What follows belongs to an exercise in optimizing a design on an open flow for small area, a short achievable clock period and few clock cycles; a production flow would make more cautious choices. At most, simulation tests tie the RTL to the original design; equivalence was not proved. Not every run is shown, and edits may drop behaviour that the tests do not exercise. The RTL of run 9 was laid out without a check of its function.

==> flow/design.v, too long to show whole: its modules and the start of the top module <==
// module tx_path: 94 lines
// module tx_rnd_u: 311 lines
// module tx_rnd_w: 311 lines
// module rx_path: 179 lines
// module rx_sign: 2705 lines
// module dpsk_modem: 51 lines
module dpsk_modem (
  input  logic        clk,
  input  logic        rst_n,
  input  logic        cfg_qpsk,      
  input  logic        cfg_bypass,    
  input  logic        tx_in_valid,
  output logic        tx_in_ready,
  input  logic [7:0]  tx_in_data,
  input  logic        tx_in_last,
  output logic        tx_out_valid,
  input  logic        tx_out_ready,
  output logic [31:0] tx_out_data,
  output logic        tx_out_last,
  input  logic        rx_in_valid,
  output logic        rx_in_ready,
  input  logic [31:0] rx_in_data,
  input  logic        rx_in_last,
  output logic        rx_out_valid,
  input  logic        rx_out_ready,
  output logic [7:0]  rx_out_data,
  output logic        rx_out_last
);
  // ...
==> flow/flow/run.sh <==
#!/bin/bash
set -e
cd "$(dirname "$0")/.."
export SETUP_SLACK_MARGIN=${SETUP_SLACK_MARGIN:-7.5}
bash standard.sh > standard.log 2>&1
==> flow/standard.sh <==
#!/bin/bash
# synth_recipe.tcl (not shown) runs the flow's synth.tcl, then flattens the netlist and writes it again
# the make line also repeats each setting of config.mk as NAME=value (left out here)
make -C /OpenROAD-flow-scripts/flow DESIGN_CONFIG=/design/flow/config.mk WORK_HOME=/design/flow/orfs CLKGATE_MAP_FILE= SYNTH_SCRIPT=/design/flow/synth_recipe.tcl "${@:-finish}"
==> flow/config.mk <==
export PLATFORM = sky130hd
export DESIGN_NAME = dpsk_modem
export DESIGN_NICKNAME = dpsk_modem
export VERILOG_FILES = /design/flow/design.v
export SDC_FILE = /design/flow/constraint.sdc
export NUM_CORES = 4
export LEC_CHECK = 0
export ABC_AREA = 1
export CAP_MARGIN = 20
export CORE_MARGIN = 2
export CORE_UTILIZATION = 40
export SLEW_MARGIN = 20
==> flow/constraint.sdc <==
create_clock -name core_clock -period 14.0 [get_ports {clk}]
set_input_delay 2.8000 -clock core_clock [delete_from_list [all_inputs] [get_ports {clk}]]
set_output_delay 2.8000 -clock core_clock [all_outputs]
set_load 0.01 [all_outputs]
Fig. 1: run 1, PDN straps and rails
Pins as bars on the die edge.
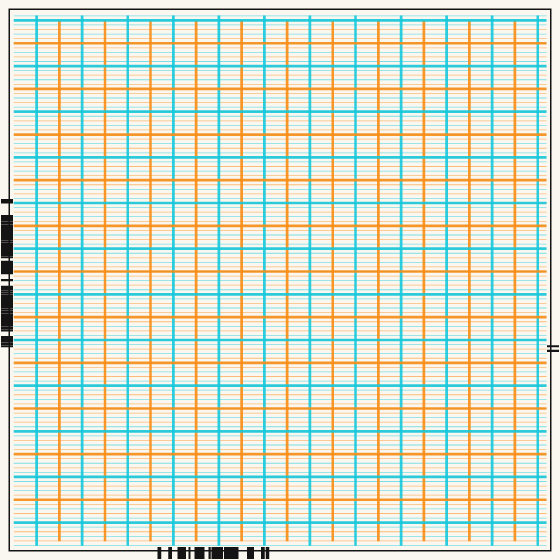
Key: VDD = orange; VSS = cyan
23 straps on met5. The core has 116 rows. 117 met1 rails follow the rows. 23 straps on met4. 96 signal pins sit on the boundary.

Fig. 2: run 1, cells colored by class
Bar = 100 µm. Fill, decap, tap and diode cells in gray.
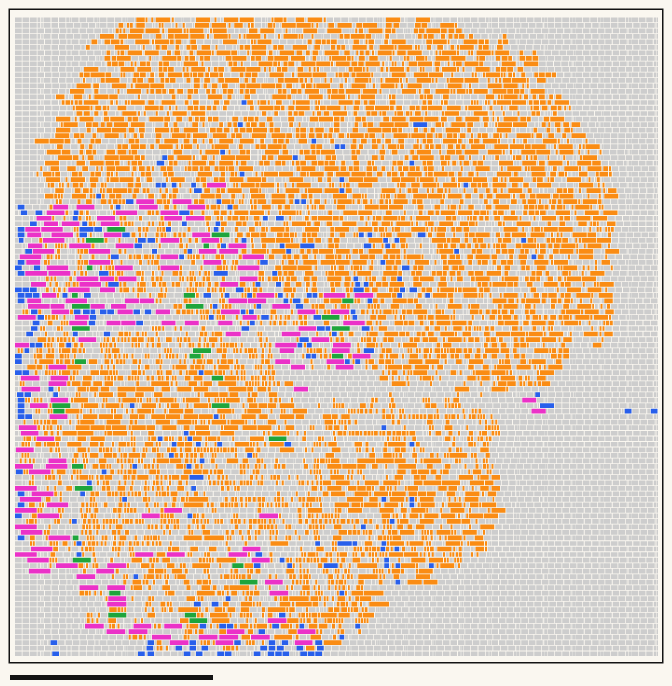
Key: clock drivers and dummy loads = green [cells 32]; combinational and other logic = orange [cells 4627]; remaining buffers and delay cells = blue [cells 271]; sequential cells = magenta [cells 166]

Fig. 3: run 1, clock distribution
Bar = 100 µm.
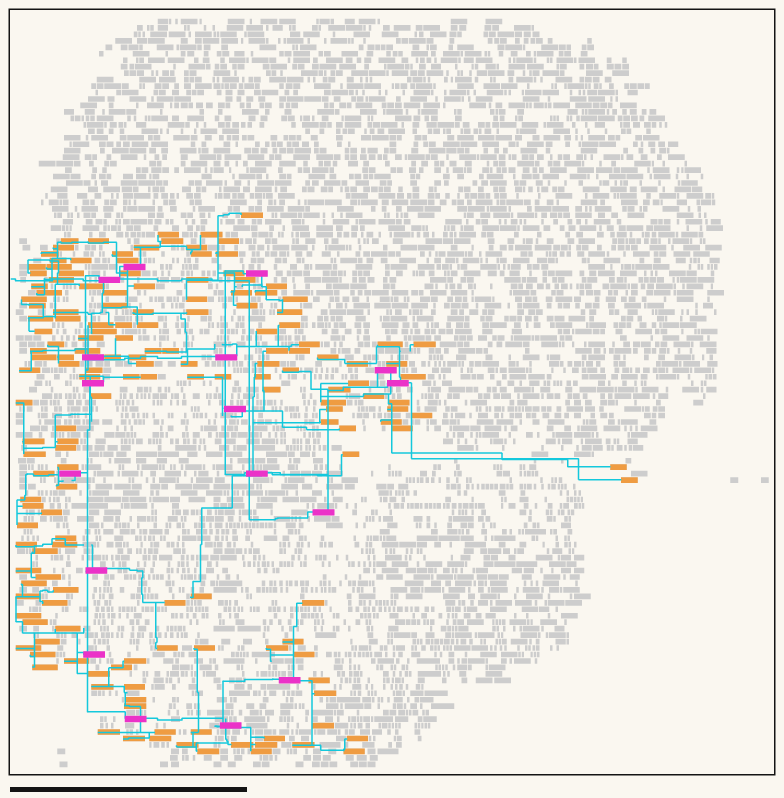
Key: flip-flops = orange [count 166]; clock wires = cyan [length 3130 µm]; clock drivers = magenta [count 17]
There are 18 routed clock nets.

==> summary.md, run 1 <==
| Metric | Value |
|---|---|
| Status | `finished clean` |
| WP data required | `~14000 ps` |
| Main flop type after synthesis | `dfrtp_1` |
| Most common cell after layout, fill and taps aside | `inv_1` |
| Post-synth ARST share | `60.24%` |
| Core Area | `approximately 0.10 mm²` |
| Grt total ovfl | `0` |
| Chip height | `roughly 320 µm` |
| Cell mode on critical path | `nand2_1` |
| Clock skew | `between 15 and 20 ps` |
| Die width | `between 300 and 400 µm` |
| Number of flops mapped to enable cells by yosys | `32` |
| Final worst hold slack | `~480 ps` |
| Ys Warns | `5` |
| Seq/Total Area, Yosys | `between 10% and 20%` |
| CTS Root Cell | `clkbuf_16` |
| Worst-path fanout max | `4` |
| WP data arrival | `~6700 ps` |
| Max Root-Sink Buffers | `2` |
| DR vias/cell | `roughly 5.8` |
| Setup TNS | `0 ps` |
| Syn nets | `roughly 6000` |
| FP Rows | `approximately 120` |
| Distinct cell type count after synthesis | `between 70 and 80` |
| Leading area contributor after synthesis | `fa_1` |
| Fin crit share | `between 40% and 50%` |
| Commonest non-fill, non-tap cells in the layout | `909 x inv_1, 655 x nand2_1, 568 x xor2_1` |
| Initial antenna violation count | `1` |
| Htree depth | `4` |
| Post-DRT Antenna Nets | `0` |
| Largest cells by area after synthesis | `fa_1 28%, xor2_1 12%, inv_1 8.7%` |
| Average size of a mapped cell | `roughly 7.9 µm²` |
| CP Launch Type | `flip-flop` |
| Rel. slew slack | `a little under two fifths` |
| All-Layer GR Usage | `about 30%` |
| Reg-to-reg slack, setup | `7710 ps` |
| Die footprint | `0.1035 mm²` |
| Worst slew pin tran | `around 950 ps` |
| First-pass GRT wire length | `about 230 mm` |
| I/O pin count | `96` |
| Gp weighted congestion | `slightly below 1` |
| Final wirelength | `about 150 mm` |
| Synthesis-to-finish area growth | `10.96%` |
| Ratio of cells with drive above 1 in the final layout | `10.62%` |
| WS Path Type | `flip-flop to flip-flop` |
| Drt drc | `0` |
| Worst path slowest cell | `dfstp_2` |
| Vias in the first global route | `about 37000` |
| Vias | `approximately 37000` |
| Netlist Area Pre-Place | `between 0.04 and 0.05 mm²` |
| Worst path max stage delay | `560 ps` |
| Worst Hold Depth | `2` |
| Hold Buf Count CTS | `0` |
| DRT Pass-1 Iters | `6` |
| Post-synthesis register bit count | `approximately 170` |
| Synth top area share | `28.16%` |
| TritonCTS clock tree | `yes` |
| Final setup fails | `0` |
| CP endpoint kind | `flip-flop` |
| Nets | `about 6000` |
| Clk sinks | `166` |
| Largest net degree at the start of global routing | `70` |
| Number of diodes | `0` |
| Mapped Cells | `5100` |
| Final Critical Period | `between 6000 and 7000 ps` |
| Slew Limit Fails | `0` |
| Clock Latency Late Sink | `490 ps` |
| Num CTS Buffers | `17` |
| Max_cap viols | `0` |
| Worst hold path type | `flip-flop to flip-flop` |
| Wirelength per Cell | `between 20 and 25 µm` |
| Max Freq | `roughly 0.16 GHz` |
| Initial Utilization | `around two fifths` |
| RSZ-0062 raised after global routing | `false` |
| Worst reg2reg path depth | `31` |
| Drt initial violations | `approximately 4300` |
| IO buf count | `between 90 and 100` |
| Final Hold Viols | `0` |
| Detailed Place HPWL | `about 110 mm` |
| CTS clock-pin slew for the worst setup and hold paths | `around 80 ps` |
Testbench counts for the RTL of run 1, summed over its fixed seeds: cycles 2,336.
[run 1: layout make-up]
cell class,instances,area (µm²)
clock buffer,17,425.4
clock inverter,15,214.0
fill,10130,55340
inverter,988,3820
multi-input combinational,3639,31990
sequential,166,4223
tap,1298,1624
timing repair buffer,271,2506
[run 1: what timing repair did]
action                                  4_1_cts  5_1_grt
buffers inserted                             22       51
pin swaps                                     4       13
gates cloned                                  0        0
hold endpoints to repair                      0        0
resized for setup                            53      209
endpoints found under the setup margin       28       32
[run 1: kinds of logic (layout without fill, tap and decap cells)]
kind of cell	count (synthesis)	in the layout	synth area share, %
AO/OA/AOI/OAI	948	948	14.04
XOR/XNOR	604	604	13.42
adder cells (fa/ha/maj)	823	823	36.06
buffers and inverters	1295	1291	12.31
flip-flops	166	166	10.34
AND/OR/NAND/NOR	1264	1264	13.82
[run 1: cells in the mapped netlist, drive strengths merged, types with 32 or more instances]
| cell type | number |
|---|---|
| inv | 967 |
| nand2 | 732 |
| xor2 | 586 |
| fa | 568 |
| o22ai | 487 |
| ha | 255 |
| nor2 | 242 |
| clkbuf | 208 |
| o21ai | 198 |
| nand3 | 179 |
| a21oi | 172 |
| buf | 99 |
| dfrtp | 74 |
| nand4 | 44 |
| nor3 | 35 |
| dfxtp | 34 |
| edfxtp | 32 |
[run 1: critical path: cells and delay by family, from the launching register on]
family | cells | cell delay (ps)
adder cells (fa/ha/maj) | 8 | 2810
flip-flops | 1 | 560
AND/OR/NAND/NOR | 13 | 1560
XOR/XNOR | 1 | 340
buffers and inverters | 5 | 430
AO/OA/AOI/OAI | 4 | 470
[run 1: metal layers]
layer | vias up | global-route usage [%] | part of all wire [%]
li1 | 16200 | - | -
met1 | 18100 | 41.82 | 42
met2 | 2300 | 43.15 | 42
met3 | 365 | 7.753 | 12
met4 | 2 | 11.11 | 4.0
met5 | - | 0 | 0.0085
[run 1: metrics by stage]
stage               setup WS, ps  cells  instance area, µm²  util [%]
detailed placement          7099   6289               42480     42.42
global route                7490   6394               44800     44.74
global placement            7076   6289               42480     42.42
floorplan                   8059   5100               40380         -
CTS                         7500   6343               43520     43.46
finish                      7709   6394               44800     44.74
Fig. 4: run 1, signal wires by layer
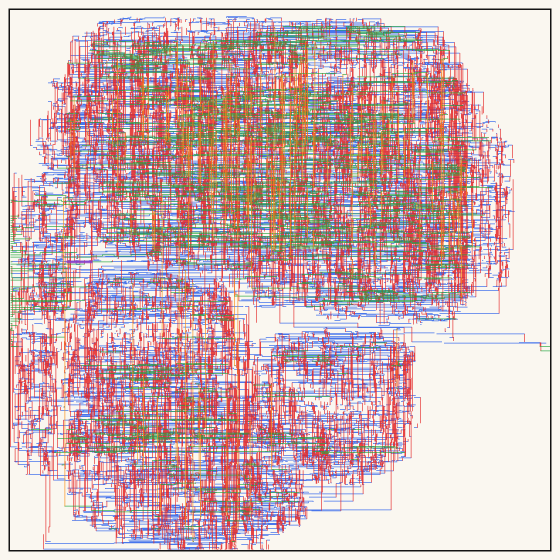

==> run 2: changes to the inputs <==
==> flow/flow/run.sh (replaced) <==
#!/bin/bash
set -e
cd "$(dirname "$0")/.."
export SETUP_SLACK_MARGIN=${SETUP_SLACK_MARGIN:-8.0}
bash standard.sh > standard.log 2>&1
Fig. 5: run 2, signal wires by layer
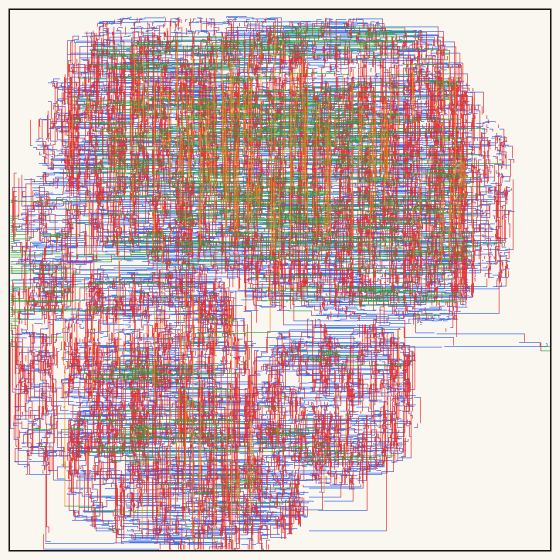
Key: metal 4 = orange [wire length 7000 µm]; metal 3 = green [wire length 19400 µm]; metal 5 = purple [wire length 13.8 µm]; metal 2 = red [wire length 67.3 mm]; metal 1 = blue [wire length 64.4 mm]

Fig. 6: run 2, clock distribution
Bar = 100 µm.
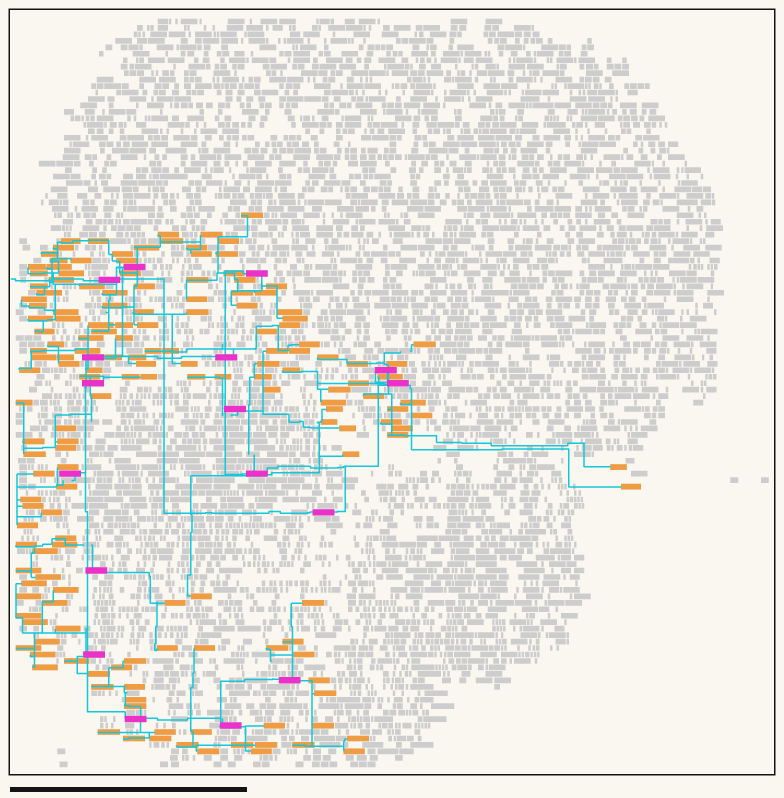
Key: flip-flops = orange [count 166]; clock wires = cyan [length 3150 µm]; clock drivers = magenta [count 17]
There are 18 routed clock nets.

==> run 2 against run 1 <==
  * Critical path type unchanged
  * Highest routed layer unchanged
  * Sequential share of layout area decreased by 0.58 points
  * Largest cell class unchanged
  * Still clean
  * Register-to-register slack improved by 160 ps
  * Routed wire length increased by 3.6%
==> summary.md, run 2 <==
| Metric | Value |
|---|---|
| Htree depth | `4` |
| Commonest non-fill, non-tap cells in the layout | `866 x inv_1, 559 x xor2_1, 549 x nand2_1` |
| Main combinational cell family by area after synthesis | `adder cells` |
| Vias | `37880` |
| Mux contribution to synthesized area | `0%` |
| Max Root-Sink Buffers | `2` |
| Gp weighted congestion | `roughly 0.96` |
| Top Family by Delay on Critical Path | `adder cells` |
| DRT Pass-1 Iters | `9` |
| Wirelength per Cell | `~24 µm` |
| CP endpoint kind | `flip-flop` |
| Worst Hold Depth | `2` |
| Max_cap viols | `0` |
| Drt initial violations | `~4400` |
| Reg-to-reg slack, setup | `between 7000 and 8000 ps` |
| Worst hold path type | `flip-flop to flip-flop` |
| RSZ-0062 raised after global routing | `true` |
| Clk sinks | `around 170` |
| Grt total ovfl | `0` |
| Average size of a mapped cell | `between 7 and 8 µm²` |
| Nets | `just over 6000` |
| Largest net degree at the start of global routing | `70` |
| Seq/Total Area, Yosys | `between 10 and 15%` |
| Setup TNS | `0 ps` |
| Clock Latency Late Sink | `between 400 and 500 ps` |
| Most common cell in the netlist | `inv_1` |
| Multi-input combinational cell area | `roughly 0.034 mm²` |
| Core Area | `between 0.1 and 0.15 mm²` |
| Post-DRT Antenna Nets | `0` |
| Worst slew pin tran | `between 1000 and 1500 ps` |
| Main flop type after synthesis | `dfrtp_1` |
| Setup WS post-layout | `roughly 7900 ps` |
| Worst path slowest cell | `fa_1` |
| Final setup fails | `0` |
| FF+latch area | `0.004248 mm²` |
| Most common cell after layout, fill and taps aside | `inv_1` |
| Place WS | `7099 ps` |
| Final Critical Period | `just over 6000 ps` |
| Worst reg2reg path depth | `30` |
| Num CTS Buffers | `17` |
| Final wirelength | `between 150 and 200 mm` |
| Status | `finished clean` |
Fig. 7: run 2, cells colored by class
Bar = 100 µm. Fill, decap, tap and diode cells in gray.
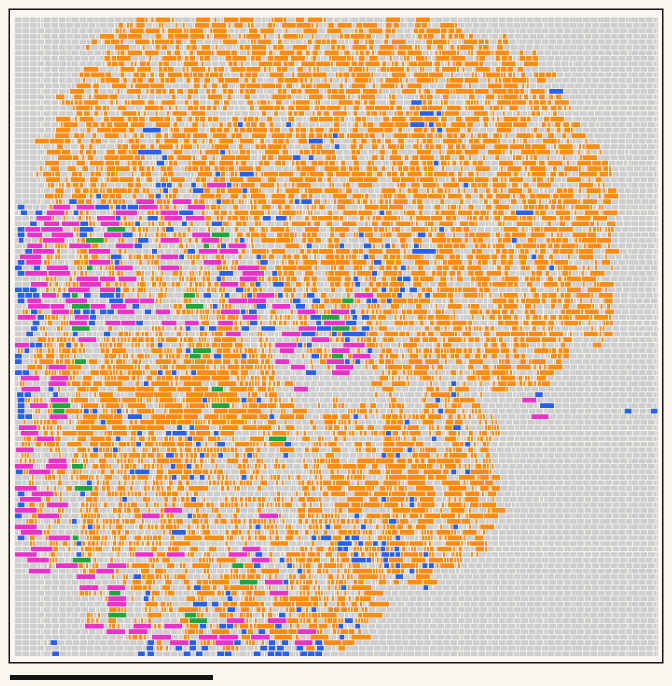
Key: combinational and other logic = orange [cells 4627]; sequential cells = magenta [cells 166]; remaining buffers and delay cells = blue [cells 372]; clock drivers and dummy loads = green [cells 32]

==> run 2: cell counts after synthesis <==
No cell type changed its count.
==> run 2: cell families (layout without fill, tap and decap cells) <==
logic type,after synthesis,after routing
other cells,0,3
flops,166,166
simple gates,1264,1264
fa+ha+maj,823,823
compound gates,948,948
buf+inv,1295,1392
xor+xnor,604,604
==> run 2: metrics by stage <==
| stage | hold slack [ps] | area [µm²] |
|---|---|---|
| after global routing | 509.2 | 47990 |
| after global placement | 464.8 | 42480 |
| after CTS | 475.3 | 45460 |
| after detailed placement | 461.8 | 42480 |
| after floorplan | 449.5 | 40380 |
| final | 476.2 | 48000 |
==> run 2: cell type report <==
type	count	share of cell area, %
Antenna cell	3	0.01564
Clock buffer	17	0.8862
Clock inverter	15	0.4457
Inverter	988	8.096
Multi-Input combinational cell	3639	70.64
Sequential cell	166	8.849
Tap cell	1298	3.383
Timing Repair Buffer	372	7.684
==> run 2: worst register-to-register path, delay by kind of cell, from the launching register on <==
family | cells | cell delay (ps)
AND/OR/NAND/NOR | 16 | 1290
adder cells (fa/ha/maj) | 7 | 3250
XOR/XNOR | 1 | 190
buffers and inverters | 5 | 570
flip-flops | 1 | 420
AO/OA/AOI/OAI | 1 | 170
==> run 2: timing repair <==
action / CTS / global route
resized for setup: 342 / 459
setup endpoints to repair: 35 / 36
cloned: 3 / 2
buffers inserted: 94 / 75
pin swaps: 44 / 167
hold buffers: 0 / 0
==> run 2: metal layers <==
layer	wire, µm	share of wire [%]	up-vias	GRT usage [%]
li1	-	-	16420	-
met1	64360	41	18610	42.48
met2	67260	43	2411	44.16
met3	19350	12	441	8.092
met4	7000	4.4	2	11.16
met5	13	0.0082	-	0
Fig. 8: run 2, congestion heat map
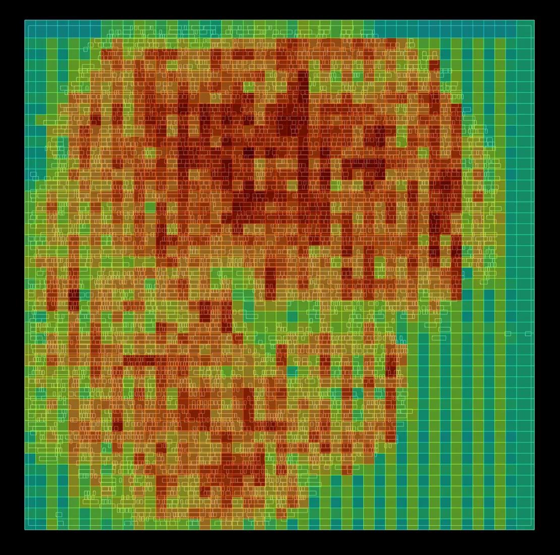

==> run 3: changes to the inputs <==
--- a/flow/design.v
+++ b/flow/design.v
@@ -32,18 +32,27 @@
   assign b1 = cur[1];
-  logic [15:0] ru, rnu, rw, rnw;
-  tx_rnd_u u_ru (.pI(pI), .pQ(pQ), .r(ru), .rn(rnu));
-  tx_rnd_w u_rw (.pI(pI), .pQ(pQ), .r(rw), .rn(rnw));
+  logic [15:0] tu, su, cu, tw, sw, cw;
+  logic        fu, xu, fw, xw;
+  tx_rnd_u u_ru (.pI(pI), .pQ(pQ), .t(tu), .sat(fu), .sv(su), .ex(xu), .c(cu));
+  tx_rnd_w u_rw (.pI(pI), .pQ(pQ), .t(tw), .sat(fw), .sv(sw), .ex(xw), .c(cw));
+  logic        uI, iI, uQ, iQ, fI, fQ;
+  logic [15:0] FI, FQ;
   logic signed [15:0] nI, nQ;
   always_comb begin
+    uI = b1 ^ b0;
+    iI = b0;
+    uQ = ~(b1 ^ b0);
+    iQ = b1;
     if (qpsk) begin
-      case ({b1, b0})
-        2'b00: begin nI = rw;  nQ = ru;  end
-        2'b01: begin nI = rnu; nQ = rw;  end
-        2'b11: begin nI = rnw; nQ = rnu; end
-        default: begin nI = ru; nQ = rnw; end
-      endcase
+      fI = uI ? (fu | (iI & xu)) : (fw | (iI & xw));
+      FI = uI ? ((iI & xu) ? cu : (su ^ {16{iI}})) : ((iI & xw) ? cw : (sw ^ {16{iI}}));
+      fQ = uQ ? (fu | (iQ & xu)) : (fw | (iQ & xw));
+      FQ = uQ ? ((iQ & xu) ? cu : (su ^ {16{iQ}})) : ((iQ & xw) ? cw : (sw ^ {16{iQ}}));
     end else begin
-      nI = b0 ? (pI ^ 16'hfffe) : pI;
-      nQ = pQ;
+      fI = 1'b1;
+      FI = b0 ? (pI ^ 16'hfffe) : pI;
+      fQ = 1'b1;
+      FQ = pQ;
     end
+    nI = fI ? FI : ((uI ? tu : tw) ^ {16{iI}});
+    nQ = fQ ? FQ : ((uQ ? tu : tw) ^ {16{iQ}});
   end
@@ -97,4 +106,7 @@
   input  logic [15:0] pI, pQ,
-  output logic [15:0] r,
-  output logic [15:0] rn
+  output logic [15:0] t,        
+  output logic        sat,      
+  output logic [15:0] sv,       
+  output logic        ex,       
+  output logic [15:0] c
 );
@@ -388,5 +400,5 @@
   wire [29:0] T = ta + tb;
-  assign r = sat_p ? 16'h7fff : sat_n ? 16'h8000 : T[29:14];
-  logic [15:0] c;
-  logic       ex;
+  assign t = T[29:14];
+  assign sat = sat_p | sat_n;
+  assign sv = sat_p ? 16'h7fff : 16'h8000;
   always_comb begin
@@ -404,3 +416,2 @@
   end
-  assign rn = ex ? c : ~r;
 endmodule
@@ -408,4 +419,7 @@
   input  logic [15:0] pI, pQ,
-  output logic [15:0] r,
-  output logic [15:0] rn
+  output logic [15:0] t,        
+  output logic        sat,      
+  output logic [15:0] sv,       
+  output logic        ex,       
+  output logic [15:0] c
 );
@@ -699,5 +713,5 @@
   wire [29:0] T = ta + tb;
-  assign r = sat_p ? 16'h7fff : sat_n ? 16'h8000 : T[29:14];
-  logic [15:0] c;
-  logic       ex;
+  assign t = T[29:14];
+  assign sat = sat_p | sat_n;
+  assign sv = sat_p ? 16'h7fff : 16'h8000;
   always_comb begin
@@ -715,3 +729,2 @@
   end
-  assign rn = ex ? c : ~r;
 endmodule
==> flow/flow/run.sh (replaced) <==
#!/bin/bash
set -e
cd "$(dirname "$0")/.."
export SETUP_SLACK_MARGIN=${SETUP_SLACK_MARGIN:-7.5}
bash standard.sh > standard.log 2>&1
Fig. 9: run 3, congestion heat map
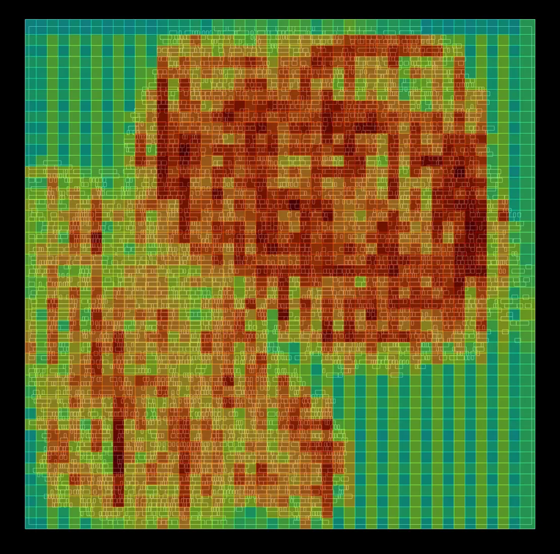
Finished Core Util: 44.96%
All-Layer GR Usage: 29.76%
GRT Max-Usage Layer: met2
Global Route met2 Usage: 44.18%
Wirelength per Cell: 24.22 µm

Fig. 10: run 3, PDN straps and rails
Pins as bars on the die edge.
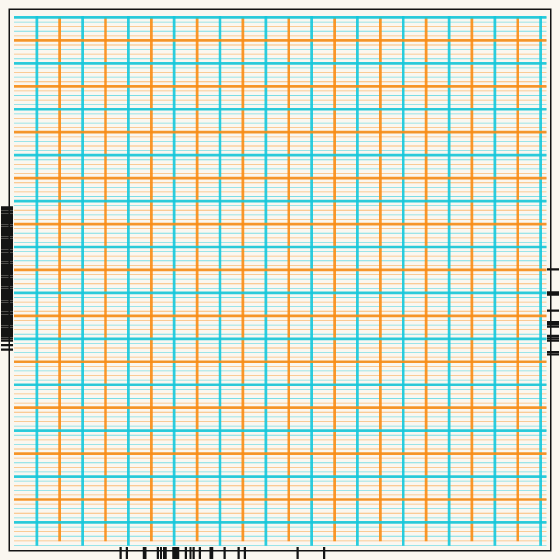
Key: VDD = orange; VSS = cyan
The core has 115 rows. 23 straps on met4. 96 signal pins sit on the boundary.

==> run 3 against run 2 <==
  * Hold slack improved by 3.3 ps
  * First-iteration DRC count decreased by 5.5%
  * Worst setup slack got worse by 140 ps
  * Global-route usage decreased by 0.42 points
  * Highest routed layer unchanged
  * Cell area decreased by 7.6%
  * Die area decreased by 1.1%
  * Routed wire length decreased by 2.9%
  * Fmax decreased by 2.2%
  * Still clean on timing, DRC and antenna
  * Flip-flop and latch count unchanged
==> summary.md, run 3 <==
| Metric | Value |
|---|---|
| Worst path max stage delay | `roughly 510 ps` |
| Vias | `approximately 37000` |
| Cell area after layout | `roughly 0.044 mm²` |
| Buf/Inv on CP | `6` |
| CTS clock-pin slew for the worst setup and hold paths | `around 90 ps` |
| Leading area contributor after synthesis | `fa_1` |
| Number of flops mapped to enable cells by yosys | `32` |
| IO buf count | `between 90 and 100` |
| Worst Hold Depth | `2` |
| Commonest non-fill, non-tap cells in the layout | `798 x inv_1, 742 x nand2_1, 570 x fa_1` |
| Nets | `5914` |
| Slew Limit Fails | `0` |
| Clock skew | `21.86 ps` |
| Most common library cells after synthesis | `821 x inv_1, 776 x nand2_1, 574 x fa_1, 565 x xor2_1, 489 x o22ai_1` |
| Core Area | `0.09871 mm²` |
| Final setup fails | `0` |
| Setup TNS | `0 ps` |
| WP data arrival | `~6500 ps` |
| Status | `finished clean` |
| Syn nets | `5918` |
| Max Freq | `0.1594 GHz` |
| DR vias/cell | `5.856` |
| Die footprint | `just over 0.1 mm²` |
| Rel. slew slack | `a little over a third` |
| Cell mode on critical path | `nand2_1` |
| Post-synth ARST share | `60.24%` |
| FP Rows | `between 100 and 150` |
| Grt total ovfl | `0` |
| Mapped Cells | `5039` |
| Main flop type after synthesis | `dfrtp_1` |
| Initial antenna violation count | `6` |
| Top Family by Delay on Critical Path | `adder cells` |
| CP Launch Type | `flip-flop` |
| Seq/Total Area, Yosys | `10.46%` |
| Largest net degree at the start of global routing | `78` |
| Critical path depth | `29` |
| Netlist Area Pre-Place | `between 0.03 and 0.04 mm²` |
| Die width | `319.9 µm` |
| First-pass GRT wire length | `230.5 mm` |
| Ratio of cells with drive above 1 in the final layout | `10.48%` |
| TritonCTS clock tree | `yes` |
| Drt drc | `0` |
| Max_cap viols | `0` |
| Vias in the first global route | `36880` |
| Worst hold path type | `flip-flop to flip-flop` |
| Distinct cell type count after synthesis | `68` |
| DRT Pass-1 Iters | `6` |
| Synthesis-to-finish area growth | `11.15%` |
| CP endpoint kind | `flip-flop` |
| WS Path Type | `flip-flop to flip-flop` |
| Post-synthesis register bit count | `between 150 and 200` |
| Clock Latency Late Sink | `around 500 ps` |
| Worst-path fanout max | `30` |
| Detailed Place HPWL | `107.2 mm` |
| Final Hold Viols | `0` |
| Most common cell in the netlist | `inv_1` |
| Most common cell after layout, fill and taps aside | `inv_1` |
Testbench counts for the RTL of run 3, summed over its fixed seeds: cycles 2,336.
Fig. 11: run 3, the clock tree on the layout
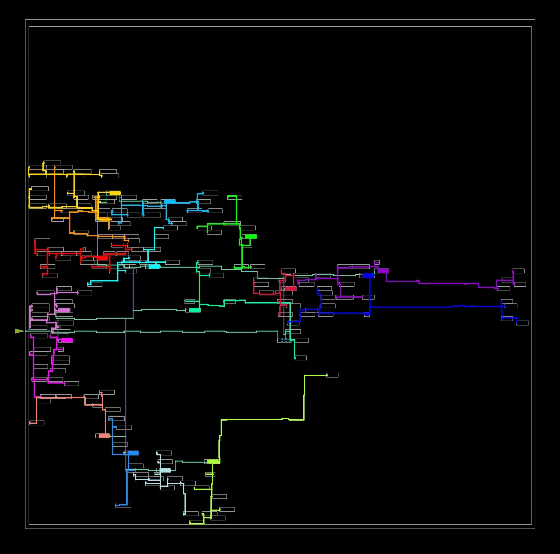
Num CTS Buffers: 17
sequential cells: 166
clk sinks: 166
CTS Root Cell: clkbuf_16
htree depth: 4

[run 3: cell count changes after synthesis, moves of 21 or more]
cell	change
inv_1	-113
nand2_1	+101
nand3_1	+86
nor2_1	-35
a21oi_1	-32
nand2_2	-29
o21ai_1	-21
[run 3: logic make-up after synthesis]
kind of cell	share of synthesized area, %
AND/OR/NAND/NOR	14.95
AO/OA/AOI/OAI	13.47
buffers and inverters	11.38
flip-flops	10.46
adder cells (fa/ha/maj)	36.77
XOR/XNOR	12.97
[run 3: per-layer routing]
metal | vias up | GRT usage (%) | wire length (µm)
li1 | 16170 | - | -
met1 | 17960 | 40.27 | 61680
met2 | 2474 | 44.18 | 64400
met3 | 500 | 9.416 | 19910
met4 | 8 | 11.60 | 7433
met5 | - | 0 | 52
[run 3: tightest hold or removal path: stages (launching register included)]
cell	delay (ps)
dfstp_2	380
nand2_1	50
inv_1	30
[run 3: area by class of cell]
type	instances	area (µm²)	area share [%]
timing repair buffer	287	2540	5.724
antenna	2	5.005	0.01128
multi-input combinational	3683	32000	72.11
tap	1287	1610	3.629
clock buffer	17	425.4	0.9586
sequential	166	4223	9.516
inverter	880	3401	7.663
clock inverter	15	173.9	0.3919
[run 3: through the flow]
step / hold WS [ps] / setup WS [ps] / cells
3_5_place_dp: 463.2 / 6748 / 6219
4_1_cts: 477.8 / 7506 / 6263
6_report: 479.5 / 7726 / 6337
2_1_floorplan: 453.9 / 7997 / 5039
5_1_grt: 492.5 / 7451 / 6337
3_3_place_gp: 469.0 / 6730 / 6219
[run 3: what timing repair did]
action	CTS	global route
pin swaps	3	33
gates resized for setup	47	210
setup endpoints to repair	32	34
hold buffers	0	0
gates cloned	0	1
buffers inserted	12	71
Fig. 12: run 3, signal wires by layer
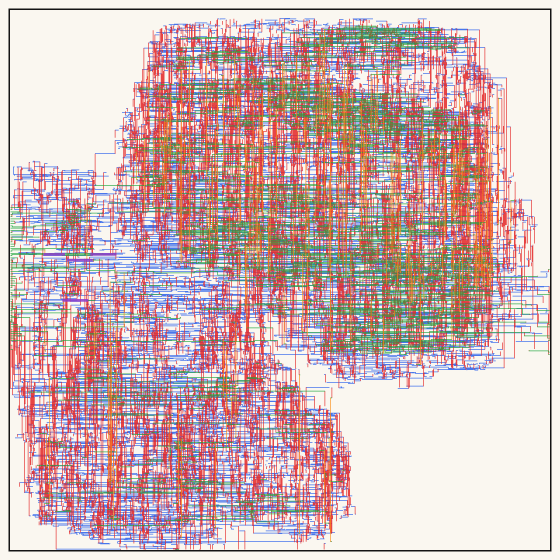

==> run 4: changes to the inputs <==
--- a/flow/design.v
+++ b/flow/design.v
@@ -17,7 +17,4 @@
   logic       clast;
-  logic [7:0] nxt;
-  logic       nv, nlast;
   logic signed [15:0] pI, pQ;
   logic               ov, olast;
-  assign in_ready  = ~nv;
   assign out_valid = ov;
@@ -28,3 +25,4 @@
   assign cur_free = (ccnt == 4'd0) | (adv & (ccnt == 4'd1));
-  assign acc      = in_valid & ~nv;
+  assign acc      = in_valid & cur_free;
+  assign in_ready = cur_free;
   logic b0, b1;
@@ -66,4 +64,2 @@
       clast <= 1'b0;
-      nv    <= 1'b0;
-      nlast <= 1'b0;
     end else begin
@@ -77,12 +73,7 @@
       end
-      if (cur_free) begin
-        if (nv) begin
-          ccnt  <= qpsk ? 4'd4 : 4'd8;
-          clast <= nlast;
-        end else if (acc) begin
-          ccnt  <= qpsk ? 4'd4 : 4'd8;
-          clast <= in_last;
-        end else begin
-          ccnt  <= 4'd0;
-        end
+      if (acc) begin
+        ccnt  <= qpsk ? 4'd4 : 4'd8;
+        clast <= in_last;
+      end else if (cur_free) begin
+        ccnt  <= 4'd0;
       end else if (adv) begin
@@ -90,7 +81,2 @@
       end
-      if (cur_free & nv) nv <= 1'b0;
-      else if (acc & ~cur_free) begin
-        nv    <= 1'b1;
-        nlast <= in_last;
-      end
     end
@@ -98,6 +84,4 @@
   always_ff @(posedge clk) begin
-    if (cur_free & nv)       cur <= nxt;
-    else if (cur_free & acc) cur <= in_data;
-    else if (adv)            cur <= qpsk ? {2'b00, cur[7:2]} : {1'b0, cur[7:1]};
-    if (acc & ~cur_free) nxt <= in_data;
+    if (acc)      cur <= in_data;
+    else if (adv) cur <= qpsk ? {2'b00, cur[7:2]} : {1'b0, cur[7:1]};
   end
Fig. 13: run 4, signal wires by layer
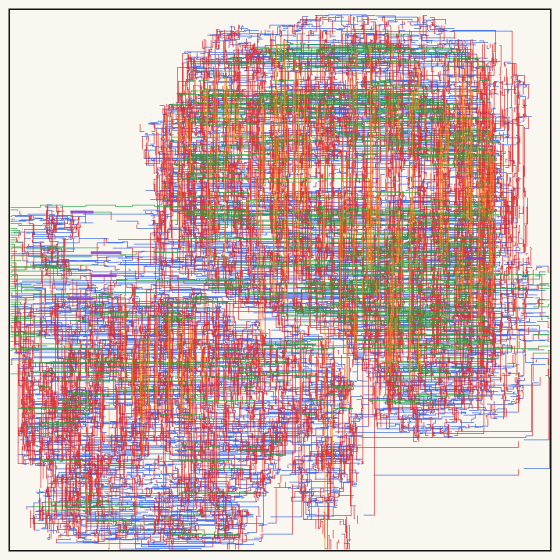
Wirelength per Cell: 24.70 µm
Vias: 37110
final wirelength: 155.9 mm
All-Layer GR Usage: 30.36%

Fig. 14: run 4, PDN straps and rails
Pins as bars on the die edge.
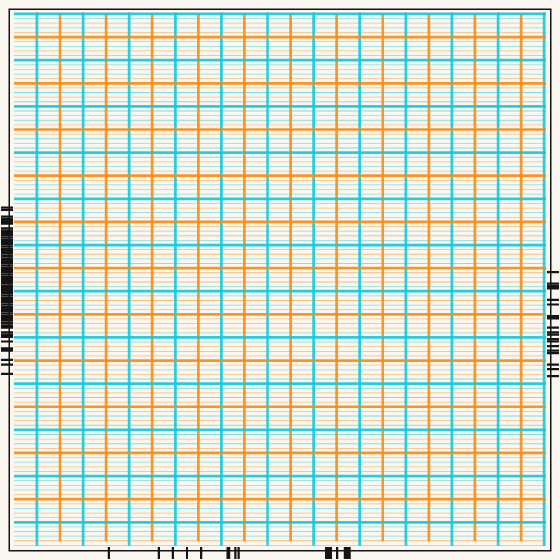
Key: VDD = orange; VSS = cyan
116 met1 rails follow the rows. 23 straps on met4. 23 straps on met5.

Fig. 15: run 4, the clock tree on the layout
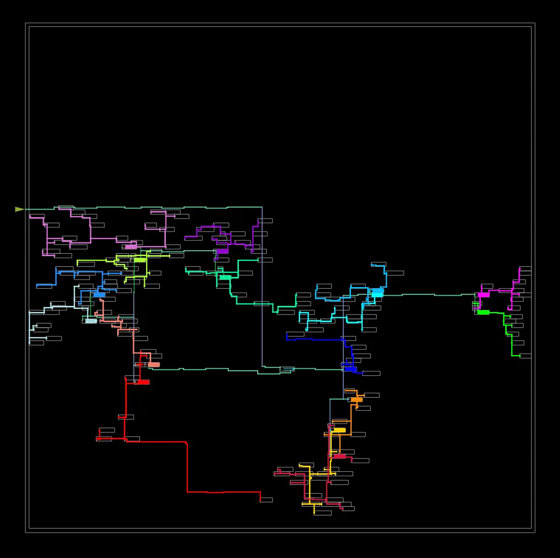
clk sinks: 156
sequential cells: 156

==> run 4 against run 3 <==
  * Synthesized cell count down 0.75%
  * Register-to-register slack lost 30 ps
  * Fmax fell by 1.0%
  * Cell area shrank 0.25%
  * Critical endpoint is now tx_in_ready
  * Highest routed layer unchanged
==> summary.md, run 4 <==
| Metric | Value |
|---|---|
| Status | `finished clean` |
| WP data required | `~11000 ps` |
| Detailed Place HPWL | `around 110 mm` |
| Ratio of cells with drive above 1 in the final layout | `~11%` |
| Die width | `between 300 and 400 µm` |
| Final Hold Viols | `0` |
| Netlist Area Pre-Place | `0.03940 mm²` |
| Largest cells by area after synthesis | `fa_1 29%, xor2_1 13%, ha_1 8.1%` |
| Final setup fails | `0` |
| Number of diodes | `0` |
| Final Critical Period | `between 6000 and 7000 ps` |
| DRT Pass-1 Iters | `8` |
| Worst hold path type | `flip-flop to flip-flop` |
| Fin crit share | `between 40% and 50%` |
| Global Route met2 Usage | `between 40% and 50%` |
| Syn nets | `roughly 5900` |
| Most common cell in the netlist | `inv_1` |
| Drt initial violations | `between 4000 and 5000` |
| First-pass GRT wire length | `between 200 and 250 mm` |
| FF+latch area | `approximately 0.004 mm²` |
| Initial antenna violation count | `5` |
| Leading area contributor after synthesis | `fa_1` |
| WP data arrival | `around 3500 ps` |
| Synth top area share | `~29%` |
| Multi-input combinational cell area | `~0.032 mm²` |
| Commonest non-fill, non-tap cells in the layout | `798 x inv_1, 740 x nand2_1, 570 x fa_1` |
| Chip height | `between 300 and 400 µm` |
| Number of flops mapped to enable cells by yosys | `24` |
| Drt drc | `0` |
| Most common library cells after synthesis | `833 x inv_1, 766 x nand2_1, 577 x xor2_1, 574 x fa_1, 489 x o22ai_1` |
| Max Freq | `approximately 0.16 GHz` |
| Worst reg2reg path depth | `31` |
| CP endpoint kind | `output port` |
| Grt total ovfl | `0` |
| IO buf count | `between 90 and 100` |
| Post-synthesis register bit count | `around 160` |
| Die footprint | `between 0.1 and 0.15 mm²` |
| Ys Warns | `5` |
| Post-synth ARST share | `62.82%` |
| CTS clock-pin slew for the worst setup and hold paths | `80 ps` |
| CTS Root Cell | `clkbuf_16` |
| TritonCTS clock tree | `yes` |
| Initial Utilization | `between 40% and 50%` |
| Worst Hold Depth | `2` |
| Dpl cells | `6185` |
| Placed Instance Area | `~0.042 mm²` |
| Num CTS Buffers | `17` |
| Core Area | `0.09799 mm²` |
| Clock skew | `just over 30 ps` |
| Slew Limit Fails | `0` |
| Seq/Total Area, Yosys | `9.863%` |
| Nets | `5894` |
| Most common cell after layout, fill and taps aside | `inv_1` |
| Post-DRT Antenna Nets | `0` |
| Synthesis-to-finish area growth | `12.34%` |
| I/O pin count | `96` |
| Rel. slew slack | `roughly two fifths` |
| Distinct cell type count after synthesis | `57` |
| DR vias/cell | `between 5 and 6` |
| Cell area after layout | `0.04427 mm²` |
| Layout Cells excl Fill | `~6300` |
| Max Root-Sink Buffers | `2` |
| Reg-to-reg slack, setup | `7700 ps` |
| Worst slew pin tran | `just under 900 ps` |
| Fillers | `around 9700` |
| Main flop type after synthesis | `dfrtp_1` |
| Htree depth | `4` |
| GRT Max-Usage Layer | `met2` |
| M3 GR Usage | `roughly 8.6%` |
| Gp weighted congestion | `approximately 1.0` |
| Met1 Use GR | `between 40% and 50%` |
| Average size of a mapped cell | `a little under 8 µm²` |
| FP Rows | `roughly 120` |
| RSZ-0062 raised after global routing | `true` |
| Max_cap viols | `0` |
| WS Path Type | `primary input to output port` |
| CP Launch Type | `primary input` |
| Worst-path fanout max | `2` |
| Setup TNS | `0 ps` |
| Hold Buf Count CTS | `0` |
| Clock Latency Late Sink | `490 ps` |
| Largest net degree at the start of global routing | `64` |
| Vias in the first global route | `between 30000 and 40000` |
| Mapped Cells | `between 5000 and 6000` |
Testbench counts for the RTL of run 4, summed over its fixed seeds: cycles 2,336.
==> run 4: cell types whose count changed in the layout (fill, tap and decap cells not counted), moves of 10 or more <==
cell and delta:
dfxtp_2 +11, o21ai_0 -13, nor2_2 +11, o211ai_1 -17, inv_4 +10, nor2_1 -12, dfxtp_1 -10, xor2_1 +10
buf_6 +18
==> run 4: layout make-up <==
cell class	count	share of cell area, %
clock buffers	17	0.9610
flip-flops and latches	156	8.915
repair buffers	297	6.009
inverters	893	7.881
multi-input cells	3649	72.17
clock inverters	15	0.4268
well taps	1287	3.638
==> run 4: cells by family (layout without fill, tap and decap cells) <==
logic type                 Yosys count  after routing  share of synthesized area [%]
xor gates and xnor gates           591            591                          13.21
buffers and inverters             1197           1222                          11.56
and+or+nand+nor                   1360           1361                          14.89
AOI/OAI and AO/OA                  867            867                          13.18
adders and majority gates          830            830                          37.29
DFF                                156            156                          9.863
==> run 4: metrics by stage <==
| step | setup WS (ps) | hold WS [ps] | utilization (%) |
|---|---|---|---|
| 2_1_floorplan | 7983 | 468.6 | - |
| 3_3_place_gp | 6767 | 485.8 | 42.42 |
| 3_5_place_dp | 6783 | 493.4 | 42.42 |
| 4_1_cts | 7459 | 507.2 | 43.62 |
| 5_1_grt | 7419 | 537.7 | 45.17 |
| 6_report | 7661 | 505.9 | 45.17 |
==> run 4: layer usage <==
metal / wire length [µm] / share of wire, %
met5: 66 / 0.042
met4: 8966 / 5.7
met3: 19660 / 13
met2: 65780 / 42
met1: 61470 / 39
==> run 4: critical path, cell delays in order <==
cell and delay (ps):
dlygate4sd2_1 250, nor2_2 140, nor2_2 50, nand2_1 90, nand2_2 80, buf_6 120
==> run 4: repair_timing <==
action	CTS	global route
resized for setup	86	254
endpoints found under the hold margin	0	0
buffers inserted	24	72
setup endpoints to repair	32	34
cloned	1	0
pin swaps	12	16
Fig. 16: run 4, clock distribution
Bar = 100 µm.
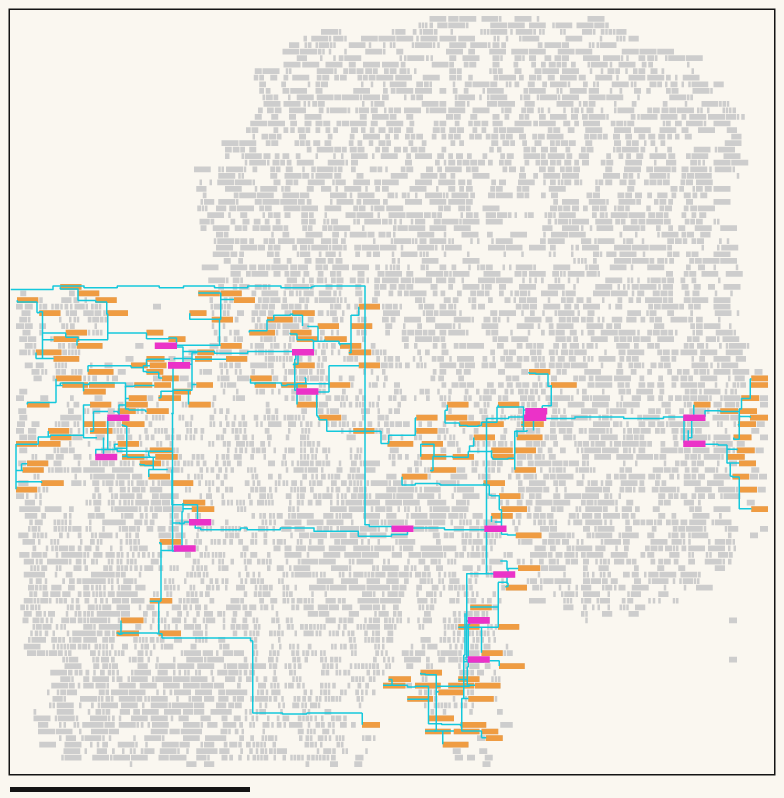

==> run 5: too many edits to list; what changed since run 4 <==
flow/design.v: 3651 -> 4337 lines; modules unchanged: 2
  tx_path: edited, 87 -> 94 lines
  tx_rnd_u: edited, 313 -> 637 lines
  tx_rnd_w: edited, 313 -> 661 lines
  rx_path: edited, 179 -> 186 lines
==> module tx_path as of run 5 <==
module tx_path (
  input  logic        clk,
  input  logic        rst_n,
  input  logic        qpsk,          
  input  logic        in_valid,
  output logic        in_ready,
  input  logic [7:0]  in_data,
  input  logic        in_last,
  output logic        out_valid,
  input  logic        out_ready,
  output logic [31:0] out_data,
  output logic        out_last
);
  logic [7:0] cur;
  logic [3:0] ccnt;                    
  logic       clast;
  logic [7:0] nxt;
  logic       nv, nlast;
  logic signed [15:0] pI, pQ;
  logic               ov, olast;
  assign in_ready  = ~nv;
  assign out_valid = ov;
  assign out_data  = {pI, pQ};
  assign out_last  = olast;
  logic adv, cur_free, acc;
  assign adv      = (ccnt != 4'd0) & (~ov | out_ready);
  assign cur_free = (ccnt == 4'd0) | (adv & (ccnt == 4'd1));
  assign acc      = in_valid & ~nv;
  logic b0, b1;
  assign b0 = cur[0];
  assign b1 = cur[1];
  logic [15:0] ru, rnu, rw, rnw;
  tx_rnd_u u_ru (.pI(pI), .pQ(pQ), .r(ru), .rn(rnu));
  tx_rnd_w u_rw (.pI(pI), .pQ(pQ), .r(rw), .rn(rnw));
  logic signed [15:0] nI, nQ;
  always_comb begin
    if (qpsk) begin
      case ({b1, b0})
        2'b00: begin nI = rw;  nQ = ru;  end
        2'b01: begin nI = rnu; nQ = rw;  end
        2'b11: begin nI = rnw; nQ = rnu; end
        default: begin nI = ru; nQ = rnw; end
      endcase
    end else begin
      nI = b0 ? (pI ^ 16'hfffe) : pI;
      nQ = pQ;
    end
  end
  always_ff @(posedge clk or negedge rst_n) begin
    if (!rst_n) begin
      pI    <= 16'sd32767;
      pQ    <= 16'sd0;
      ov    <= 1'b0;
      olast <= 1'b0;
      ccnt  <= 4'd0;
      clast <= 1'b0;
      nv    <= 1'b0;
      nlast <= 1'b0;
    end else begin
      if (adv) begin
        pI    <= nI;
        pQ    <= nQ;
        ov    <= 1'b1;
        olast <= clast & (ccnt == 4'd1);
      end else if (out_ready) begin
        ov    <= 1'b0;
      end
      if (cur_free) begin
        if (nv) begin
          ccnt  <= qpsk ? 4'd4 : 4'd8;
          clast <= nlast;
        end else if (acc) begin
          ccnt  <= qpsk ? 4'd4 : 4'd8;
          clast <= in_last;
        end else begin
          ccnt  <= 4'd0;
        end
      end else if (adv) begin
        ccnt <= ccnt - 4'd1;
      end
      if (cur_free & nv) nv <= 1'b0;
      else if (acc & ~cur_free) begin
        nv    <= 1'b1;
        nlast <= in_last;
      end
    end
  end
  always_ff @(posedge clk) begin
    if (cur_free & nv)       cur <= nxt;
    else if (cur_free & acc) cur <= in_data;
    else if (adv)            cur <= qpsk ? {2'b00, cur[7:2]} : {1'b0, cur[7:1]};
    if (acc & ~cur_free) nxt <= in_data;
  end
endmodule
==> module rx_path as of run 5 <==
module rx_path (
  input  logic        clk,
  input  logic        rst_n,
  input  logic        qpsk,          
  input  logic        in_valid,
  output logic        in_ready,
  input  logic [31:0] in_data,
  input  logic        in_last,
  output logic        out_valid,
  input  logic        out_ready,
  output logic [7:0]  out_data,
  output logic        out_last
);
  logic [3:0] K;
  assign K = qpsk ? 4'd2 : 4'd1;
  logic signed [15:0] yI, yQ;
  logic [7:0]         pIn, pIo, pIt, pQn, pQo, pQt;
  logic               nsI, nsQ;      
  logic               v1, l1;
  logic               rdy;
  logic               acc;
  assign in_ready = rdy;
  assign acc      = in_valid & rdy;
  logic [7:0] eIn, eIo, eIt, eQn, eQo, eQt;
  logic [16:0] yIx, yQx;
  assign yIx = {yI, 1'b0};
  assign yQx = {yQ, 1'b0};
  always_comb begin
    for (int i = 0; i < 8; i++) begin
      eIn[i] = yIx[2*i+2];
      eIo[i] = yIx[2*i+1] ^ yIx[2*i];
      eIt[i] = (yIx[2*i+2] & ~yIx[2*i+1] & ~yIx[2*i]) | (~yIx[2*i+2] & yIx[2*i+1] & yIx[2*i]);
      eQn[i] = yQx[2*i+2];
      eQo[i] = yQx[2*i+1] ^ yQx[2*i];
      eQt[i] = (yQx[2*i+2] & ~yQx[2*i+1] & ~yQx[2*i]) | (~yQx[2*i+2] & yQx[2*i+1] & yQx[2*i]);
    end
  end
  logic [7:0] reG, imG;
  logic [7:1] reP, imP;
  logic       reX, imX;
  rx_sign u_sign (
    .yI(yI), .yQ(yQ),
    .pIn(pIn), .pIo(pIo), .pIt(pIt),
    .pQn(pQn), .pQo(pQo), .pQt(pQt),
    .reG(reG), .reP(reP), .reX(reX),
    .imG(imG), .imP(imP), .imX(imX)
  );
  logic y_p1, y_m1, y_pj, y_mj;
  assign y_p1 = (yI ==  16'sd32767) && (yQ == 16'sd0);
  assign y_m1 = (yI == -16'sd32767) && (yQ == 16'sd0);
  assign y_pj = (yI == 16'sd0) && (yQ ==  16'sd32767);
  assign y_mj = (yI == 16'sd0) && (yQ == -16'sd32767);
  logic fast, fb0, fb1;
  always_comb begin
    fast = y_p1 | y_m1 | y_pj | y_mj;
    if (y_p1)      begin fb0 = pIn[7]; fb1 = nsQ;    end
    else if (y_m1) begin fb0 = nsI;    fb1 = pQn[7]; end
    else if (y_pj) begin fb0 = pQn[7]; fb1 = pIn[7]; end
    else           begin fb0 = nsQ;    fb1 = nsI;    end
  end
  logic [7:0] reG2, imG2;
  logic [7:1] reP2, imP2;
  logic       reX2, imX2;
  logic       fast2, fb02, fb12;
  logic       v2, l2;
  logic cre, cim;
  always_comb begin
    cre = reG2[0];
    cim = imG2[0];
    for (int i = 1; i < 8; i++) begin
      cre = reG2[i] | (reP2[i] & cre);
      cim = imG2[i] | (imP2[i] & cim);
    end
  end
  logic b0, b1;
  assign b0 = fast2 ? fb02 : (reX2 ^ cre);
  assign b1 = fast2 ? fb12 : (imX2 ^ cim);
  logic [7:0] pk;                      
  logic [3:0] fill;                    
  logic       plast;
  logic [7:0] ob;
  logic       obv, oblast;
  assign out_valid = obv;
  assign out_data  = ob;
  assign out_last  = oblast;
  logic [7:0] pk_sh;
  assign pk_sh = qpsk ? {b1, b0, pk[7:2]} : {b0, pk[7:1]};
  logic pend, done;
  assign pend = (fill == 4'd8);
  assign done = v2 & (fill + K == 4'd8);
  logic [3:0] fill_n, fill_w;
  logic       obv_n, obv_w, plast_n, oblast_n, ob_load;
  always_comb begin
    fill_n   = fill;
    obv_n    = obv & ~out_ready;
    plast_n  = plast;
    oblast_n = oblast;
    ob_load  = 1'b0;
    if (pend) begin
      if (~obv | out_ready) begin
        ob_load  = 1'b1;
        obv_n    = 1'b1;
        oblast_n = plast;
        fill_n   = v2 ? K : 4'd0;
        plast_n  = v2 & l2;
      end
    end else if (v2) begin
      if (done) begin
        if (~obv | out_ready) begin
          ob_load  = 1'b1;
          obv_n    = 1'b1;
          oblast_n = plast | l2;
          fill_n   = 4'd0;
          plast_n  = 1'b0;
        end else begin
          fill_n   = 4'd8;
          plast_n  = plast | l2;
        end
      end else begin
        fill_n  = fill + K;
        plast_n = plast | l2;
      end
    end
    fill_w = fill;
    obv_w  = obv;
    if (pend) begin
      if (~obv) begin
        obv_w  = 1'b1;
        fill_w = v2 ? K : 4'd0;
      end
    end else if (v2) begin
      if (done) begin
        if (~obv) begin
          obv_w  = 1'b1;
          fill_w = 4'd0;
        end else begin
          fill_w = 4'd8;
        end
      end else begin
        fill_w = fill + K;
      end
    end
  end
  logic [4:0] occ_w;
  assign occ_w = {1'b0, K} + (v1 ? {1'b0, K} : 5'd0) + {1'b0, fill_w} + (obv_w ? 5'd8 : 5'd0);
  always_ff @(posedge clk or negedge rst_n) begin
    if (!rst_n) begin
      yI     <= 16'sd32767;
      yQ     <= 16'sd0;
      v1     <= 1'b0;
      v2     <= 1'b0;
      rdy    <= 1'b1;
      fill   <= 4'd0;
      plast  <= 1'b0;
      obv    <= 1'b0;
      oblast <= 1'b0;
    end else begin
      v1 <= acc;
      v2 <= v1;
      if (acc) begin
        yI <= in_data[31:16];
        yQ <= in_data[15:0];
      end
      rdy    <= (occ_w + {1'b0, K}) <= 5'd16;
      fill   <= fill_n;
      plast  <= plast_n;
      obv    <= obv_n;
      oblast <= oblast_n;
    end
  end
  always_ff @(posedge clk) begin
    if (acc) begin
      l1  <= in_last;
      pIn <= eIn; pIo <= eIo; pIt <= eIt;
      pQn <= eQn; pQo <= eQo; pQt <= eQt;
      nsI <= ((yI != 16'sd0) & ~yI[15]) | (yI == -16'sd32768);
      nsQ <= ((yQ != 16'sd0) & ~yQ[15]) | (yQ == -16'sd32768);
    end
    l2    <= l1;
    reG2  <= reG;  reP2 <= reP;  reX2 <= reX;
    imG2  <= imG;  imP2 <= imP;  imX2 <= imX;
    fast2 <= fast; fb02 <= fb0;  fb12 <= fb1;
    if (v2 & ~(pend & obv & ~out_ready)) pk <= pk_sh;
    if (ob_load) ob <= pend ? pk : pk_sh;
  end
endmodule
==> flow/flow/run.sh (replaced) <==
#!/bin/bash
set -e
cd "$(dirname "$0")/.."
export SETUP_SLACK_MARGIN=${SETUP_SLACK_MARGIN:-8.5}
bash standard.sh > standard.log 2>&1
--- a/flow/config.mk
+++ b/flow/config.mk
@@ -6,5 +6,4 @@
 export NUM_CORES = 4
 export LEC_CHECK = 0
-export ABC_AREA = 1
 export CAP_MARGIN = 20
 export CORE_MARGIN = 2
Fig. 17: run 5, clock distribution
Bar = 100 µm.
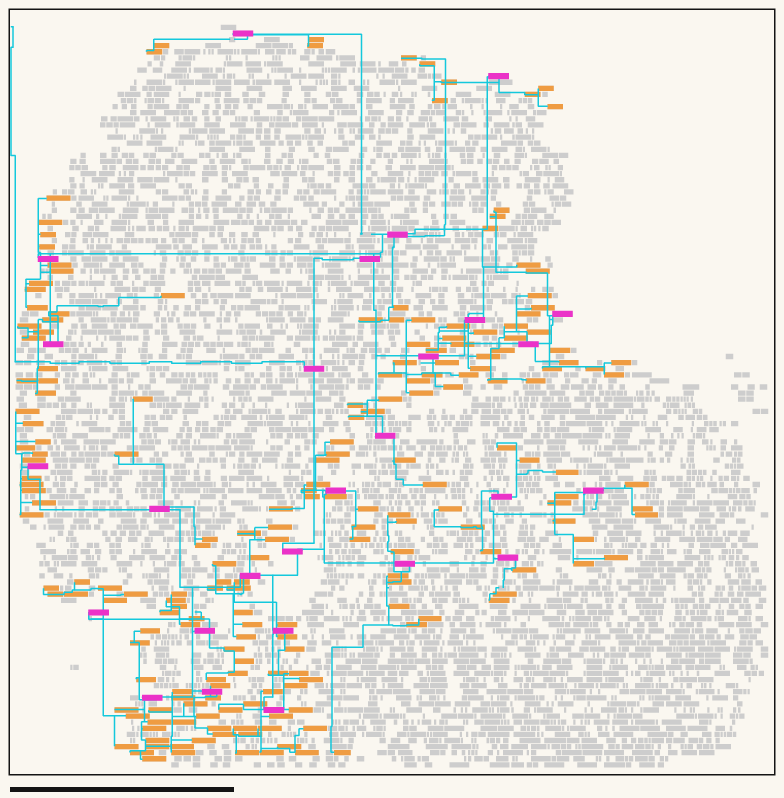
Key: clock wires = cyan [length 4440 µm]; clock drivers = magenta [count 27]; flip-flops = orange [count 203]
There are 28 routed clock nets.

Fig. 18: run 5, PDN straps and rails
Pins as bars on the die edge.
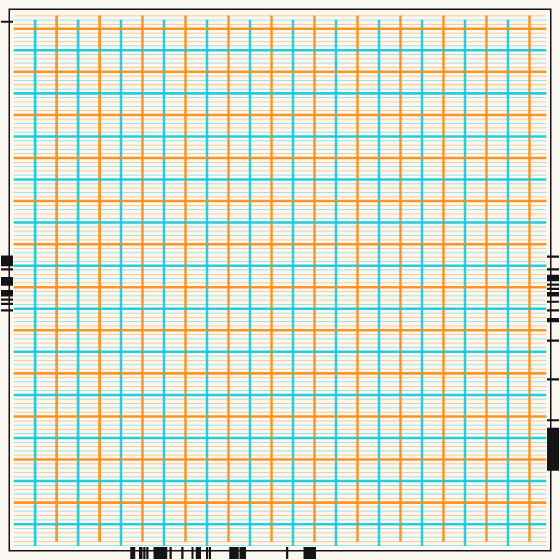
Key: VDD = orange; VSS = cyan
24 straps on met5. 124 met1 rails follow the rows. 24 straps on met4. 96 signal pins sit on the boundary.

==> run 5 against run 4 <==
  * Critical path type is now flip-flop to flip-flop
  * Still clean on timing, DRC and antenna
  * Routed wire length rose by 8.7%
  * Critical endpoint is now u_tx.pQ[15]
  * Synthesized cell count fell by 2.4%
  * Highest routed layer is now met4
==> summary.md, run 5 <==
| Metric | Value |
|---|---|
| Status | `finished clean` |
| Worst-path fanout max | `3` |
| Fillers | `10630` |
| Largest cells by area after synthesis | `fa_1 32%, xnor2_1 10%, ha_1 8.8%` |
| Post-synth ARST share | `40.89%` |
| Setup TNS | `0 ps` |
| Wirelength per Cell | `about 26 µm` |
| Core Area | `between 0.1 and 0.15 mm²` |
| Final Critical Period | `6416 ps` |
| Worst slew pin tran | `between 1000 and 1500 ps` |
| TritonCTS clock tree | `yes` |
| CTS Root Cell | `clkbuf_16` |
| CP Launch Type | `flip-flop` |
| Ys Warns | `5` |
| Max_cap viols | `0` |
| Post-DRT Antenna Nets | `0` |
| Drt drc | `0` |
| All-Layer GR Usage | `between 20% and 30%` |
| Largest net degree at the start of global routing | `55` |
| Die width | `between 300 and 400 µm` |
| IO buf count | `95` |
| Clock skew | `23.41 ps` |
| Number of flops mapped to enable cells by yosys | `between 80 and 90` |
| WS Path Type | `flip-flop to flip-flop` |
| Nets | `~6000` |
| Placed Instance Area | `between 0.04 and 0.05 mm²` |
| Number of diodes | `0` |
| Worst hold path type | `flip-flop to flip-flop` |
| Chip height | `between 300 and 400 µm` |
| DRT Pass-1 Iters | `6` |
| Worst reg2reg path depth | `26` |
| Max Freq | `between 0.15 and 0.2 GHz` |
| Final worst hold slack | `about 340 ps` |
| Main flop type after synthesis | `edfxtp_1` |
| Clock Latency Late Sink | `around 630 ps` |
| RSZ-0062 raised after global routing | `true` |
| CTS clock-pin slew for the worst setup and hold paths | `roughly 70 ps` |
| Vias | `~38000` |
| WP data arrival | `6900 ps` |
Testbench counts for the RTL of run 5, summed over its fixed seeds: cycles 2,352.
Fig. 19: run 5, the clock tree on the layout
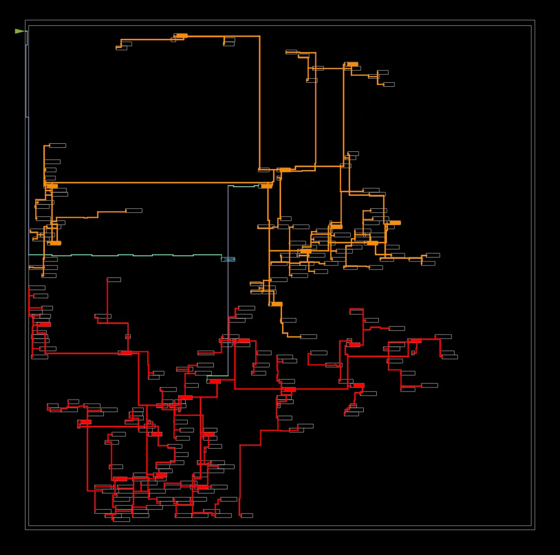
htree depth: 1
Num CTS Buffers: 27
sequential cells: 203
clk sinks: 203

==> run 5: cell types whose count changed after synthesis, sizes merged, moves of 149 or more <==
cell   delta
nand2   -647
o22ai   -473
xnor2   +512
nand3   -211
xor2    -464
fa      +149
a22oi   +484
==> run 5: metrics by stage <==
stage | setup WS (ps) | std cells
2_1_floorplan | 7922 | 4880
3_3_place_gp | 6566 | 6222
3_5_place_dp | 6654 | 6222
4_1_cts | 7666 | 6411
5_1_grt | 7357 | 6457
6_report | 7584 | 6457
==> run 5: layout make-up <==
type	instances	area, µm²	area share (%)
Multi-Input combinational cell	3387	36970	70.98
Sequential cell	203	5441	10.45
Clock buffer	37	744.5	1.429
Inverter	929	3597	6.907
Clock inverter	13	122.6	0.2354
Timing Repair Buffer	388	3329	6.393
Tap cell	1500	1877	3.604
==> run 5: worst max-delay path, stage by stage, from the launching register on <==
cell and delay (ps):
dfstp_4 680, clkinvlp_4 110, buf_4 140, fa_2 580
inv_4 60, ha_4 260, inv_2 30, fa_1 510
inv_2 50, ha_4 150, fa_1 470, inv_1 50
fa_1 490, inv_2 50, ha_4 260, ha_4 200
a21oi_4 170, o21ai_4 110, nand2b_4 150, a221o_1 370
a31oi_4 280, a31oi_4 140, xnor2_2 290, a21boi_2 130
a211o_1 300, o21ai_1 130, o22ai_1 130
==> run 5: metal layers <==
layer / GRT usage (%) / share of wire [%]
met2: 45.18 / 45
met3: 6.762 / 11
met1: 38.03 / 39
met5: 0 / 0
met4: 13.24 / 5.5
==> run 5: repair_timing <==
action | 4_1_cts | 5_1_grt
setup buffers | 139 | 46
setup endpoints to repair | 41 | 35
pin swaps | 126 | 85
resized for setup | 194 | 99
==> run 5: cell families after synthesis <==
kind of cell | count (synthesis) | share of synthesized area [%]
AO/OA/AOI/OAI | 1065 | 16.51
XOR/XNOR | 639 | 12.43
flip-flops | 203 | 11.78
AND/OR/NAND/NOR | 583 | 6.482
multiplexers | 58 | 1.394
adder cells (fa/ha/maj) | 1042 | 40.66
buffers and inverters | 1290 | 10.75
Fig. 20: run 5, cells colored by class
Bar = 100 µm. Fill, decap, tap and diode cells in gray.
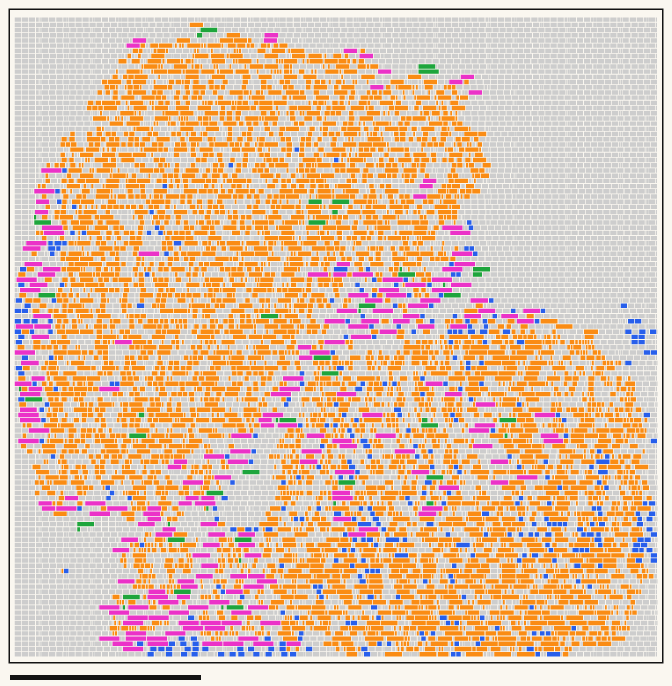

==> run 6: changes to the inputs <==
==> flow/flow/run.sh (replaced) <==
#!/bin/bash
set -e
cd "$(dirname "$0")/.."
export SETUP_SLACK_MARGIN=${SETUP_SLACK_MARGIN:-7.5}
bash standard.sh > standard.log 2>&1
Fig. 21: run 6, cells colored by class
Bar = 100 µm. Fill, decap, tap and diode cells in gray.
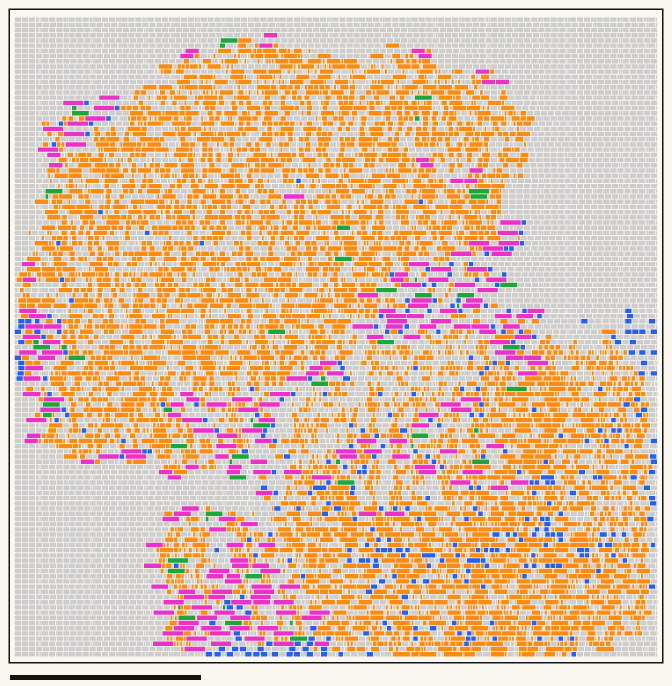
Key: combinational and other logic = orange [cells 4316]; remaining buffers and delay cells = blue [cells 353]; sequential cells = magenta [cells 203]; clock drivers and dummy loads = green [cells 54]

Fig. 22: run 6, signal wires by layer
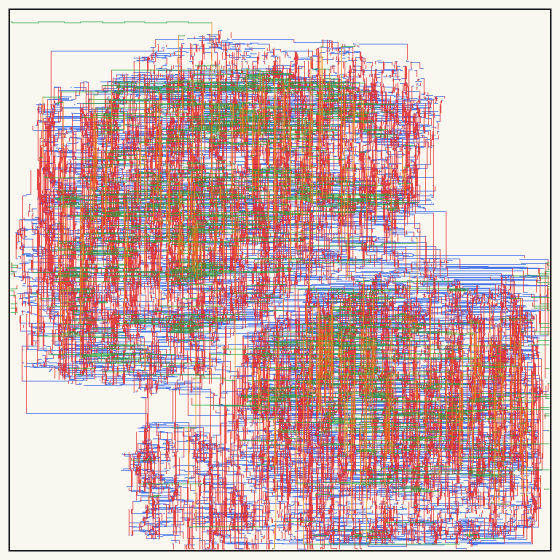
Key: metal 1 = blue [wire length 65.4 mm]; metal 2 = red [wire length 75.7 mm]; metal 3 = green [wire length 18300 µm]; metal 4 = orange [wire length 9210 µm]

==> run 6 against run 5 <==
  * Still clean
  * Sequential share of layout area up 0.16 points
  * Die area is the same
  * Flip-flop and latch count did not move
==> summary.md, run 6 <==
| Metric | Value |
|---|---|
| Status | `finished clean` |
| Reg-to-reg slack, setup | `approximately 7500 ps` |
| Core Area | `about 0.11 mm²` |
| WP data required | `approximately 14000 ps` |
| Cell mode on critical path | `fa_1` |
| Worst Hold Depth | `0` |
| Nets | `5995` |
| Mapped Cells | `slightly below 5000` |
| Buf/Inv on CP | `7` |
| WP data arrival | `around 7000 ps` |
| RSZ-0062 raised after global routing | `true` |
| Rel. slew slack | `about 22%` |
| Worst-path fanout max | `5` |
| Layout Cells excl Fill | `6426` |
| Ratio of cells with drive above 1 in the final layout | `between 10 and 15%` |
| Max Freq | `approximately 0.15 GHz` |
| Ys Warns | `5` |
| Worst hold path type | `flip-flop to flip-flop` |
| Max_cap viols | `0` |
| CP endpoint kind | `flip-flop` |
| Clock Latency Late Sink | `640 ps` |
| Grt total ovfl | `0` |
| Max Root-Sink Buffers | `3` |
| I/O pin count | `96` |
| Top Family by Delay on Critical Path | `adder cells` |
| Worst path slowest cell | `dfstp_4` |
| Vias in the first global route | `between 30000 and 40000` |
| Die footprint | `0.1163 mm²` |
| Most common cell after layout, fill and taps aside | `inv_1` |
| GRT Max-Usage Layer | `met2` |
| Num CTS Buffers | `29` |
| Final wirelength | `about 170 mm` |
| Final Critical Period | `between 6000 and 7000 ps` |
| DR vias/cell | `a little under 6` |
| FP Rows | `about 120` |
| TritonCTS clock tree | `yes` |
| Final Hold Viols | `0` |
| First-pass GRT wire length | `approximately 250 mm` |
| Synth top area share | `31.87%` |
| Detailed Place HPWL | `between 100 and 150 mm` |
| Slew Limit Fails | `0` |
Fig. 23: run 6, congestion heat map
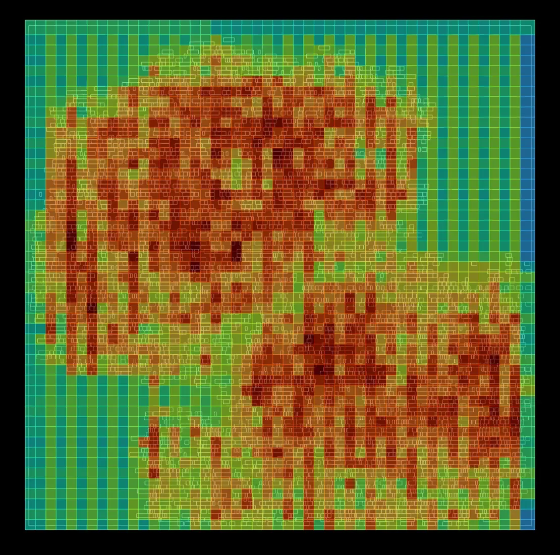
met1 Use GR: 38.28%
M3 GR Usage: 6.094%
Wirelength per Cell: 26.22 µm
Finished Core Util: 45.40%
All-Layer GR Usage: 28.80%

[run 6: cell counts after synthesis]
Identical to the previous run, type by type.
[run 6: cell type report]
type	instances	area, µm²	area share (%)
tap	1500	1877	3.675
sequential	203	5416	10.61
multi-input combinational	3387	36210	70.91
timing repair buffer	353	2965	5.806
inverter	929	3598	7.046
clock buffer	35	768.2	1.504
clock inverter	19	232.7	0.4557
[run 6: logic make-up after synthesis]
kind of cell	share of synthesized area [%]
XOR/XNOR	12.43
AND/OR/NAND/NOR	6.482
adder cells (fa/ha/maj)	40.66
AO/OA/AOI/OAI	16.51
flip-flops	11.78
buffers and inverters	10.75
multiplexers	1.394
[run 6: routing by layer]
metal	vias up	share of wire, %
li1	15950	-
met3	583	11
met4	0	5.5
met1	19280	39
met5	-	0
met2	2467	45
[run 6: repair_timing]
item	in CTS	in global routing
pin swaps	33	81
gates resized for setup	113	143
setup buffers	78	74
endpoints found under the setup margin	30	31
[run 6: per-stage QoR]
step	area, µm²	worst slack (ps)	hold WS (ps)
floorplan	45440	7540	323.3
global placement	47680	6271	332.0
detailed placement	47690	6105	335.8
CTS	49800	7485	347.8
global route	51070	7396	352.9
finish	51070	7507	342.7
Fig. 24: run 6, the clock tree on the layout
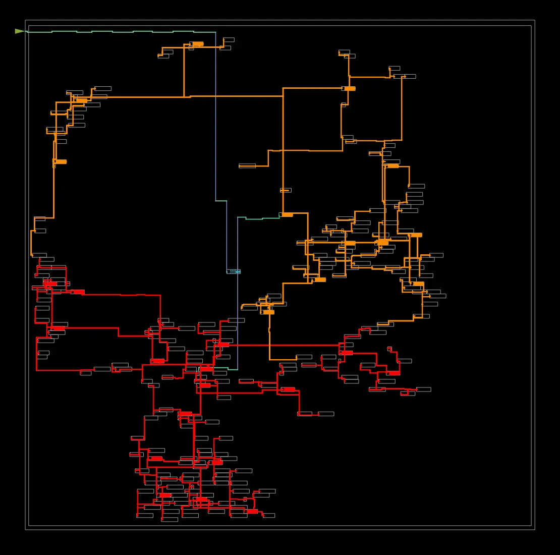

==> run 7: changes to the inputs <==
==> flow/flow/run.sh (replaced) <==
#!/bin/bash
set -e
cd "$(dirname "$0")/.."
export SETUP_SLACK_MARGIN=${SETUP_SLACK_MARGIN:-10}
bash standard.sh > standard.log 2>&1
Fig. 25: run 7, the clock tree on the layout
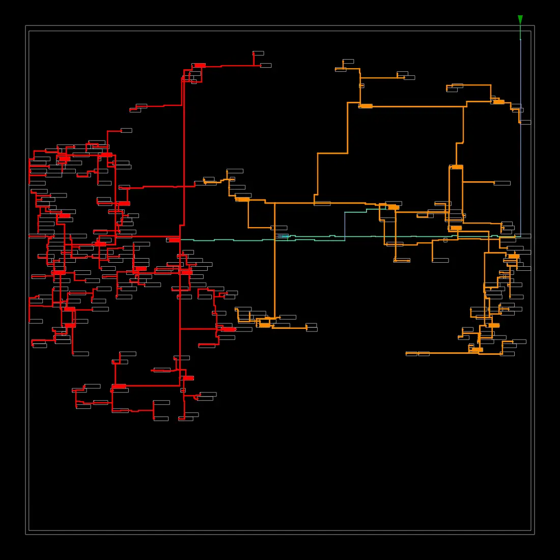
Num CTS Buffers: 26

Fig. 26: run 7, clock distribution
Bar = 100 µm.
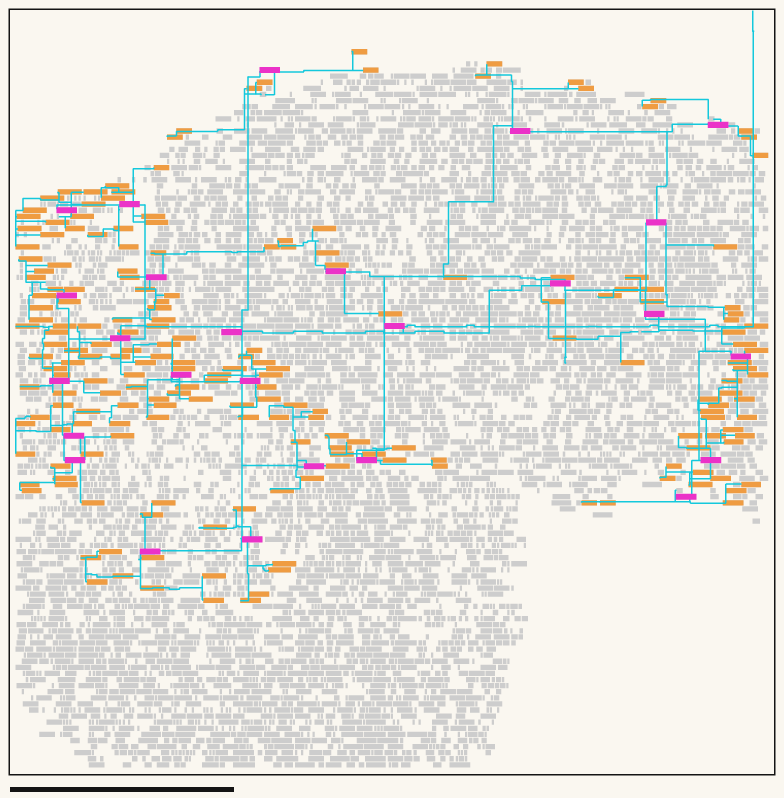
Key: clock drivers = magenta [count 26]; clock wires = cyan [length 4230 µm]; flip-flops = orange [count 203]
There are 27 routed clock nets.

==> run 7 against run 6 <==
  * Worst setup slack better by 27 ps
  * Global-route usage is 2.4 points higher
  * Fmax is 0.42% higher
  * Clock skew is 3.5 ps lower
  * Routed wire length is 9.5% higher
  * Synthesized cell count stayed put
  * Critical path depth is 2 higher
  * Synthesized area stayed put
  * Via count is 6.4% higher
  * Cell area is 13% higher
  * Core utilization is 5.8 points higher
==> summary.md, run 7 <==
| Metric | Value |
|---|---|
| Status | `finished clean` |
| Initial Utilization | `about two fifths` |
| Most common cell after layout, fill and taps aside | `inv_1` |
| Worst hold path type | `flip-flop to flip-flop` |
| CTS Root Cell | `clkbuf_16` |
| Clock Latency Late Sink | `640 ps` |
| Dpl cells | `roughly 6200` |
| Worst slew pin tran | `1057 ps` |
| Rel. slew slack | `29.35%` |
| Drt drc | `0` |
| Detailed Place HPWL | `110.3 mm` |
| Htree depth | `1` |
| FP Rows | `roughly 120` |
| Largest cells by area after synthesis | `fa_1 32%, xnor2_1 10%, ha_1 8.8%` |
| Core Area | `approximately 0.11 mm²` |
| Post-DRT Antenna Nets | `0` |
| Finished Core Util | `between 50% and 60%` |
| Final setup fails | `0` |
| Commonest non-fill, non-tap cells in the layout | `816 x inv_1, 639 x fa_1, 494 x xnor2_1` |
| Seq/Total Area, Yosys | `between 10% and 20%` |
| Drt initial violations | `5052` |
| Most common cell in the netlist | `inv_1` |
| Number of flops mapped to enable cells by yosys | `between 80 and 90` |
| Clock skew | `approximately 29 ps` |
| Worst-path fanout max | `5` |
| Vias | `40720` |
| Syn nets | `5972` |
| Gp weighted congestion | `just under 1` |
| RSZ-0062 raised after global routing | `true` |
| Largest net degree at the start of global routing | `55` |
| Synth top area share | `31.87%` |
| Max Freq | `between 0.15 and 0.2 GHz` |
| Chip height | `roughly 340 µm` |
| Post-synth ARST share | `40.89%` |
| Nets | `~6300` |
| Main flop type after synthesis | `edfxtp_1` |
| Max_cap viols | `0` |
| Ys Warns | `5` |
| Worst reg2reg path depth | `27` |
| CTS clock-pin slew for the worst setup and hold paths | `70 ps` |
| Post-synthesis register bit count | `~200` |
| First-pass GRT wire length | `between 200 and 300 mm` |
| Vias in the first global route | `roughly 42000` |
| Grt total ovfl | `0` |
| WP data arrival | `between 6000 and 7000 ps` |
| IO buf count | `between 90 and 100` |
Fig. 27: run 7, congestion heat map
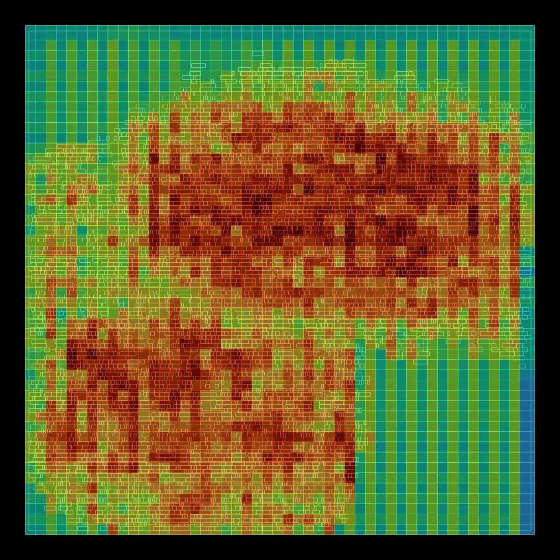
Global Route met2 Usage: 45.41%
M3 GR Usage: 10.36%
Wirelength per Cell: 27.39 µm
met1 Use GR: 41.15%
All-Layer GR Usage: 31.18%

[run 7: kinds of logic after synthesis]
group,after synthesis,share of synthesized area (%)
XOR/XNOR,639,12.43
multiplexers,58,1.394
adder cells (fa/ha/maj),1042,40.66
AO/OA/AOI/OAI,1065,16.51
AND/OR/NAND/NOR,583,6.482
buffers and inverters,1290,10.75
flip-flops,203,11.78
[run 7: repair_timing]
item | in CTS | in global routing
resized for setup | 844 | 220
gates cloned | 39 | 3
pin swaps | 232 | 218
endpoints found under the setup margin | 170 | 98
setup buffers | 365 | 62
[run 7: through the flow]
stage	instance area (µm²)	worst slack (ps)	hold slack [ps]
6_report	57550	7534	344.2
3_3_place_gp	48640	6767	329.5
2_1_floorplan	47290	7922	323.3
4_1_cts	56080	7609	345.4
5_1_grt	57540	7414	359.9
3_5_place_dp	48640	6762	331.8
[run 7: final cells by class]
class	instances	area (µm²)	share of cell area [%]
timing repair buffer	668	7541	13.10
tap	1500	1877	3.261
multi-input combinational	3387	38140	66.28
antenna	4	10.01	0.01739
clock buffer	32	693.2	1.205
sequential	203	5466	9.499
inverter	929	3667	6.373
clock inverter	16	152.6	0.2653
[run 7: metal layers]
| metal | wire [µm] | up-vias | track usage, % |
|---|---|---|---|
| met4 | 12580 | 20 | 15.86 |
| met3 | 25440 | 751 | 10.36 |
| met5 | 185 | - | 0.6944 |
| met1 | 69590 | 20410 | 41.15 |
| li1 | - | 16650 | - |
| met2 | 76790 | 2891 | 45.41 |
[run 7: worst max-delay path, stage by stage (launching register included)]
cell and delay [ps]:
dfstp_4 680, clkinvlp_4 150, buf_6 140, fa_2 550, inv_2 60, ha_4 260, inv_2 30, fa_1 490
inv_1 40, ha_2 180, fa_1 490, inv_1 50, fa_1 500, inv_2 50, ha_4 270, ha_4 210
a21oi_4 190, o21ai_4 90, nand2b_4 140, a221o_1 380, a31oi_4 170, buf_12 150, o21ai_4 60, xnor2_2 150
nor2_2 180, o21ai_2 90, mux2_4 280, a221o_1 290
Fig. 28: run 7, cells colored by class
Bar = 100 µm. Fill, decap, tap and diode cells in gray.
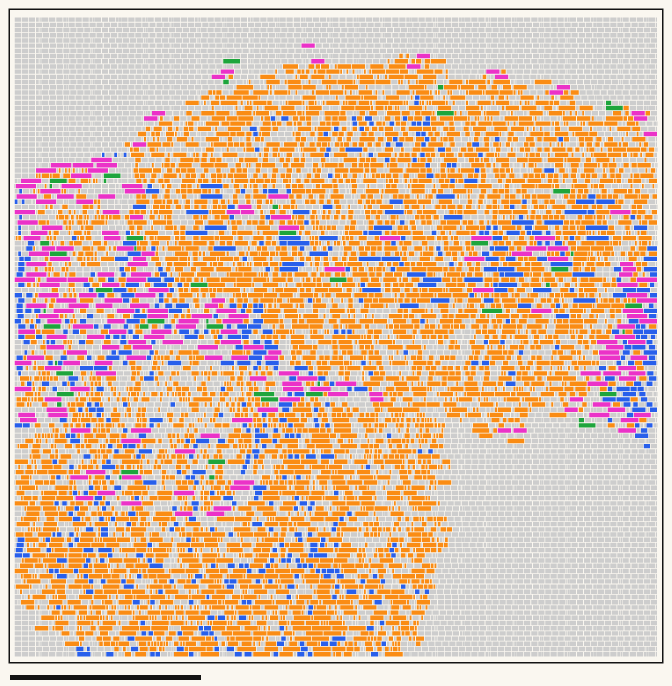

==> run 8: changes to the inputs <==
==> flow/run.sh (new file) <==
#!/bin/bash
# synth_recipe.tcl (not shown) runs the flow's synth.tcl, then flattens the netlist and writes it again
# the make line also repeats each setting of config.mk as NAME=value (left out here)
make -C /OpenROAD-flow-scripts/flow DESIGN_CONFIG=/design/flow/config.mk WORK_HOME=/design/flow/orfs CLKGATE_MAP_FILE= SYNTH_SCRIPT=/design/flow/synth_recipe.tcl finish
removed: flow/flow/run.sh
removed: flow/standard.sh
Fig. 29: run 8, cells colored by class
Bar = 100 µm. Fill, decap, tap and diode cells in gray.
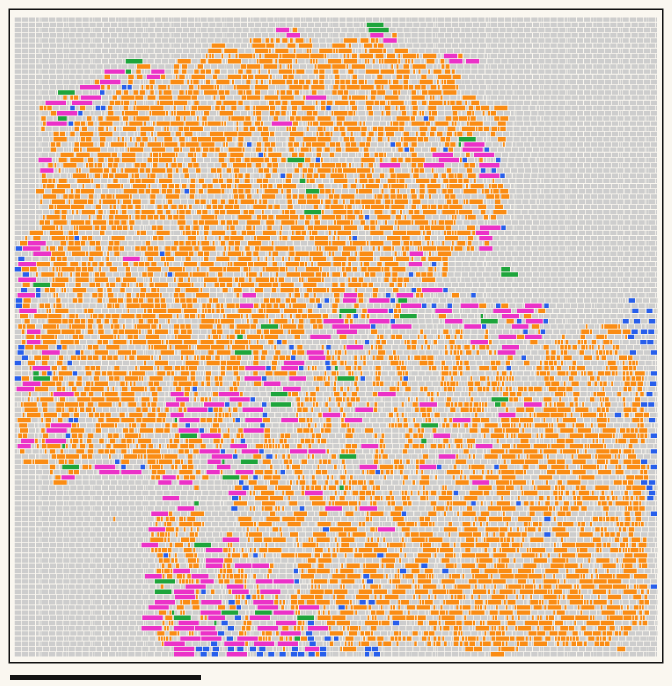
Key: remaining buffers and delay cells = blue [cells 208]; combinational and other logic = orange [cells 4316]; sequential cells = magenta [cells 203]; clock drivers and dummy loads = green [cells 54]

Fig. 30: run 8, PDN straps and rails
Pins as bars on the die edge.
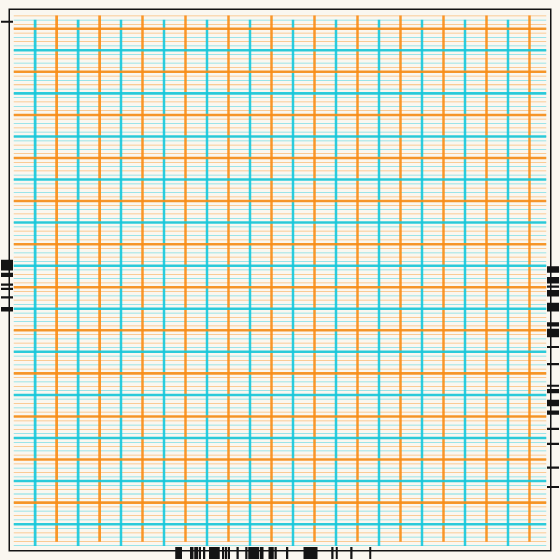
Core Area: 0.1125 mm²
chip height: 341.0 µm

==> run 8 against run 7 <==
  * Still clean
  * Core utilization shrank 7.9 points
  * Final cell count is 6.8% lower
  * First-iteration DRC count down 28%
  * Clock skew up 25 ps
  * Critical path type unchanged
  * Highest routed layer unchanged
==> summary.md, run 8 <==
| Metric | Value |
|---|---|
| Final wirelength | `around 160 mm` |
| CTS clock-pin slew for the worst setup and hold paths | `~70 ps` |
| Clk sinks | `203` |
| Seq/Total Area, Yosys | `a little under an eighth` |
| Grt total ovfl | `0` |
| Setup TNS | `0 ps` |
| Wirelength per Cell | `roughly 26 µm` |
| Hold Buf Count CTS | `0` |
| Most common cell after layout, fill and taps aside | `inv_1` |
| WP data required | `approximately 15000 ps` |
| Gp weighted congestion | `around 1.0` |
| Reg-to-reg slack, setup | `5980 ps` |
| Drt drc | `0` |
| WP data arrival | `around 8500 ps` |
| Worst reg2reg path depth | `23` |
| Post-CTS Setup Inserts | `0` |
| Syn nets | `roughly 6000` |
| DR vias/cell | `between 5 and 6` |
| Initial Utilization | `about two fifths` |
| Status | `finished clean` |
| Ys Warns | `5` |
| I/O pin count | `96` |
| Vias | `~37000` |
| Die width | `about 340 µm` |
| Worst hold path type | `flip-flop to flip-flop` |
| Critical path depth | `23` |
| Leading area contributor after synthesis | `fa_1` |
| Clock Latency Late Sink | `between 600 and 700 ps` |
| Netlist Area Pre-Place | `0.04542 mm²` |
| Finished Core Util | `between 40% and 50%` |
| CP endpoint kind | `flip-flop` |
| Die footprint | `0.1163 mm²` |
| Fillers | `around 11000` |
| Slew Limit Fails | `0` |
| Final setup fails | `0` |
| Post-synthesis register bit count | `203` |
| Synth top area share | `about a third` |
| Most common cell in the netlist | `inv_1` |
| Max Freq | `approximately 0.12 GHz` |
| Main flop type after synthesis | `edfxtp_1` |
| Worst Hold Depth | `0` |
| First-pass GRT wire length | `roughly 250 mm` |
| Distinct cell type count after synthesis | `slightly below 100` |
| WS Path Type | `flip-flop to flip-flop` |
| IO buf count | `95` |
| PostCTS Resize Cnt | `0` |
| Clock skew | `54.19 ps` |
| Vias in the first global route | `38770` |
| FP Rows | `123` |
| Largest cells by area after synthesis | `fa_1 32%, xnor2_1 10%, ha_1 8.8%` |
| Max_cap viols | `0` |
| TritonCTS clock tree | `yes` |
| Nets | `5850` |
| Synthesis-to-finish area growth | `7.256%` |
| Detailed Place HPWL | `115.3 mm` |
| Layout Cells excl Fill | `roughly 6300` |
| Crit-path cells | `inv_1 -> ha_1 -> inv_1 -> fa_1 -> fa_1 -> ha_1 -> inv_1 -> fa_1 -> fa_1 -> inv_1 -> ha_1 -> ha_1 -> and3_1 -> nand2_1 -> nor3_1 -> o21ai_0 -> a211oi_1 -> o21ai_0 -> nand4_1 -> or3b_1 -> nand3_1 -> a221oi_1 -> o41ai_1` |
| CP Launch Type | `flip-flop` |
| Worst path max stage delay | `just under 1000 ps` |
| Ratio of cells with drive above 1 in the final layout | `roughly 6%` |
| Worst slew pin tran | `between 1000 and 1500 ps` |
| Final worst hold slack | `337.3 ps` |
| Max Root-Sink Buffers | `3` |
| Dpl cells | `6227` |
| Worst-path fanout max | `9` |
| Mapped Cells | `4880` |
| Htree depth | `1` |
| Final Hold Viols | `0` |
| RSZ-0062 raised after global routing | `false` |
| CTS Root Cell | `clkbuf_16` |
| Commonest non-fill, non-tap cells in the layout | `917 x inv_1, 723 x fa_1, 517 x xnor2_1` |
| All-Layer GR Usage | `between 20% and 30%` |
| Initial antenna violation count | `2` |
| DRT Pass-1 Iters | `8` |
| Rel. slew slack | `between 20% and 30%` |
| Post-DRT Antenna Nets | `0` |
| Worst path slowest cell | `a211oi_1` |
| Final Critical Period | `between 8000 and 9000 ps` |
| Number of flops mapped to enable cells by yosys | `83` |
| Buf/Inv on CP | `4` |
Fig. 31: run 8, the clock tree on the layout
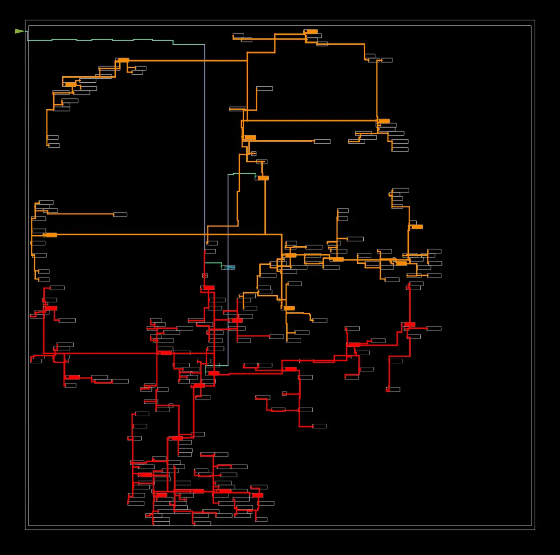
Num CTS Buffers: 29

==> run 8: cell counts after synthesis <==
Identical to the previous run, type by type.
==> run 8: worst reg2reg max path, cell delays in order (launching register included) <==
cell      delay [ps]
dfrtp_1          800
inv_1            420
ha_1             610
inv_1            310
fa_1             570
fa_1             380
ha_1             190
inv_1             80
fa_1             430
fa_1             500
inv_1             40
ha_1             270
ha_1             370
and3_1           210
nand2_1           80
nor3_1           170
o21ai_0          200
a211oi_1         980
o21ai_0          250
nand4_1          140
or3b_1           420
nand3_1          110
a221oi_1          90
o41ai_1          290
==> run 8: final cells by class <==
cell class	count	area [µm²]	area share, %
diodes	1	2.502	0.005137
clock buffers	38	789.5	1.621
clock inverters	16	200.2	0.4110
inverters	929	3487	7.158
multi-input cells	3387	35210	72.28
flip-flops and latches	203	5350	10.98
well taps	1500	1877	3.853
repair buffers	208	1797	3.688
==> run 8: through the flow <==
stage / area [µm²] / setup WS [ps]
global route: 48710 / 5578
detailed placement: 47720 / 6150
global placement: 47710 / 6158
CTS: 48710 / 6102
floorplan: 45420 / 7440
finish: 48710 / 5980
==> run 8: cell families after synthesis <==
group                    count (synthesis)  synth area share, %
buffers and inverters                 1290                10.75
flip-flops                             203                11.78
AND/OR/NAND/NOR                        583                6.482
multiplexers                            58                1.394
adder cells (fa/ha/maj)               1042                40.66
XOR/XNOR                               639                12.43
AO/OA/AOI/OAI                         1065                16.51
==> run 8: routing by layer <==
layer  global-route usage, %  vias to the layer above  part of all wire, %
li1                        -                    15670                    -
met2                   44.18                     2031                   45
met5                       0                        -                0.014
met4                   11.76                        4                  4.7
met3                   5.554                      444                   10
met1                   37.95                    18760                   40
Fig. 32: run 8, congestion heat map
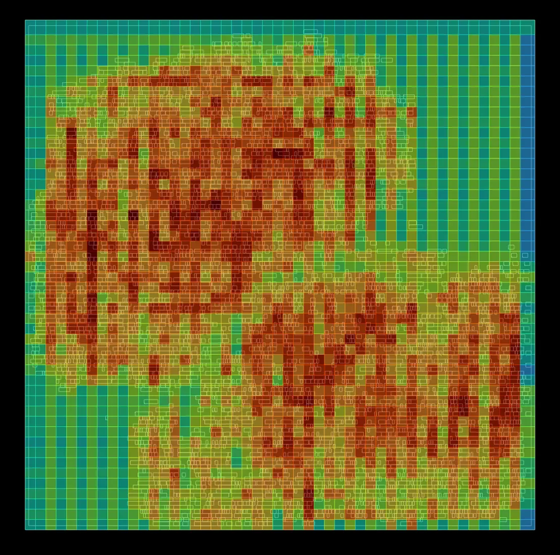

## Run 9: large edit since run 8, in outline
flow/design.v: 4337 -> 4181 lines; modules unchanged: 4
  tx_rnd_u: edited, 637 -> 556 lines
  tx_rnd_w: edited, 661 -> 586 lines
==> flow/flow/run.sh (new file) <==
#!/bin/bash
set -e
cd "$(dirname "$0")/.."
export SETUP_SLACK_MARGIN=${SETUP_SLACK_MARGIN:-7.5}
bash standard.sh > standard.log 2>&1
==> flow/standard.sh (new file) <==
#!/bin/bash
# synth_recipe.tcl (not shown) runs the flow's synth.tcl, then flattens the netlist and writes it again
# the make line also repeats each setting of config.mk as NAME=value (left out here)
make -C /OpenROAD-flow-scripts/flow DESIGN_CONFIG=/design/flow/config.mk WORK_HOME=/design/flow/orfs CLKGATE_MAP_FILE= SYNTH_SCRIPT=/design/flow/synth_recipe.tcl "${@:-finish}"
removed: flow/run.sh
Fig. 33: run 9, congestion heat map
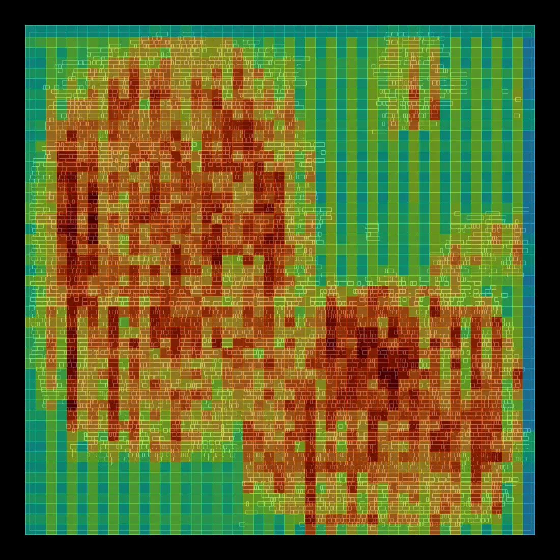
All-Layer GR Usage: 26.75%
Finished Core Util: 44.42%
met1 Use GR: 34.81%
Wirelength per Cell: 24.57 µm

Fig. 34: run 9, clock distribution
Bar = 100 µm.
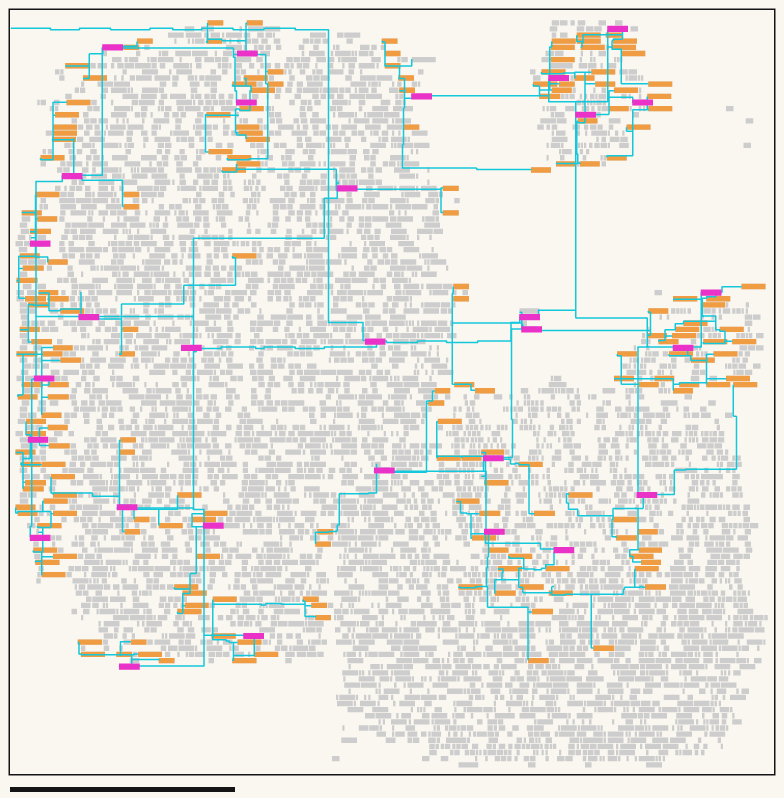
Key: clock wires = cyan [length 4760 µm]; clock drivers = magenta [count 30]; flip-flops = orange [count 203]
Position of the flops: spread over the die.

==> run 9 against run 8 <==
  * Hold slack improved by 1.6 ps
  * Core utilization rose by 1.1 points
  * Fmax rose by 24%
  * Register-to-register slack improved by 1600 ps
  * Global-route usage fell by 1.4 points
  * Flip-flop and latch count did not move
  * Sequential share of layout area barely moved
  * Die area fell by 1.2%
  * Final cell count rose by 0.60%
  * Critical path type unchanged
==> summary.md, run 9 <==
| Metric | Value |
|---|---|
| Status | `finished clean` |
| RSZ-0062 raised after global routing | `true` |
| Htree depth | `1` |
| Worst-path fanout max | `4` |
| Distinct cell type count after synthesis | `between 100 and 150` |
| Mapped Cells | `roughly 4800` |
| Slew Limit Fails | `0` |
| FP Rows | `about 120` |
| Final wirelength | `155.3 mm` |
| Clock Latency Late Sink | `~640 ps` |
| Rel. slew slack | `21.28%` |
| Fillers | `~11000` |
| Global Route met2 Usage | `between 40 and 50%` |
| Buf/Inv on CP | `5` |
| Largest net degree at the start of global routing | `between 50 and 60` |
| Die width | `roughly 340 µm` |
| Syn nets | `slightly below 6000` |
| Top Family by Delay on Critical Path | `adder cells` |
| Largest cells by area after synthesis | `fa_1 32%, xnor2_1 10%, a22oi_1 8.2%` |
| GRT Max-Usage Layer | `met2` |
| Core Area | `approximately 0.11 mm²` |
| Most common library cells after synthesis | `902 x inv_1, 709 x fa_1, 521 x xnor2_1, 487 x a22oi_1, 278 x ha_1` |
| Post-synth ARST share | `40.89%` |
| WP data required | `between 10000 and 15000 ps` |
| Post-synthesis register bit count | `approximately 200` |
| Clk sinks | `203` |
| Max_cap viols | `0` |
| I/O pin count | `96` |
| Worst Hold Depth | `0` |
| CTS Root Cell | `clkbuf_16` |
| Most common cell after layout, fill and taps aside | `inv_1` |
| Hold Buf Count CTS | `0` |
| Critical path depth | `23` |
| WP data arrival | `6970 ps` |
| M3 GR Usage | `5.260%` |
| Main flop type after synthesis | `edfxtp_1` |
| Initial antenna violation count | `1` |
| Netlist Area Pre-Place | `between 0.04 and 0.05 mm²` |
| Max Freq | `between 0.15 and 0.2 GHz` |
| Final Critical Period | `between 6000 and 7000 ps` |
| Chip height | `between 300 and 400 µm` |
| Commonest non-fill, non-tap cells in the layout | `872 x inv_1, 705 x fa_1, 520 x xnor2_1` |
| Setup TNS | `0 ps` |
| CTS clock-pin slew for the worst setup and hold paths | `60 ps` |
| IO buf count | `95` |
| Number of flops mapped to enable cells by yosys | `83` |
| Reg-to-reg slack, setup | `7540 ps` |
| Synth top area share | `between 30% and 40%` |
| Initial Utilization | `40.42%` |
| Die footprint | `~0.11 mm²` |
| Drt drc | `0` |
| Worst path max stage delay | `680 ps` |
| DR vias/cell | `a little under 6` |
| WS Path Type | `flip-flop to flip-flop` |
| Gp weighted congestion | `0.9824` |
| Vias | `~37000` |
| Cell mode on critical path | `fa_1` |
| Synthesis-to-finish area growth | `9.896%` |
| Clock skew | `a little over 50 ps` |
| Ys Warns | `5` |
| Crit-path cells | `clkinvlp_4 -> buf_4 -> fa_1 -> inv_1 -> fa_2 -> fa_1 -> fa_1 -> inv_1 -> fa_1 -> inv_1 -> ha_1 -> ha_4 -> a21o_1 -> a311oi_2 -> a21oi_2 -> o2bb2ai_2 -> or4_4 -> a31oi_2 -> xnor2_1 -> nand2_2 -> a221oi_2 -> o21ai_1 -> o32ai_2` |
| Final setup fails | `0` |
| First-pass GRT wire length | `roughly 240 mm` |
| DRT Pass-1 Iters | `6` |
| Drt initial violations | `around 3400` |
| Most common cell in the netlist | `inv_1` |
| Grt total ovfl | `0` |
| Worst hold path type | `flip-flop to flip-flop` |
| Leading area contributor after synthesis | `fa_1` |
| Seq/Total Area, Yosys | `a little under an eighth` |
| Worst slew pin tran | `between 1000 and 1500 ps` |
| Final Hold Viols | `0` |
| Worst reg2reg path depth | `23` |
| Average size of a mapped cell | `between 9 and 10 µm²` |
| Worst path slowest cell | `dfstp_4` |
| Vias in the first global route | `between 30000 and 40000` |
| CP Launch Type | `flip-flop` |
Fig. 35: run 9, the clock tree on the layout
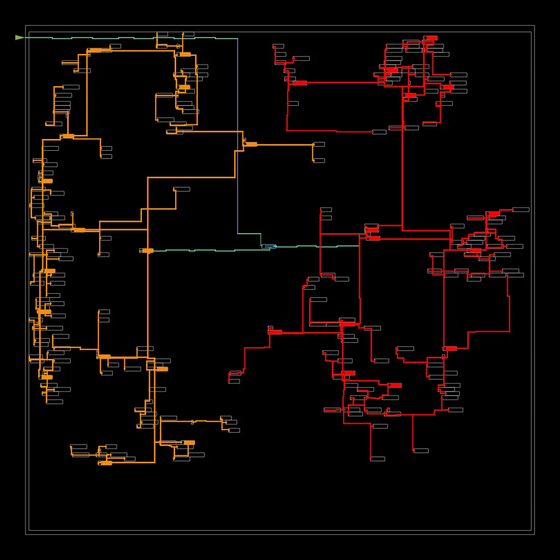
Num CTS Buffers: 30

## run 9: changes by cell type in the layout (fill, tap and decap cells not counted), sizes merged, moves of 17 or more
cell,before,now
buf,114,211
clkinvlp,2,30
ha,319,278
inv,928,885
o21ai,151,168
## run 9: stage by stage
| step | cells | instance area, µm² | setup WS [ps] | utilization, % | hold WS (ps) |
|---|---|---|---|---|---|
| 5_1_grt | 6319 | 49290 | 7372 | 44.42 | 347.6 |
| 2_1_floorplan | 4835 | 44860 | 7584 | - | 323.3 |
| 3_5_place_dp | 6161 | 47040 | 6536 | 42.39 | 327.8 |
| 3_3_place_gp | 6161 | 47040 | 6695 | 42.39 | 325.5 |
| 6_report | 6320 | 49300 | 7540 | 44.42 | 338.8 |
| 4_1_cts | 6272 | 48670 | 7501 | 43.86 | 339.9 |
## run 9: area by class of cell
cell class | instances | area (µm²) | share of cell area (%)
sequential | 203 | 5428 | 11.01
clock inverter | 15 | 185.2 | 0.3756
antenna | 1 | 2.502 | 0.005076
multi-input combinational | 3355 | 34920 | 70.84
clock buffer | 41 | 823.3 | 1.670
inverter | 912 | 3532 | 7.165
tap | 1488 | 1862 | 3.777
timing repair buffer | 305 | 2544 | 5.160
## run 9: timing repair
| item | CTS | global route |
|---|---|---|
| buffers inserted | 55 | 47 |
| hold endpoints to repair | 0 | 0 |
| setup endpoints to repair | 23 | 22 |
| pin swaps | 4 | 14 |
| gates resized for setup | 60 | 62 |
## run 9: logic make-up (layout without fill, tap and decap cells)
family / Yosys count / in the layout / synth area share [%]
mux: 67 / 67 / 1.662
other cells: 0 / 1 / 0
compound gates: 1088 / 1088 / 17.14
simple gates: 580 / 580 / 6.622
xor+xnor: 632 / 632 / 12.36
flops: 203 / 203 / 11.92
fa+ha+maj: 988 / 988 / 39.42
buf+inv: 1277 / 1273 / 10.88
## run 9: metal layers
layer  share of wire, %  up-vias
li1                   -    15780
met1                 39    18450
met2                 46     2108
met3                9.4      486
met4                5.4        0
met5                  0        -
## run 9: worst reg2reg max path, stage by stage (launching register included)
cell        delay [ps]
dfstp_4            680
clkinvlp_4         130
buf_4              150
fa_1               470
inv_1               50
fa_2               450
fa_1               410
fa_1               490
inv_1               50
fa_1               480
inv_1               50
ha_1               310
ha_4               240
a21o_1             190
a311oi_2           330
a21oi_2            120
o2bb2ai_2          160
or4_4              530
a31oi_2            190
xnor2_1            150
nand2_2            110
a221oi_2           300
o21ai_1            130
o32ai_2            210
Fig. 36: run 9, signal wires by layer
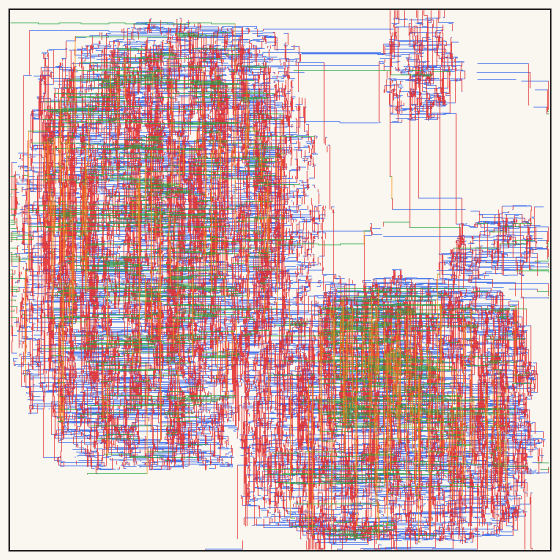

==> run 10: changes to the inputs <==
--- a/flow/design.v
+++ b/flow/design.v
@@ -1385,4 +1385,10 @@
     if (!rst_n) begin
-      yI     <= 16'sd32767;
-      yQ     <= 16'sd0;
+      pIn    <= 8'h7f;
+      pIo    <= 8'h01;
+      pIt    <= 8'h80;
+      pQn    <= 8'h00;
+      pQo    <= 8'h00;
+      pQt    <= 8'h00;
+      nsI    <= 1'b1;
+      nsQ    <= 1'b0;
       v1     <= 1'b0;
@@ -1397,5 +1403,7 @@
       v2 <= v1;
-      if (acc) begin
-        yI <= in_data[31:16];
-        yQ <= in_data[15:0];
+      if (v1) begin
+        pIn <= eIn; pIo <= eIo; pIt <= eIt;
+        pQn <= eQn; pQo <= eQo; pQt <= eQt;
+        nsI <= ((yI != 16'sd0) & ~yI[15]) | (yI == -16'sd32768);
+        nsQ <= ((yQ != 16'sd0) & ~yQ[15]) | (yQ == -16'sd32768);
       end
@@ -1409,9 +1417,5 @@
   always_ff @(posedge clk) begin
-    if (acc) begin
-      l1  <= in_last;
-      pIn <= eIn; pIo <= eIo; pIt <= eIt;
-      pQn <= eQn; pQo <= eQo; pQt <= eQt;
-      nsI <= ((yI != 16'sd0) & ~yI[15]) | (yI == -16'sd32768);
-      nsQ <= ((yQ != 16'sd0) & ~yQ[15]) | (yQ == -16'sd32768);
-    end
+    yI <= in_data[31:16];
+    yQ <= in_data[15:0];
+    l1 <= in_last;
     l2    <= l1;
--- a/flow/config.mk
+++ b/flow/config.mk
@@ -9,3 +9,3 @@
 export CORE_MARGIN = 2
-export CORE_UTILIZATION = 40
+export CORE_UTILIZATION = 60
 export SLEW_MARGIN = 20
Fig. 37: run 10, signal wires by layer
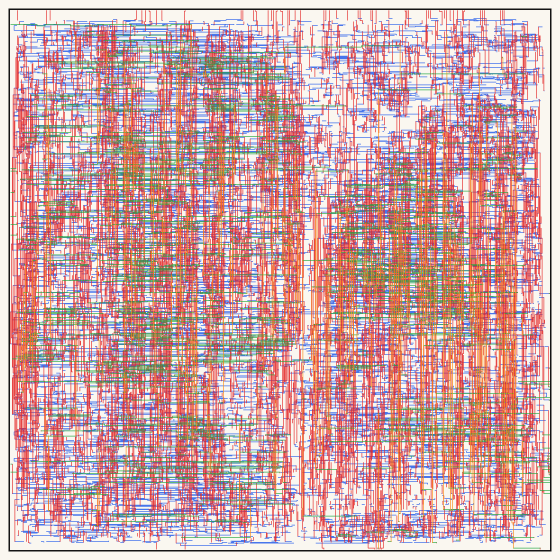
All-Layer GR Usage: 40.34%
final wirelength: 150.7 mm
Vias: 36780
Wirelength per Cell: 25.92 µm

Fig. 38: run 10, clock distribution
Bar = 100 µm.
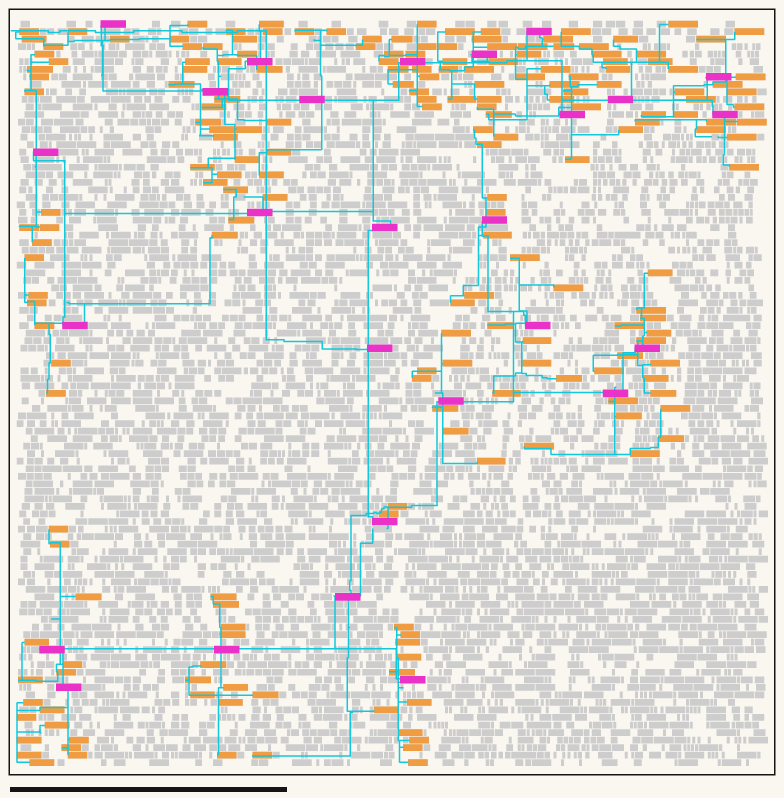
clock skew: 25.45 ps
Clock Latency Late Sink: 610 ps

==> run 10 against run 9 <==
  * Largest cell class unchanged
  * Die area fell by 34%
  * Global-route usage is 14 points higher
  * Critical path depth rose by 1
  * Synthesized cell count increased by 1.3%
  * Core utilization rose by 21 points
==> summary.md, run 10 <==
| Metric | Value |
|---|---|
| Distinct cell type count after synthesis | `99` |
| Gp weighted congestion | `1.011` |
| Average size of a mapped cell | `between 9 and 10 µm²` |
| Setup TNS | `0 ps` |
| Largest cells by area after synthesis | `fa_1 32%, xnor2_1 11%, a22oi_1 8.2%` |
| CTS clock-pin slew for the worst setup and hold paths | `60 ps` |
| Number of diodes | `0` |
| Final Critical Period | `between 6000 and 7000 ps` |
| Final Hold Viols | `0` |
| Post-DRT Antenna Nets | `0` |
| TritonCTS clock tree | `yes` |
| Initial antenna violation count | `0` |
| Core Area | `between 0.07 and 0.08 mm²` |
| Max_cap viols | `0` |
| Most common cell in the netlist | `inv_1` |
| Worst path slowest cell | `dfrtp_2` |
| Max Root-Sink Buffers | `3` |
| FP Rows | `slightly below 100` |
| Worst Hold Depth | `0` |
| Buf/Inv on CP | `6` |
| Vias in the first global route | `38120` |
| Die footprint | `0.07602 mm²` |
| Nets | `5869` |
| DR vias/cell | `between 6 and 7` |
| Grt total ovfl | `0` |
| Main flop type after synthesis | `dfrtp_1` |
| Most common cell after layout, fill and taps aside | `inv_1` |
| Worst hold path type | `flip-flop to flip-flop` |
| Synthesis-to-finish area growth | `8.214%` |
| Most common library cells after synthesis | `889 x inv_1, 709 x fa_1, 539 x xnor2_1, 486 x a22oi_1, 302 x clkbuf_1` |
| Ratio of cells with drive above 1 in the final layout | `a little under 9%` |
| First-pass GRT wire length | `~230 mm` |
| Fillers | `roughly 6200` |
| Status | `finished clean` |
| Seq/Total Area, Yosys | `approximately 11%` |
| Detailed Place HPWL | `roughly 100 mm` |
| WP data required | `between 10000 and 15000 ps` |
| Reg-to-reg slack, setup | `7630 ps` |
| Crit-path cells | `clkinvlp_4 -> buf_4 -> ha_1 -> fa_1 -> inv_1 -> fa_1 -> inv_1 -> fa_1 -> inv_1 -> fa_1 -> inv_1 -> ha_1 -> ha_4 -> a21o_1 -> a21oi_2 -> o21ai_1 -> o41a_1 -> a211o_1 -> a21oi_2 -> xnor2_2 -> a21oi_2 -> or2_4 -> a221oi_2 -> o32ai_1` |
| DRT Pass-1 Iters | `27` |
| Worst slew pin tran | `1110 ps` |
| Largest net degree at the start of global routing | `83` |
| Final setup fails | `0` |
| Ys Warns | `5` |
| Synth top area share | `32.04%` |
| Worst-path fanout max | `9` |
| Dpl cells | `approximately 5700` |
| Number of flops mapped to enable cells by yosys | `32` |
| WP data arrival | `around 6800 ps` |
| Post-synth ARST share | `about half` |
| Max Freq | `between 0.15 and 0.2 GHz` |
| Worst path max stage delay | `about 650 ps` |
| Clk sinks | `203` |
| Post-synthesis register bit count | `between 200 and 250` |
| Layout Cells excl Fill | `approximately 5800` |
| Initial Utilization | `about three fifths` |
| Chip height | `about 280 µm` |
| Drt drc | `0` |
| Worst reg2reg path depth | `24` |
| CTS Root Cell | `clkbuf_16` |
| Top Family by Delay on Critical Path | `adder cells` |
| IO buf count | `95` |
| Drt initial violations | `approximately 4000` |
| Fin crit share | `a little under half` |
| Die width | `~280 µm` |
| Rel. slew slack | `between 20% and 30%` |
| Slew Limit Fails | `0` |
| Commonest non-fill, non-tap cells in the layout | `861 x inv_1, 707 x fa_1, 535 x xnor2_1` |
| Mapped Cells | `4898` |
| RSZ-0062 raised after global routing | `true` |
| CP Launch Type | `flip-flop` |
| Num CTS Buffers | `27` |
| CP endpoint kind | `flip-flop` |
| Syn nets | `between 5000 and 6000` |
| Netlist Area Pre-Place | `0.04430 mm²` |
| WS Path Type | `flip-flop to flip-flop` |
| I/O pin count | `96` |
| Critical path depth | `24` |
| Htree depth | `1` |
| Leading area contributor after synthesis | `fa_1` |
Testbench counts for the RTL of run 10, summed over its fixed seeds: cycles 2,352.
Fig. 39: run 10, congestion heat map
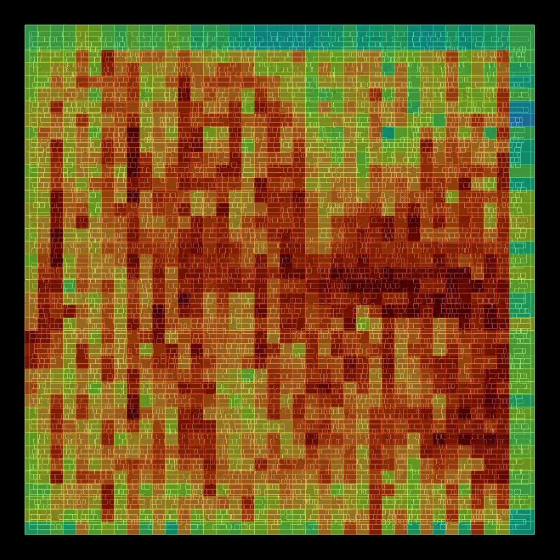
met1 Use GR: 49.29%
Global Route met2 Usage: 65.75%

## run 10: cell types whose count changed in the layout (fill, tap and decap cells not counted), sizes merged, moves of 23 or more
cell    before  now
dfrtp       52   75
a21oi      135  180
nor2       139  189
dfxtp       37   70
edfxtp      83   32
mux2        47   20
o21ai      168  144
buf        211  186
## run 10: per-layer routing
layer | up-vias | track usage, % | share of wire, %
met5 | - | 0 | 0
met4 | 0 | 26.53 | 7.6
met3 | 598 | 7.299 | 9.7
met2 | 2162 | 65.75 | 46
met1 | 18170 | 49.29 | 36
li1 | 15850 | - | -
## run 10: through the flow
step	hold WS [ps]	cell area [µm²]	setup slack [ps]	utilization (%)
floorplan	309.6	44300	7968	-
detailed placement	332.7	45770	6727	62.63
global placement	325.6	45770	6722	62.63
global route	355.4	47930	7422	65.59
finish	349.9	47930	7628	65.59
CTS	347.5	47490	7490	64.99
## run 10: cells by family after synthesis
| logic type | share of synthesized area (%) |
|---|---|
| xor+xnor | 12.46 |
| mux | 0.9660 |
| fa+ha+maj | 39.92 |
| flops | 11.11 |
| simple gates | 6.968 |
| compound gates | 17.67 |
| buf+inv | 10.91 |
## run 10: layout make-up
class | instances | area [µm²] | area share [%]
inverters | 906 | 3498 | 7.298
well taps | 959 | 1200 | 2.503
repair buffers | 281 | 2361 | 4.925
multi-input cells | 3413 | 34860 | 72.73
flip-flops and latches | 203 | 5024 | 10.48
clock inverters | 16 | 247.7 | 0.5168
clock buffers | 34 | 743.2 | 1.550
## run 10: what timing repair did
action                                  4_1_cts  5_1_grt
gates resized for setup                      71       57
endpoints found under the setup margin       31       30
pin swaps                                     1       20
setup buffers                                68       21
hold buffers                                  0        0
Fig. 40: run 10, the clock tree on the layout
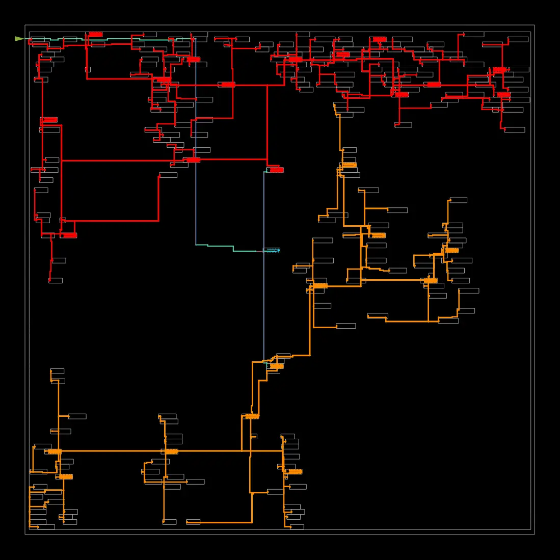

==> run 11: changes to the inputs <==
==> flow/flow/run.sh (replaced) <==
#!/bin/bash
set -e
cd "$(dirname "$0")/.."
export SETUP_SLACK_MARGIN=${SETUP_SLACK_MARGIN:-8.0}
bash standard.sh > standard.log 2>&1
--- a/flow/config.mk
+++ b/flow/config.mk
@@ -9,3 +9,3 @@
 export CORE_MARGIN = 2
-export CORE_UTILIZATION = 60
+export CORE_UTILIZATION = 40
 export SLEW_MARGIN = 20
Fig. 41: run 11, the clock tree on the layout
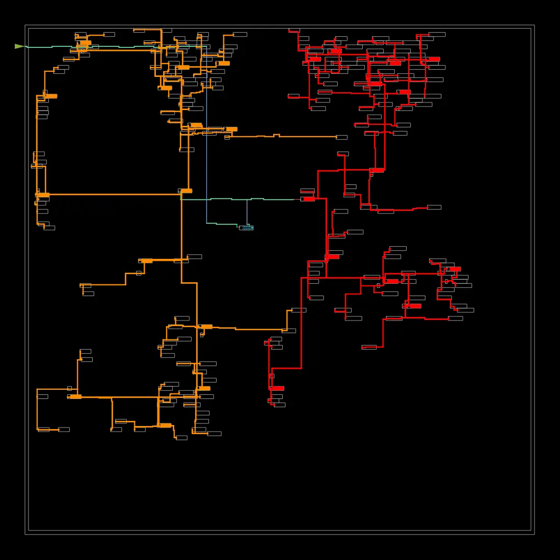
Num CTS Buffers: 28

Fig. 42: run 11, signal wires by layer
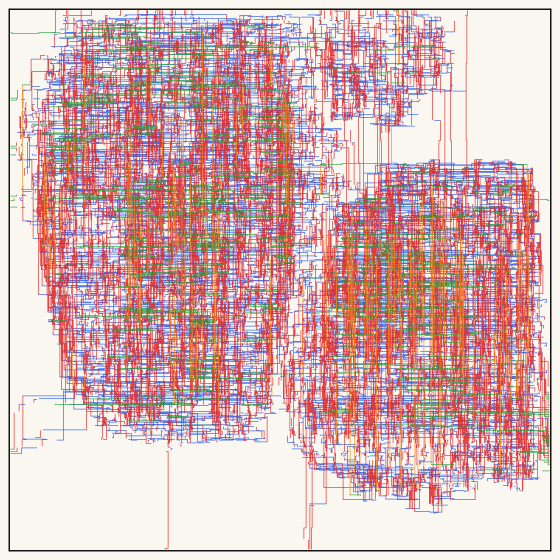
Key: metal 2 = red [wire length 72.1 mm]; metal 3 = green [wire length 12200 µm]; metal 4 = orange [wire length 9230 µm]; metal 1 = blue [wire length 60.3 mm]

==> run 11 against run 10 <==
  * Flip-flop and latch count unchanged
  * Non-clock buffer count grew 78
  * Register-to-register slack better by 160 ps
  * Sequential share of layout area down 0.47 points
  * Hold slack worse by 12 ps
  * Critical path type unchanged
  * Critical endpoint is now u_tx.pI[14]
  * Highest routed layer unchanged
==> summary.md, run 11 <==
| Metric | Value |
|---|---|
| FP Rows | `122` |
| Nets | `5948` |
| Vias | `~37000` |
| Synth top area share | `32.04%` |
| Slew Limit Fails | `0` |
| RSZ-0062 raised after global routing | `true` |
| Distinct cell type count after synthesis | `a little under 100` |
| Setup TNS | `0 ps` |
| Status | `finished clean` |
| Syn nets | `approximately 6000` |
| Average size of a mapped cell | `9.044 µm²` |
| Die footprint | `0.1134 mm²` |
| Number of diodes | `0` |
| Synthesis-to-finish area growth | `13.27%` |
| All-Layer GR Usage | `a little over a quarter` |
| Worst reg2reg path depth | `24` |
| Drt drc | `0` |
| Ratio of cells with drive above 1 in the final layout | `about an eighth` |
| Final Critical Period | `6211 ps` |
| Worst Hold Depth | `0` |
| Htree depth | `1` |
| CP endpoint kind | `flip-flop` |
| Clock skew | `~50 ps` |
| Drt initial violations | `around 3200` |
| Largest net degree at the start of global routing | `77` |
| TritonCTS clock tree | `yes` |
| Rel. slew slack | `between 20% and 30%` |
| CP Launch Type | `flip-flop` |
| Setup WS post-layout | `~8000 ps` |
| Initial antenna violation count | `0` |
| Vias in the first global route | `38250` |
| Max Freq | `around 0.16 GHz` |
| Main flop type after synthesis | `dfrtp_1` |
| Final setup fails | `0` |
| DR vias/cell | `a little under 6` |
| I/O pin count | `between 90 and 100` |
| WP data required | `14490 ps` |
| Leading area contributor after synthesis | `fa_1` |
| IO buf count | `95` |
| Chip height | `~340 µm` |
| Core Area | `0.1102 mm²` |
| Most common cell after layout, fill and taps aside | `inv_1` |
Fig. 43: run 11, cells colored by class
Bar = 100 µm. Fill, decap, tap and diode cells in gray.
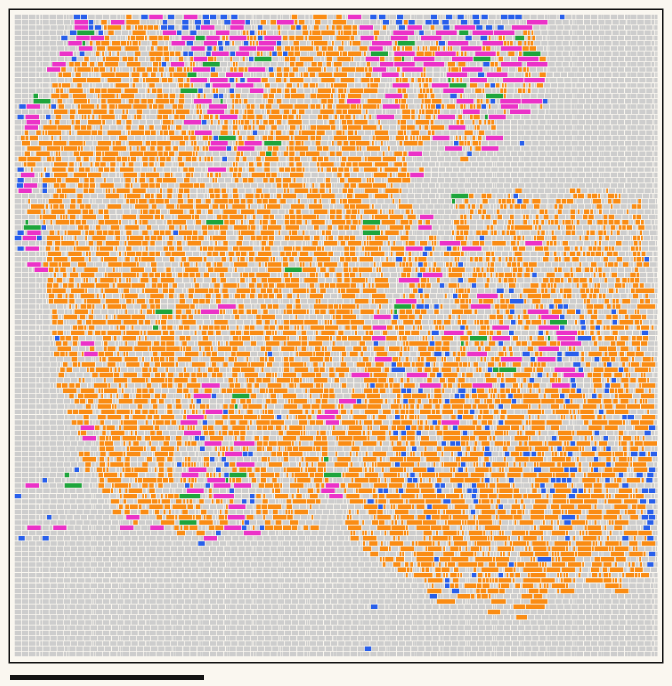
Key: remaining buffers and delay cells = blue [cells 359]; sequential cells = magenta [cells 203]; combinational and other logic = orange [cells 4319]; clock drivers and dummy loads = green [cells 52]

run 11: changes by cell type in the layout (fill, tap and decap cells not counted), moves of 10 or more:
cell | previous run | this run
inv_1 | 861 | 846
fa_2 | 2 | 19
ha_4 | 2 | 21
a21oi_1 | 171 | 161
a211oi_1 | 27 | 16
fa_1 | 707 | 690
inv_2 | 12 | 27
buf_6 | 1 | 15
buf_4 | 184 | 244
ha_1 | 267 | 247
run 11: metal layers:
metal	up-vias	global-route usage, %	wire [µm]
met5	-	0	0
li1	16000	-	-
met4	0	14.18	9226
met3	476	4.262	12230
met1	18670	34.58	60320
met2	1955	44.38	72080
run 11: cells by family (layout without fill, tap and decap cells):
group	count (synthesis)	count (layout)	share of synthesized area, %
buf+inv	1282	1317	10.91
compound gates	1123	1123	17.67
fa+ha+maj	988	988	39.92
simple gates	633	633	6.968
xor+xnor	630	630	12.46
flops	203	203	11.11
mux	39	39	0.9660
run 11: repair_timing:
action | CTS | global route
setup endpoints to repair | 40 | 34
hold buffers | 0 | 0
resized for setup | 194 | 138
cloned | 0 | 0
pin swaps | 68 | 121
buffers inserted | 113 | 47
run 11: final cells by class:
cell class,count,area (µm²)
inverters,906,3500
fillers,10620,60040
clock buffers,38,799.5
flip-flops and latches,203,5025
well taps,1488,1862
clock inverters,14,113.9
repair buffers,359,3062
multi-input cells,3413,35810
run 11: per-stage QoR:
stage | std cells | utilization [%]
after floorplan | 4898 | -
after global placement | 6209 | 42.18
after detailed placement | 6209 | 42.18
after CTS | 6374 | 44.58
after global routing | 6421 | 45.52
final | 6421 | 45.52
run 11: critical path, stage by stage (launching register included):
cell        delay [ps]
dfstp_4            660
clkinvlp_4         150
buf_6              140
fa_1               490
fa_2               550
inv_2               40
fa_2               330
fa_1               510
inv_2               40
fa_1               520
inv_2               50
ha_4               160
ha_4               250
a21o_1             150
a21o_1             170
a21o_1             200
a31oi_4            170
a31oi_1            100
a311o_1            370
xor2_2             170
nand3_2            130
buf_4              140
a21oi_2             40
or3_1              410
a31oi_1            190

## separate check: timing with driven ports
The results above use ideal ports. As a check the final layouts listed here were re-extracted and re-timed, cells and wires unchanged.
Step 1: set_driving_cell puts a clkbuf_16 on clk and a buf_2 on each other input, an assumption about the parent block.
Step 2 also shifts input and output timing later by t, the mid clock arrival at the registers, as if the neighbouring blocks saw the same clock.
a / b / c = no drivers / after step 1 / after step 2; a / b = the first two.
run | shift t [ns] | setup WS [ns] | clock arrival spread, ns | slew at the worst register clock pin (ns) | pins driven straight from the clock port
run 1 | 0.550 | 7.709 / 7.709 / 7.709 | 0.019 / 0.019 | 0.09 / 0.09 | 1
run 2 | 0.552 | 7.866 / 7.866 / 7.866 | 0.019 / 0.019 | 0.09 / 0.09 | 1
run 3 | 0.542 | 7.726 / 7.726 / 7.726 | 0.023 / 0.023 | 0.09 / 0.09 | 1
run 4 | 0.542 | 7.661 / 7.645 / 7.645 | 0.031 / 0.031 | 0.09 / 0.09 | 1
run 5 | 0.680 | 7.584 / 7.584 / 7.584 | 0.029 / 0.028 | 0.07 / 0.07 | 1
run 6 | 0.694 | 7.507 / 7.507 / 7.507 | 0.034 / 0.034 | 0.07 / 0.07 | 1
run 7 | 0.701 | 7.534 / 7.534 / 7.534 | 0.030 / 0.030 | 0.07 / 0.07 | 1
run 8 | 0.699 | 5.980 / 5.980 / 5.980 | 0.054 / 0.054 | 0.07 / 0.07 | 1
run 9 | 0.683 | 7.540 / 7.540 / 7.540 | 0.052 / 0.052 | 0.07 / 0.07 | 1
run 10 | 0.663 | 7.628 / 7.628 / 7.628 | 0.025 / 0.025 | 0.07 / 0.07 | 1
run 11 | 0.661 | 7.789 / 7.789 / 7.789 | 0.050 / 0.049 | 0.07 / 0.07 | 1
After both steps every run listed still meets setup and hold. The setup slack of run 4, which loses most, moves by -0.016 ns with the drivers and by -0.016 ns with both steps.
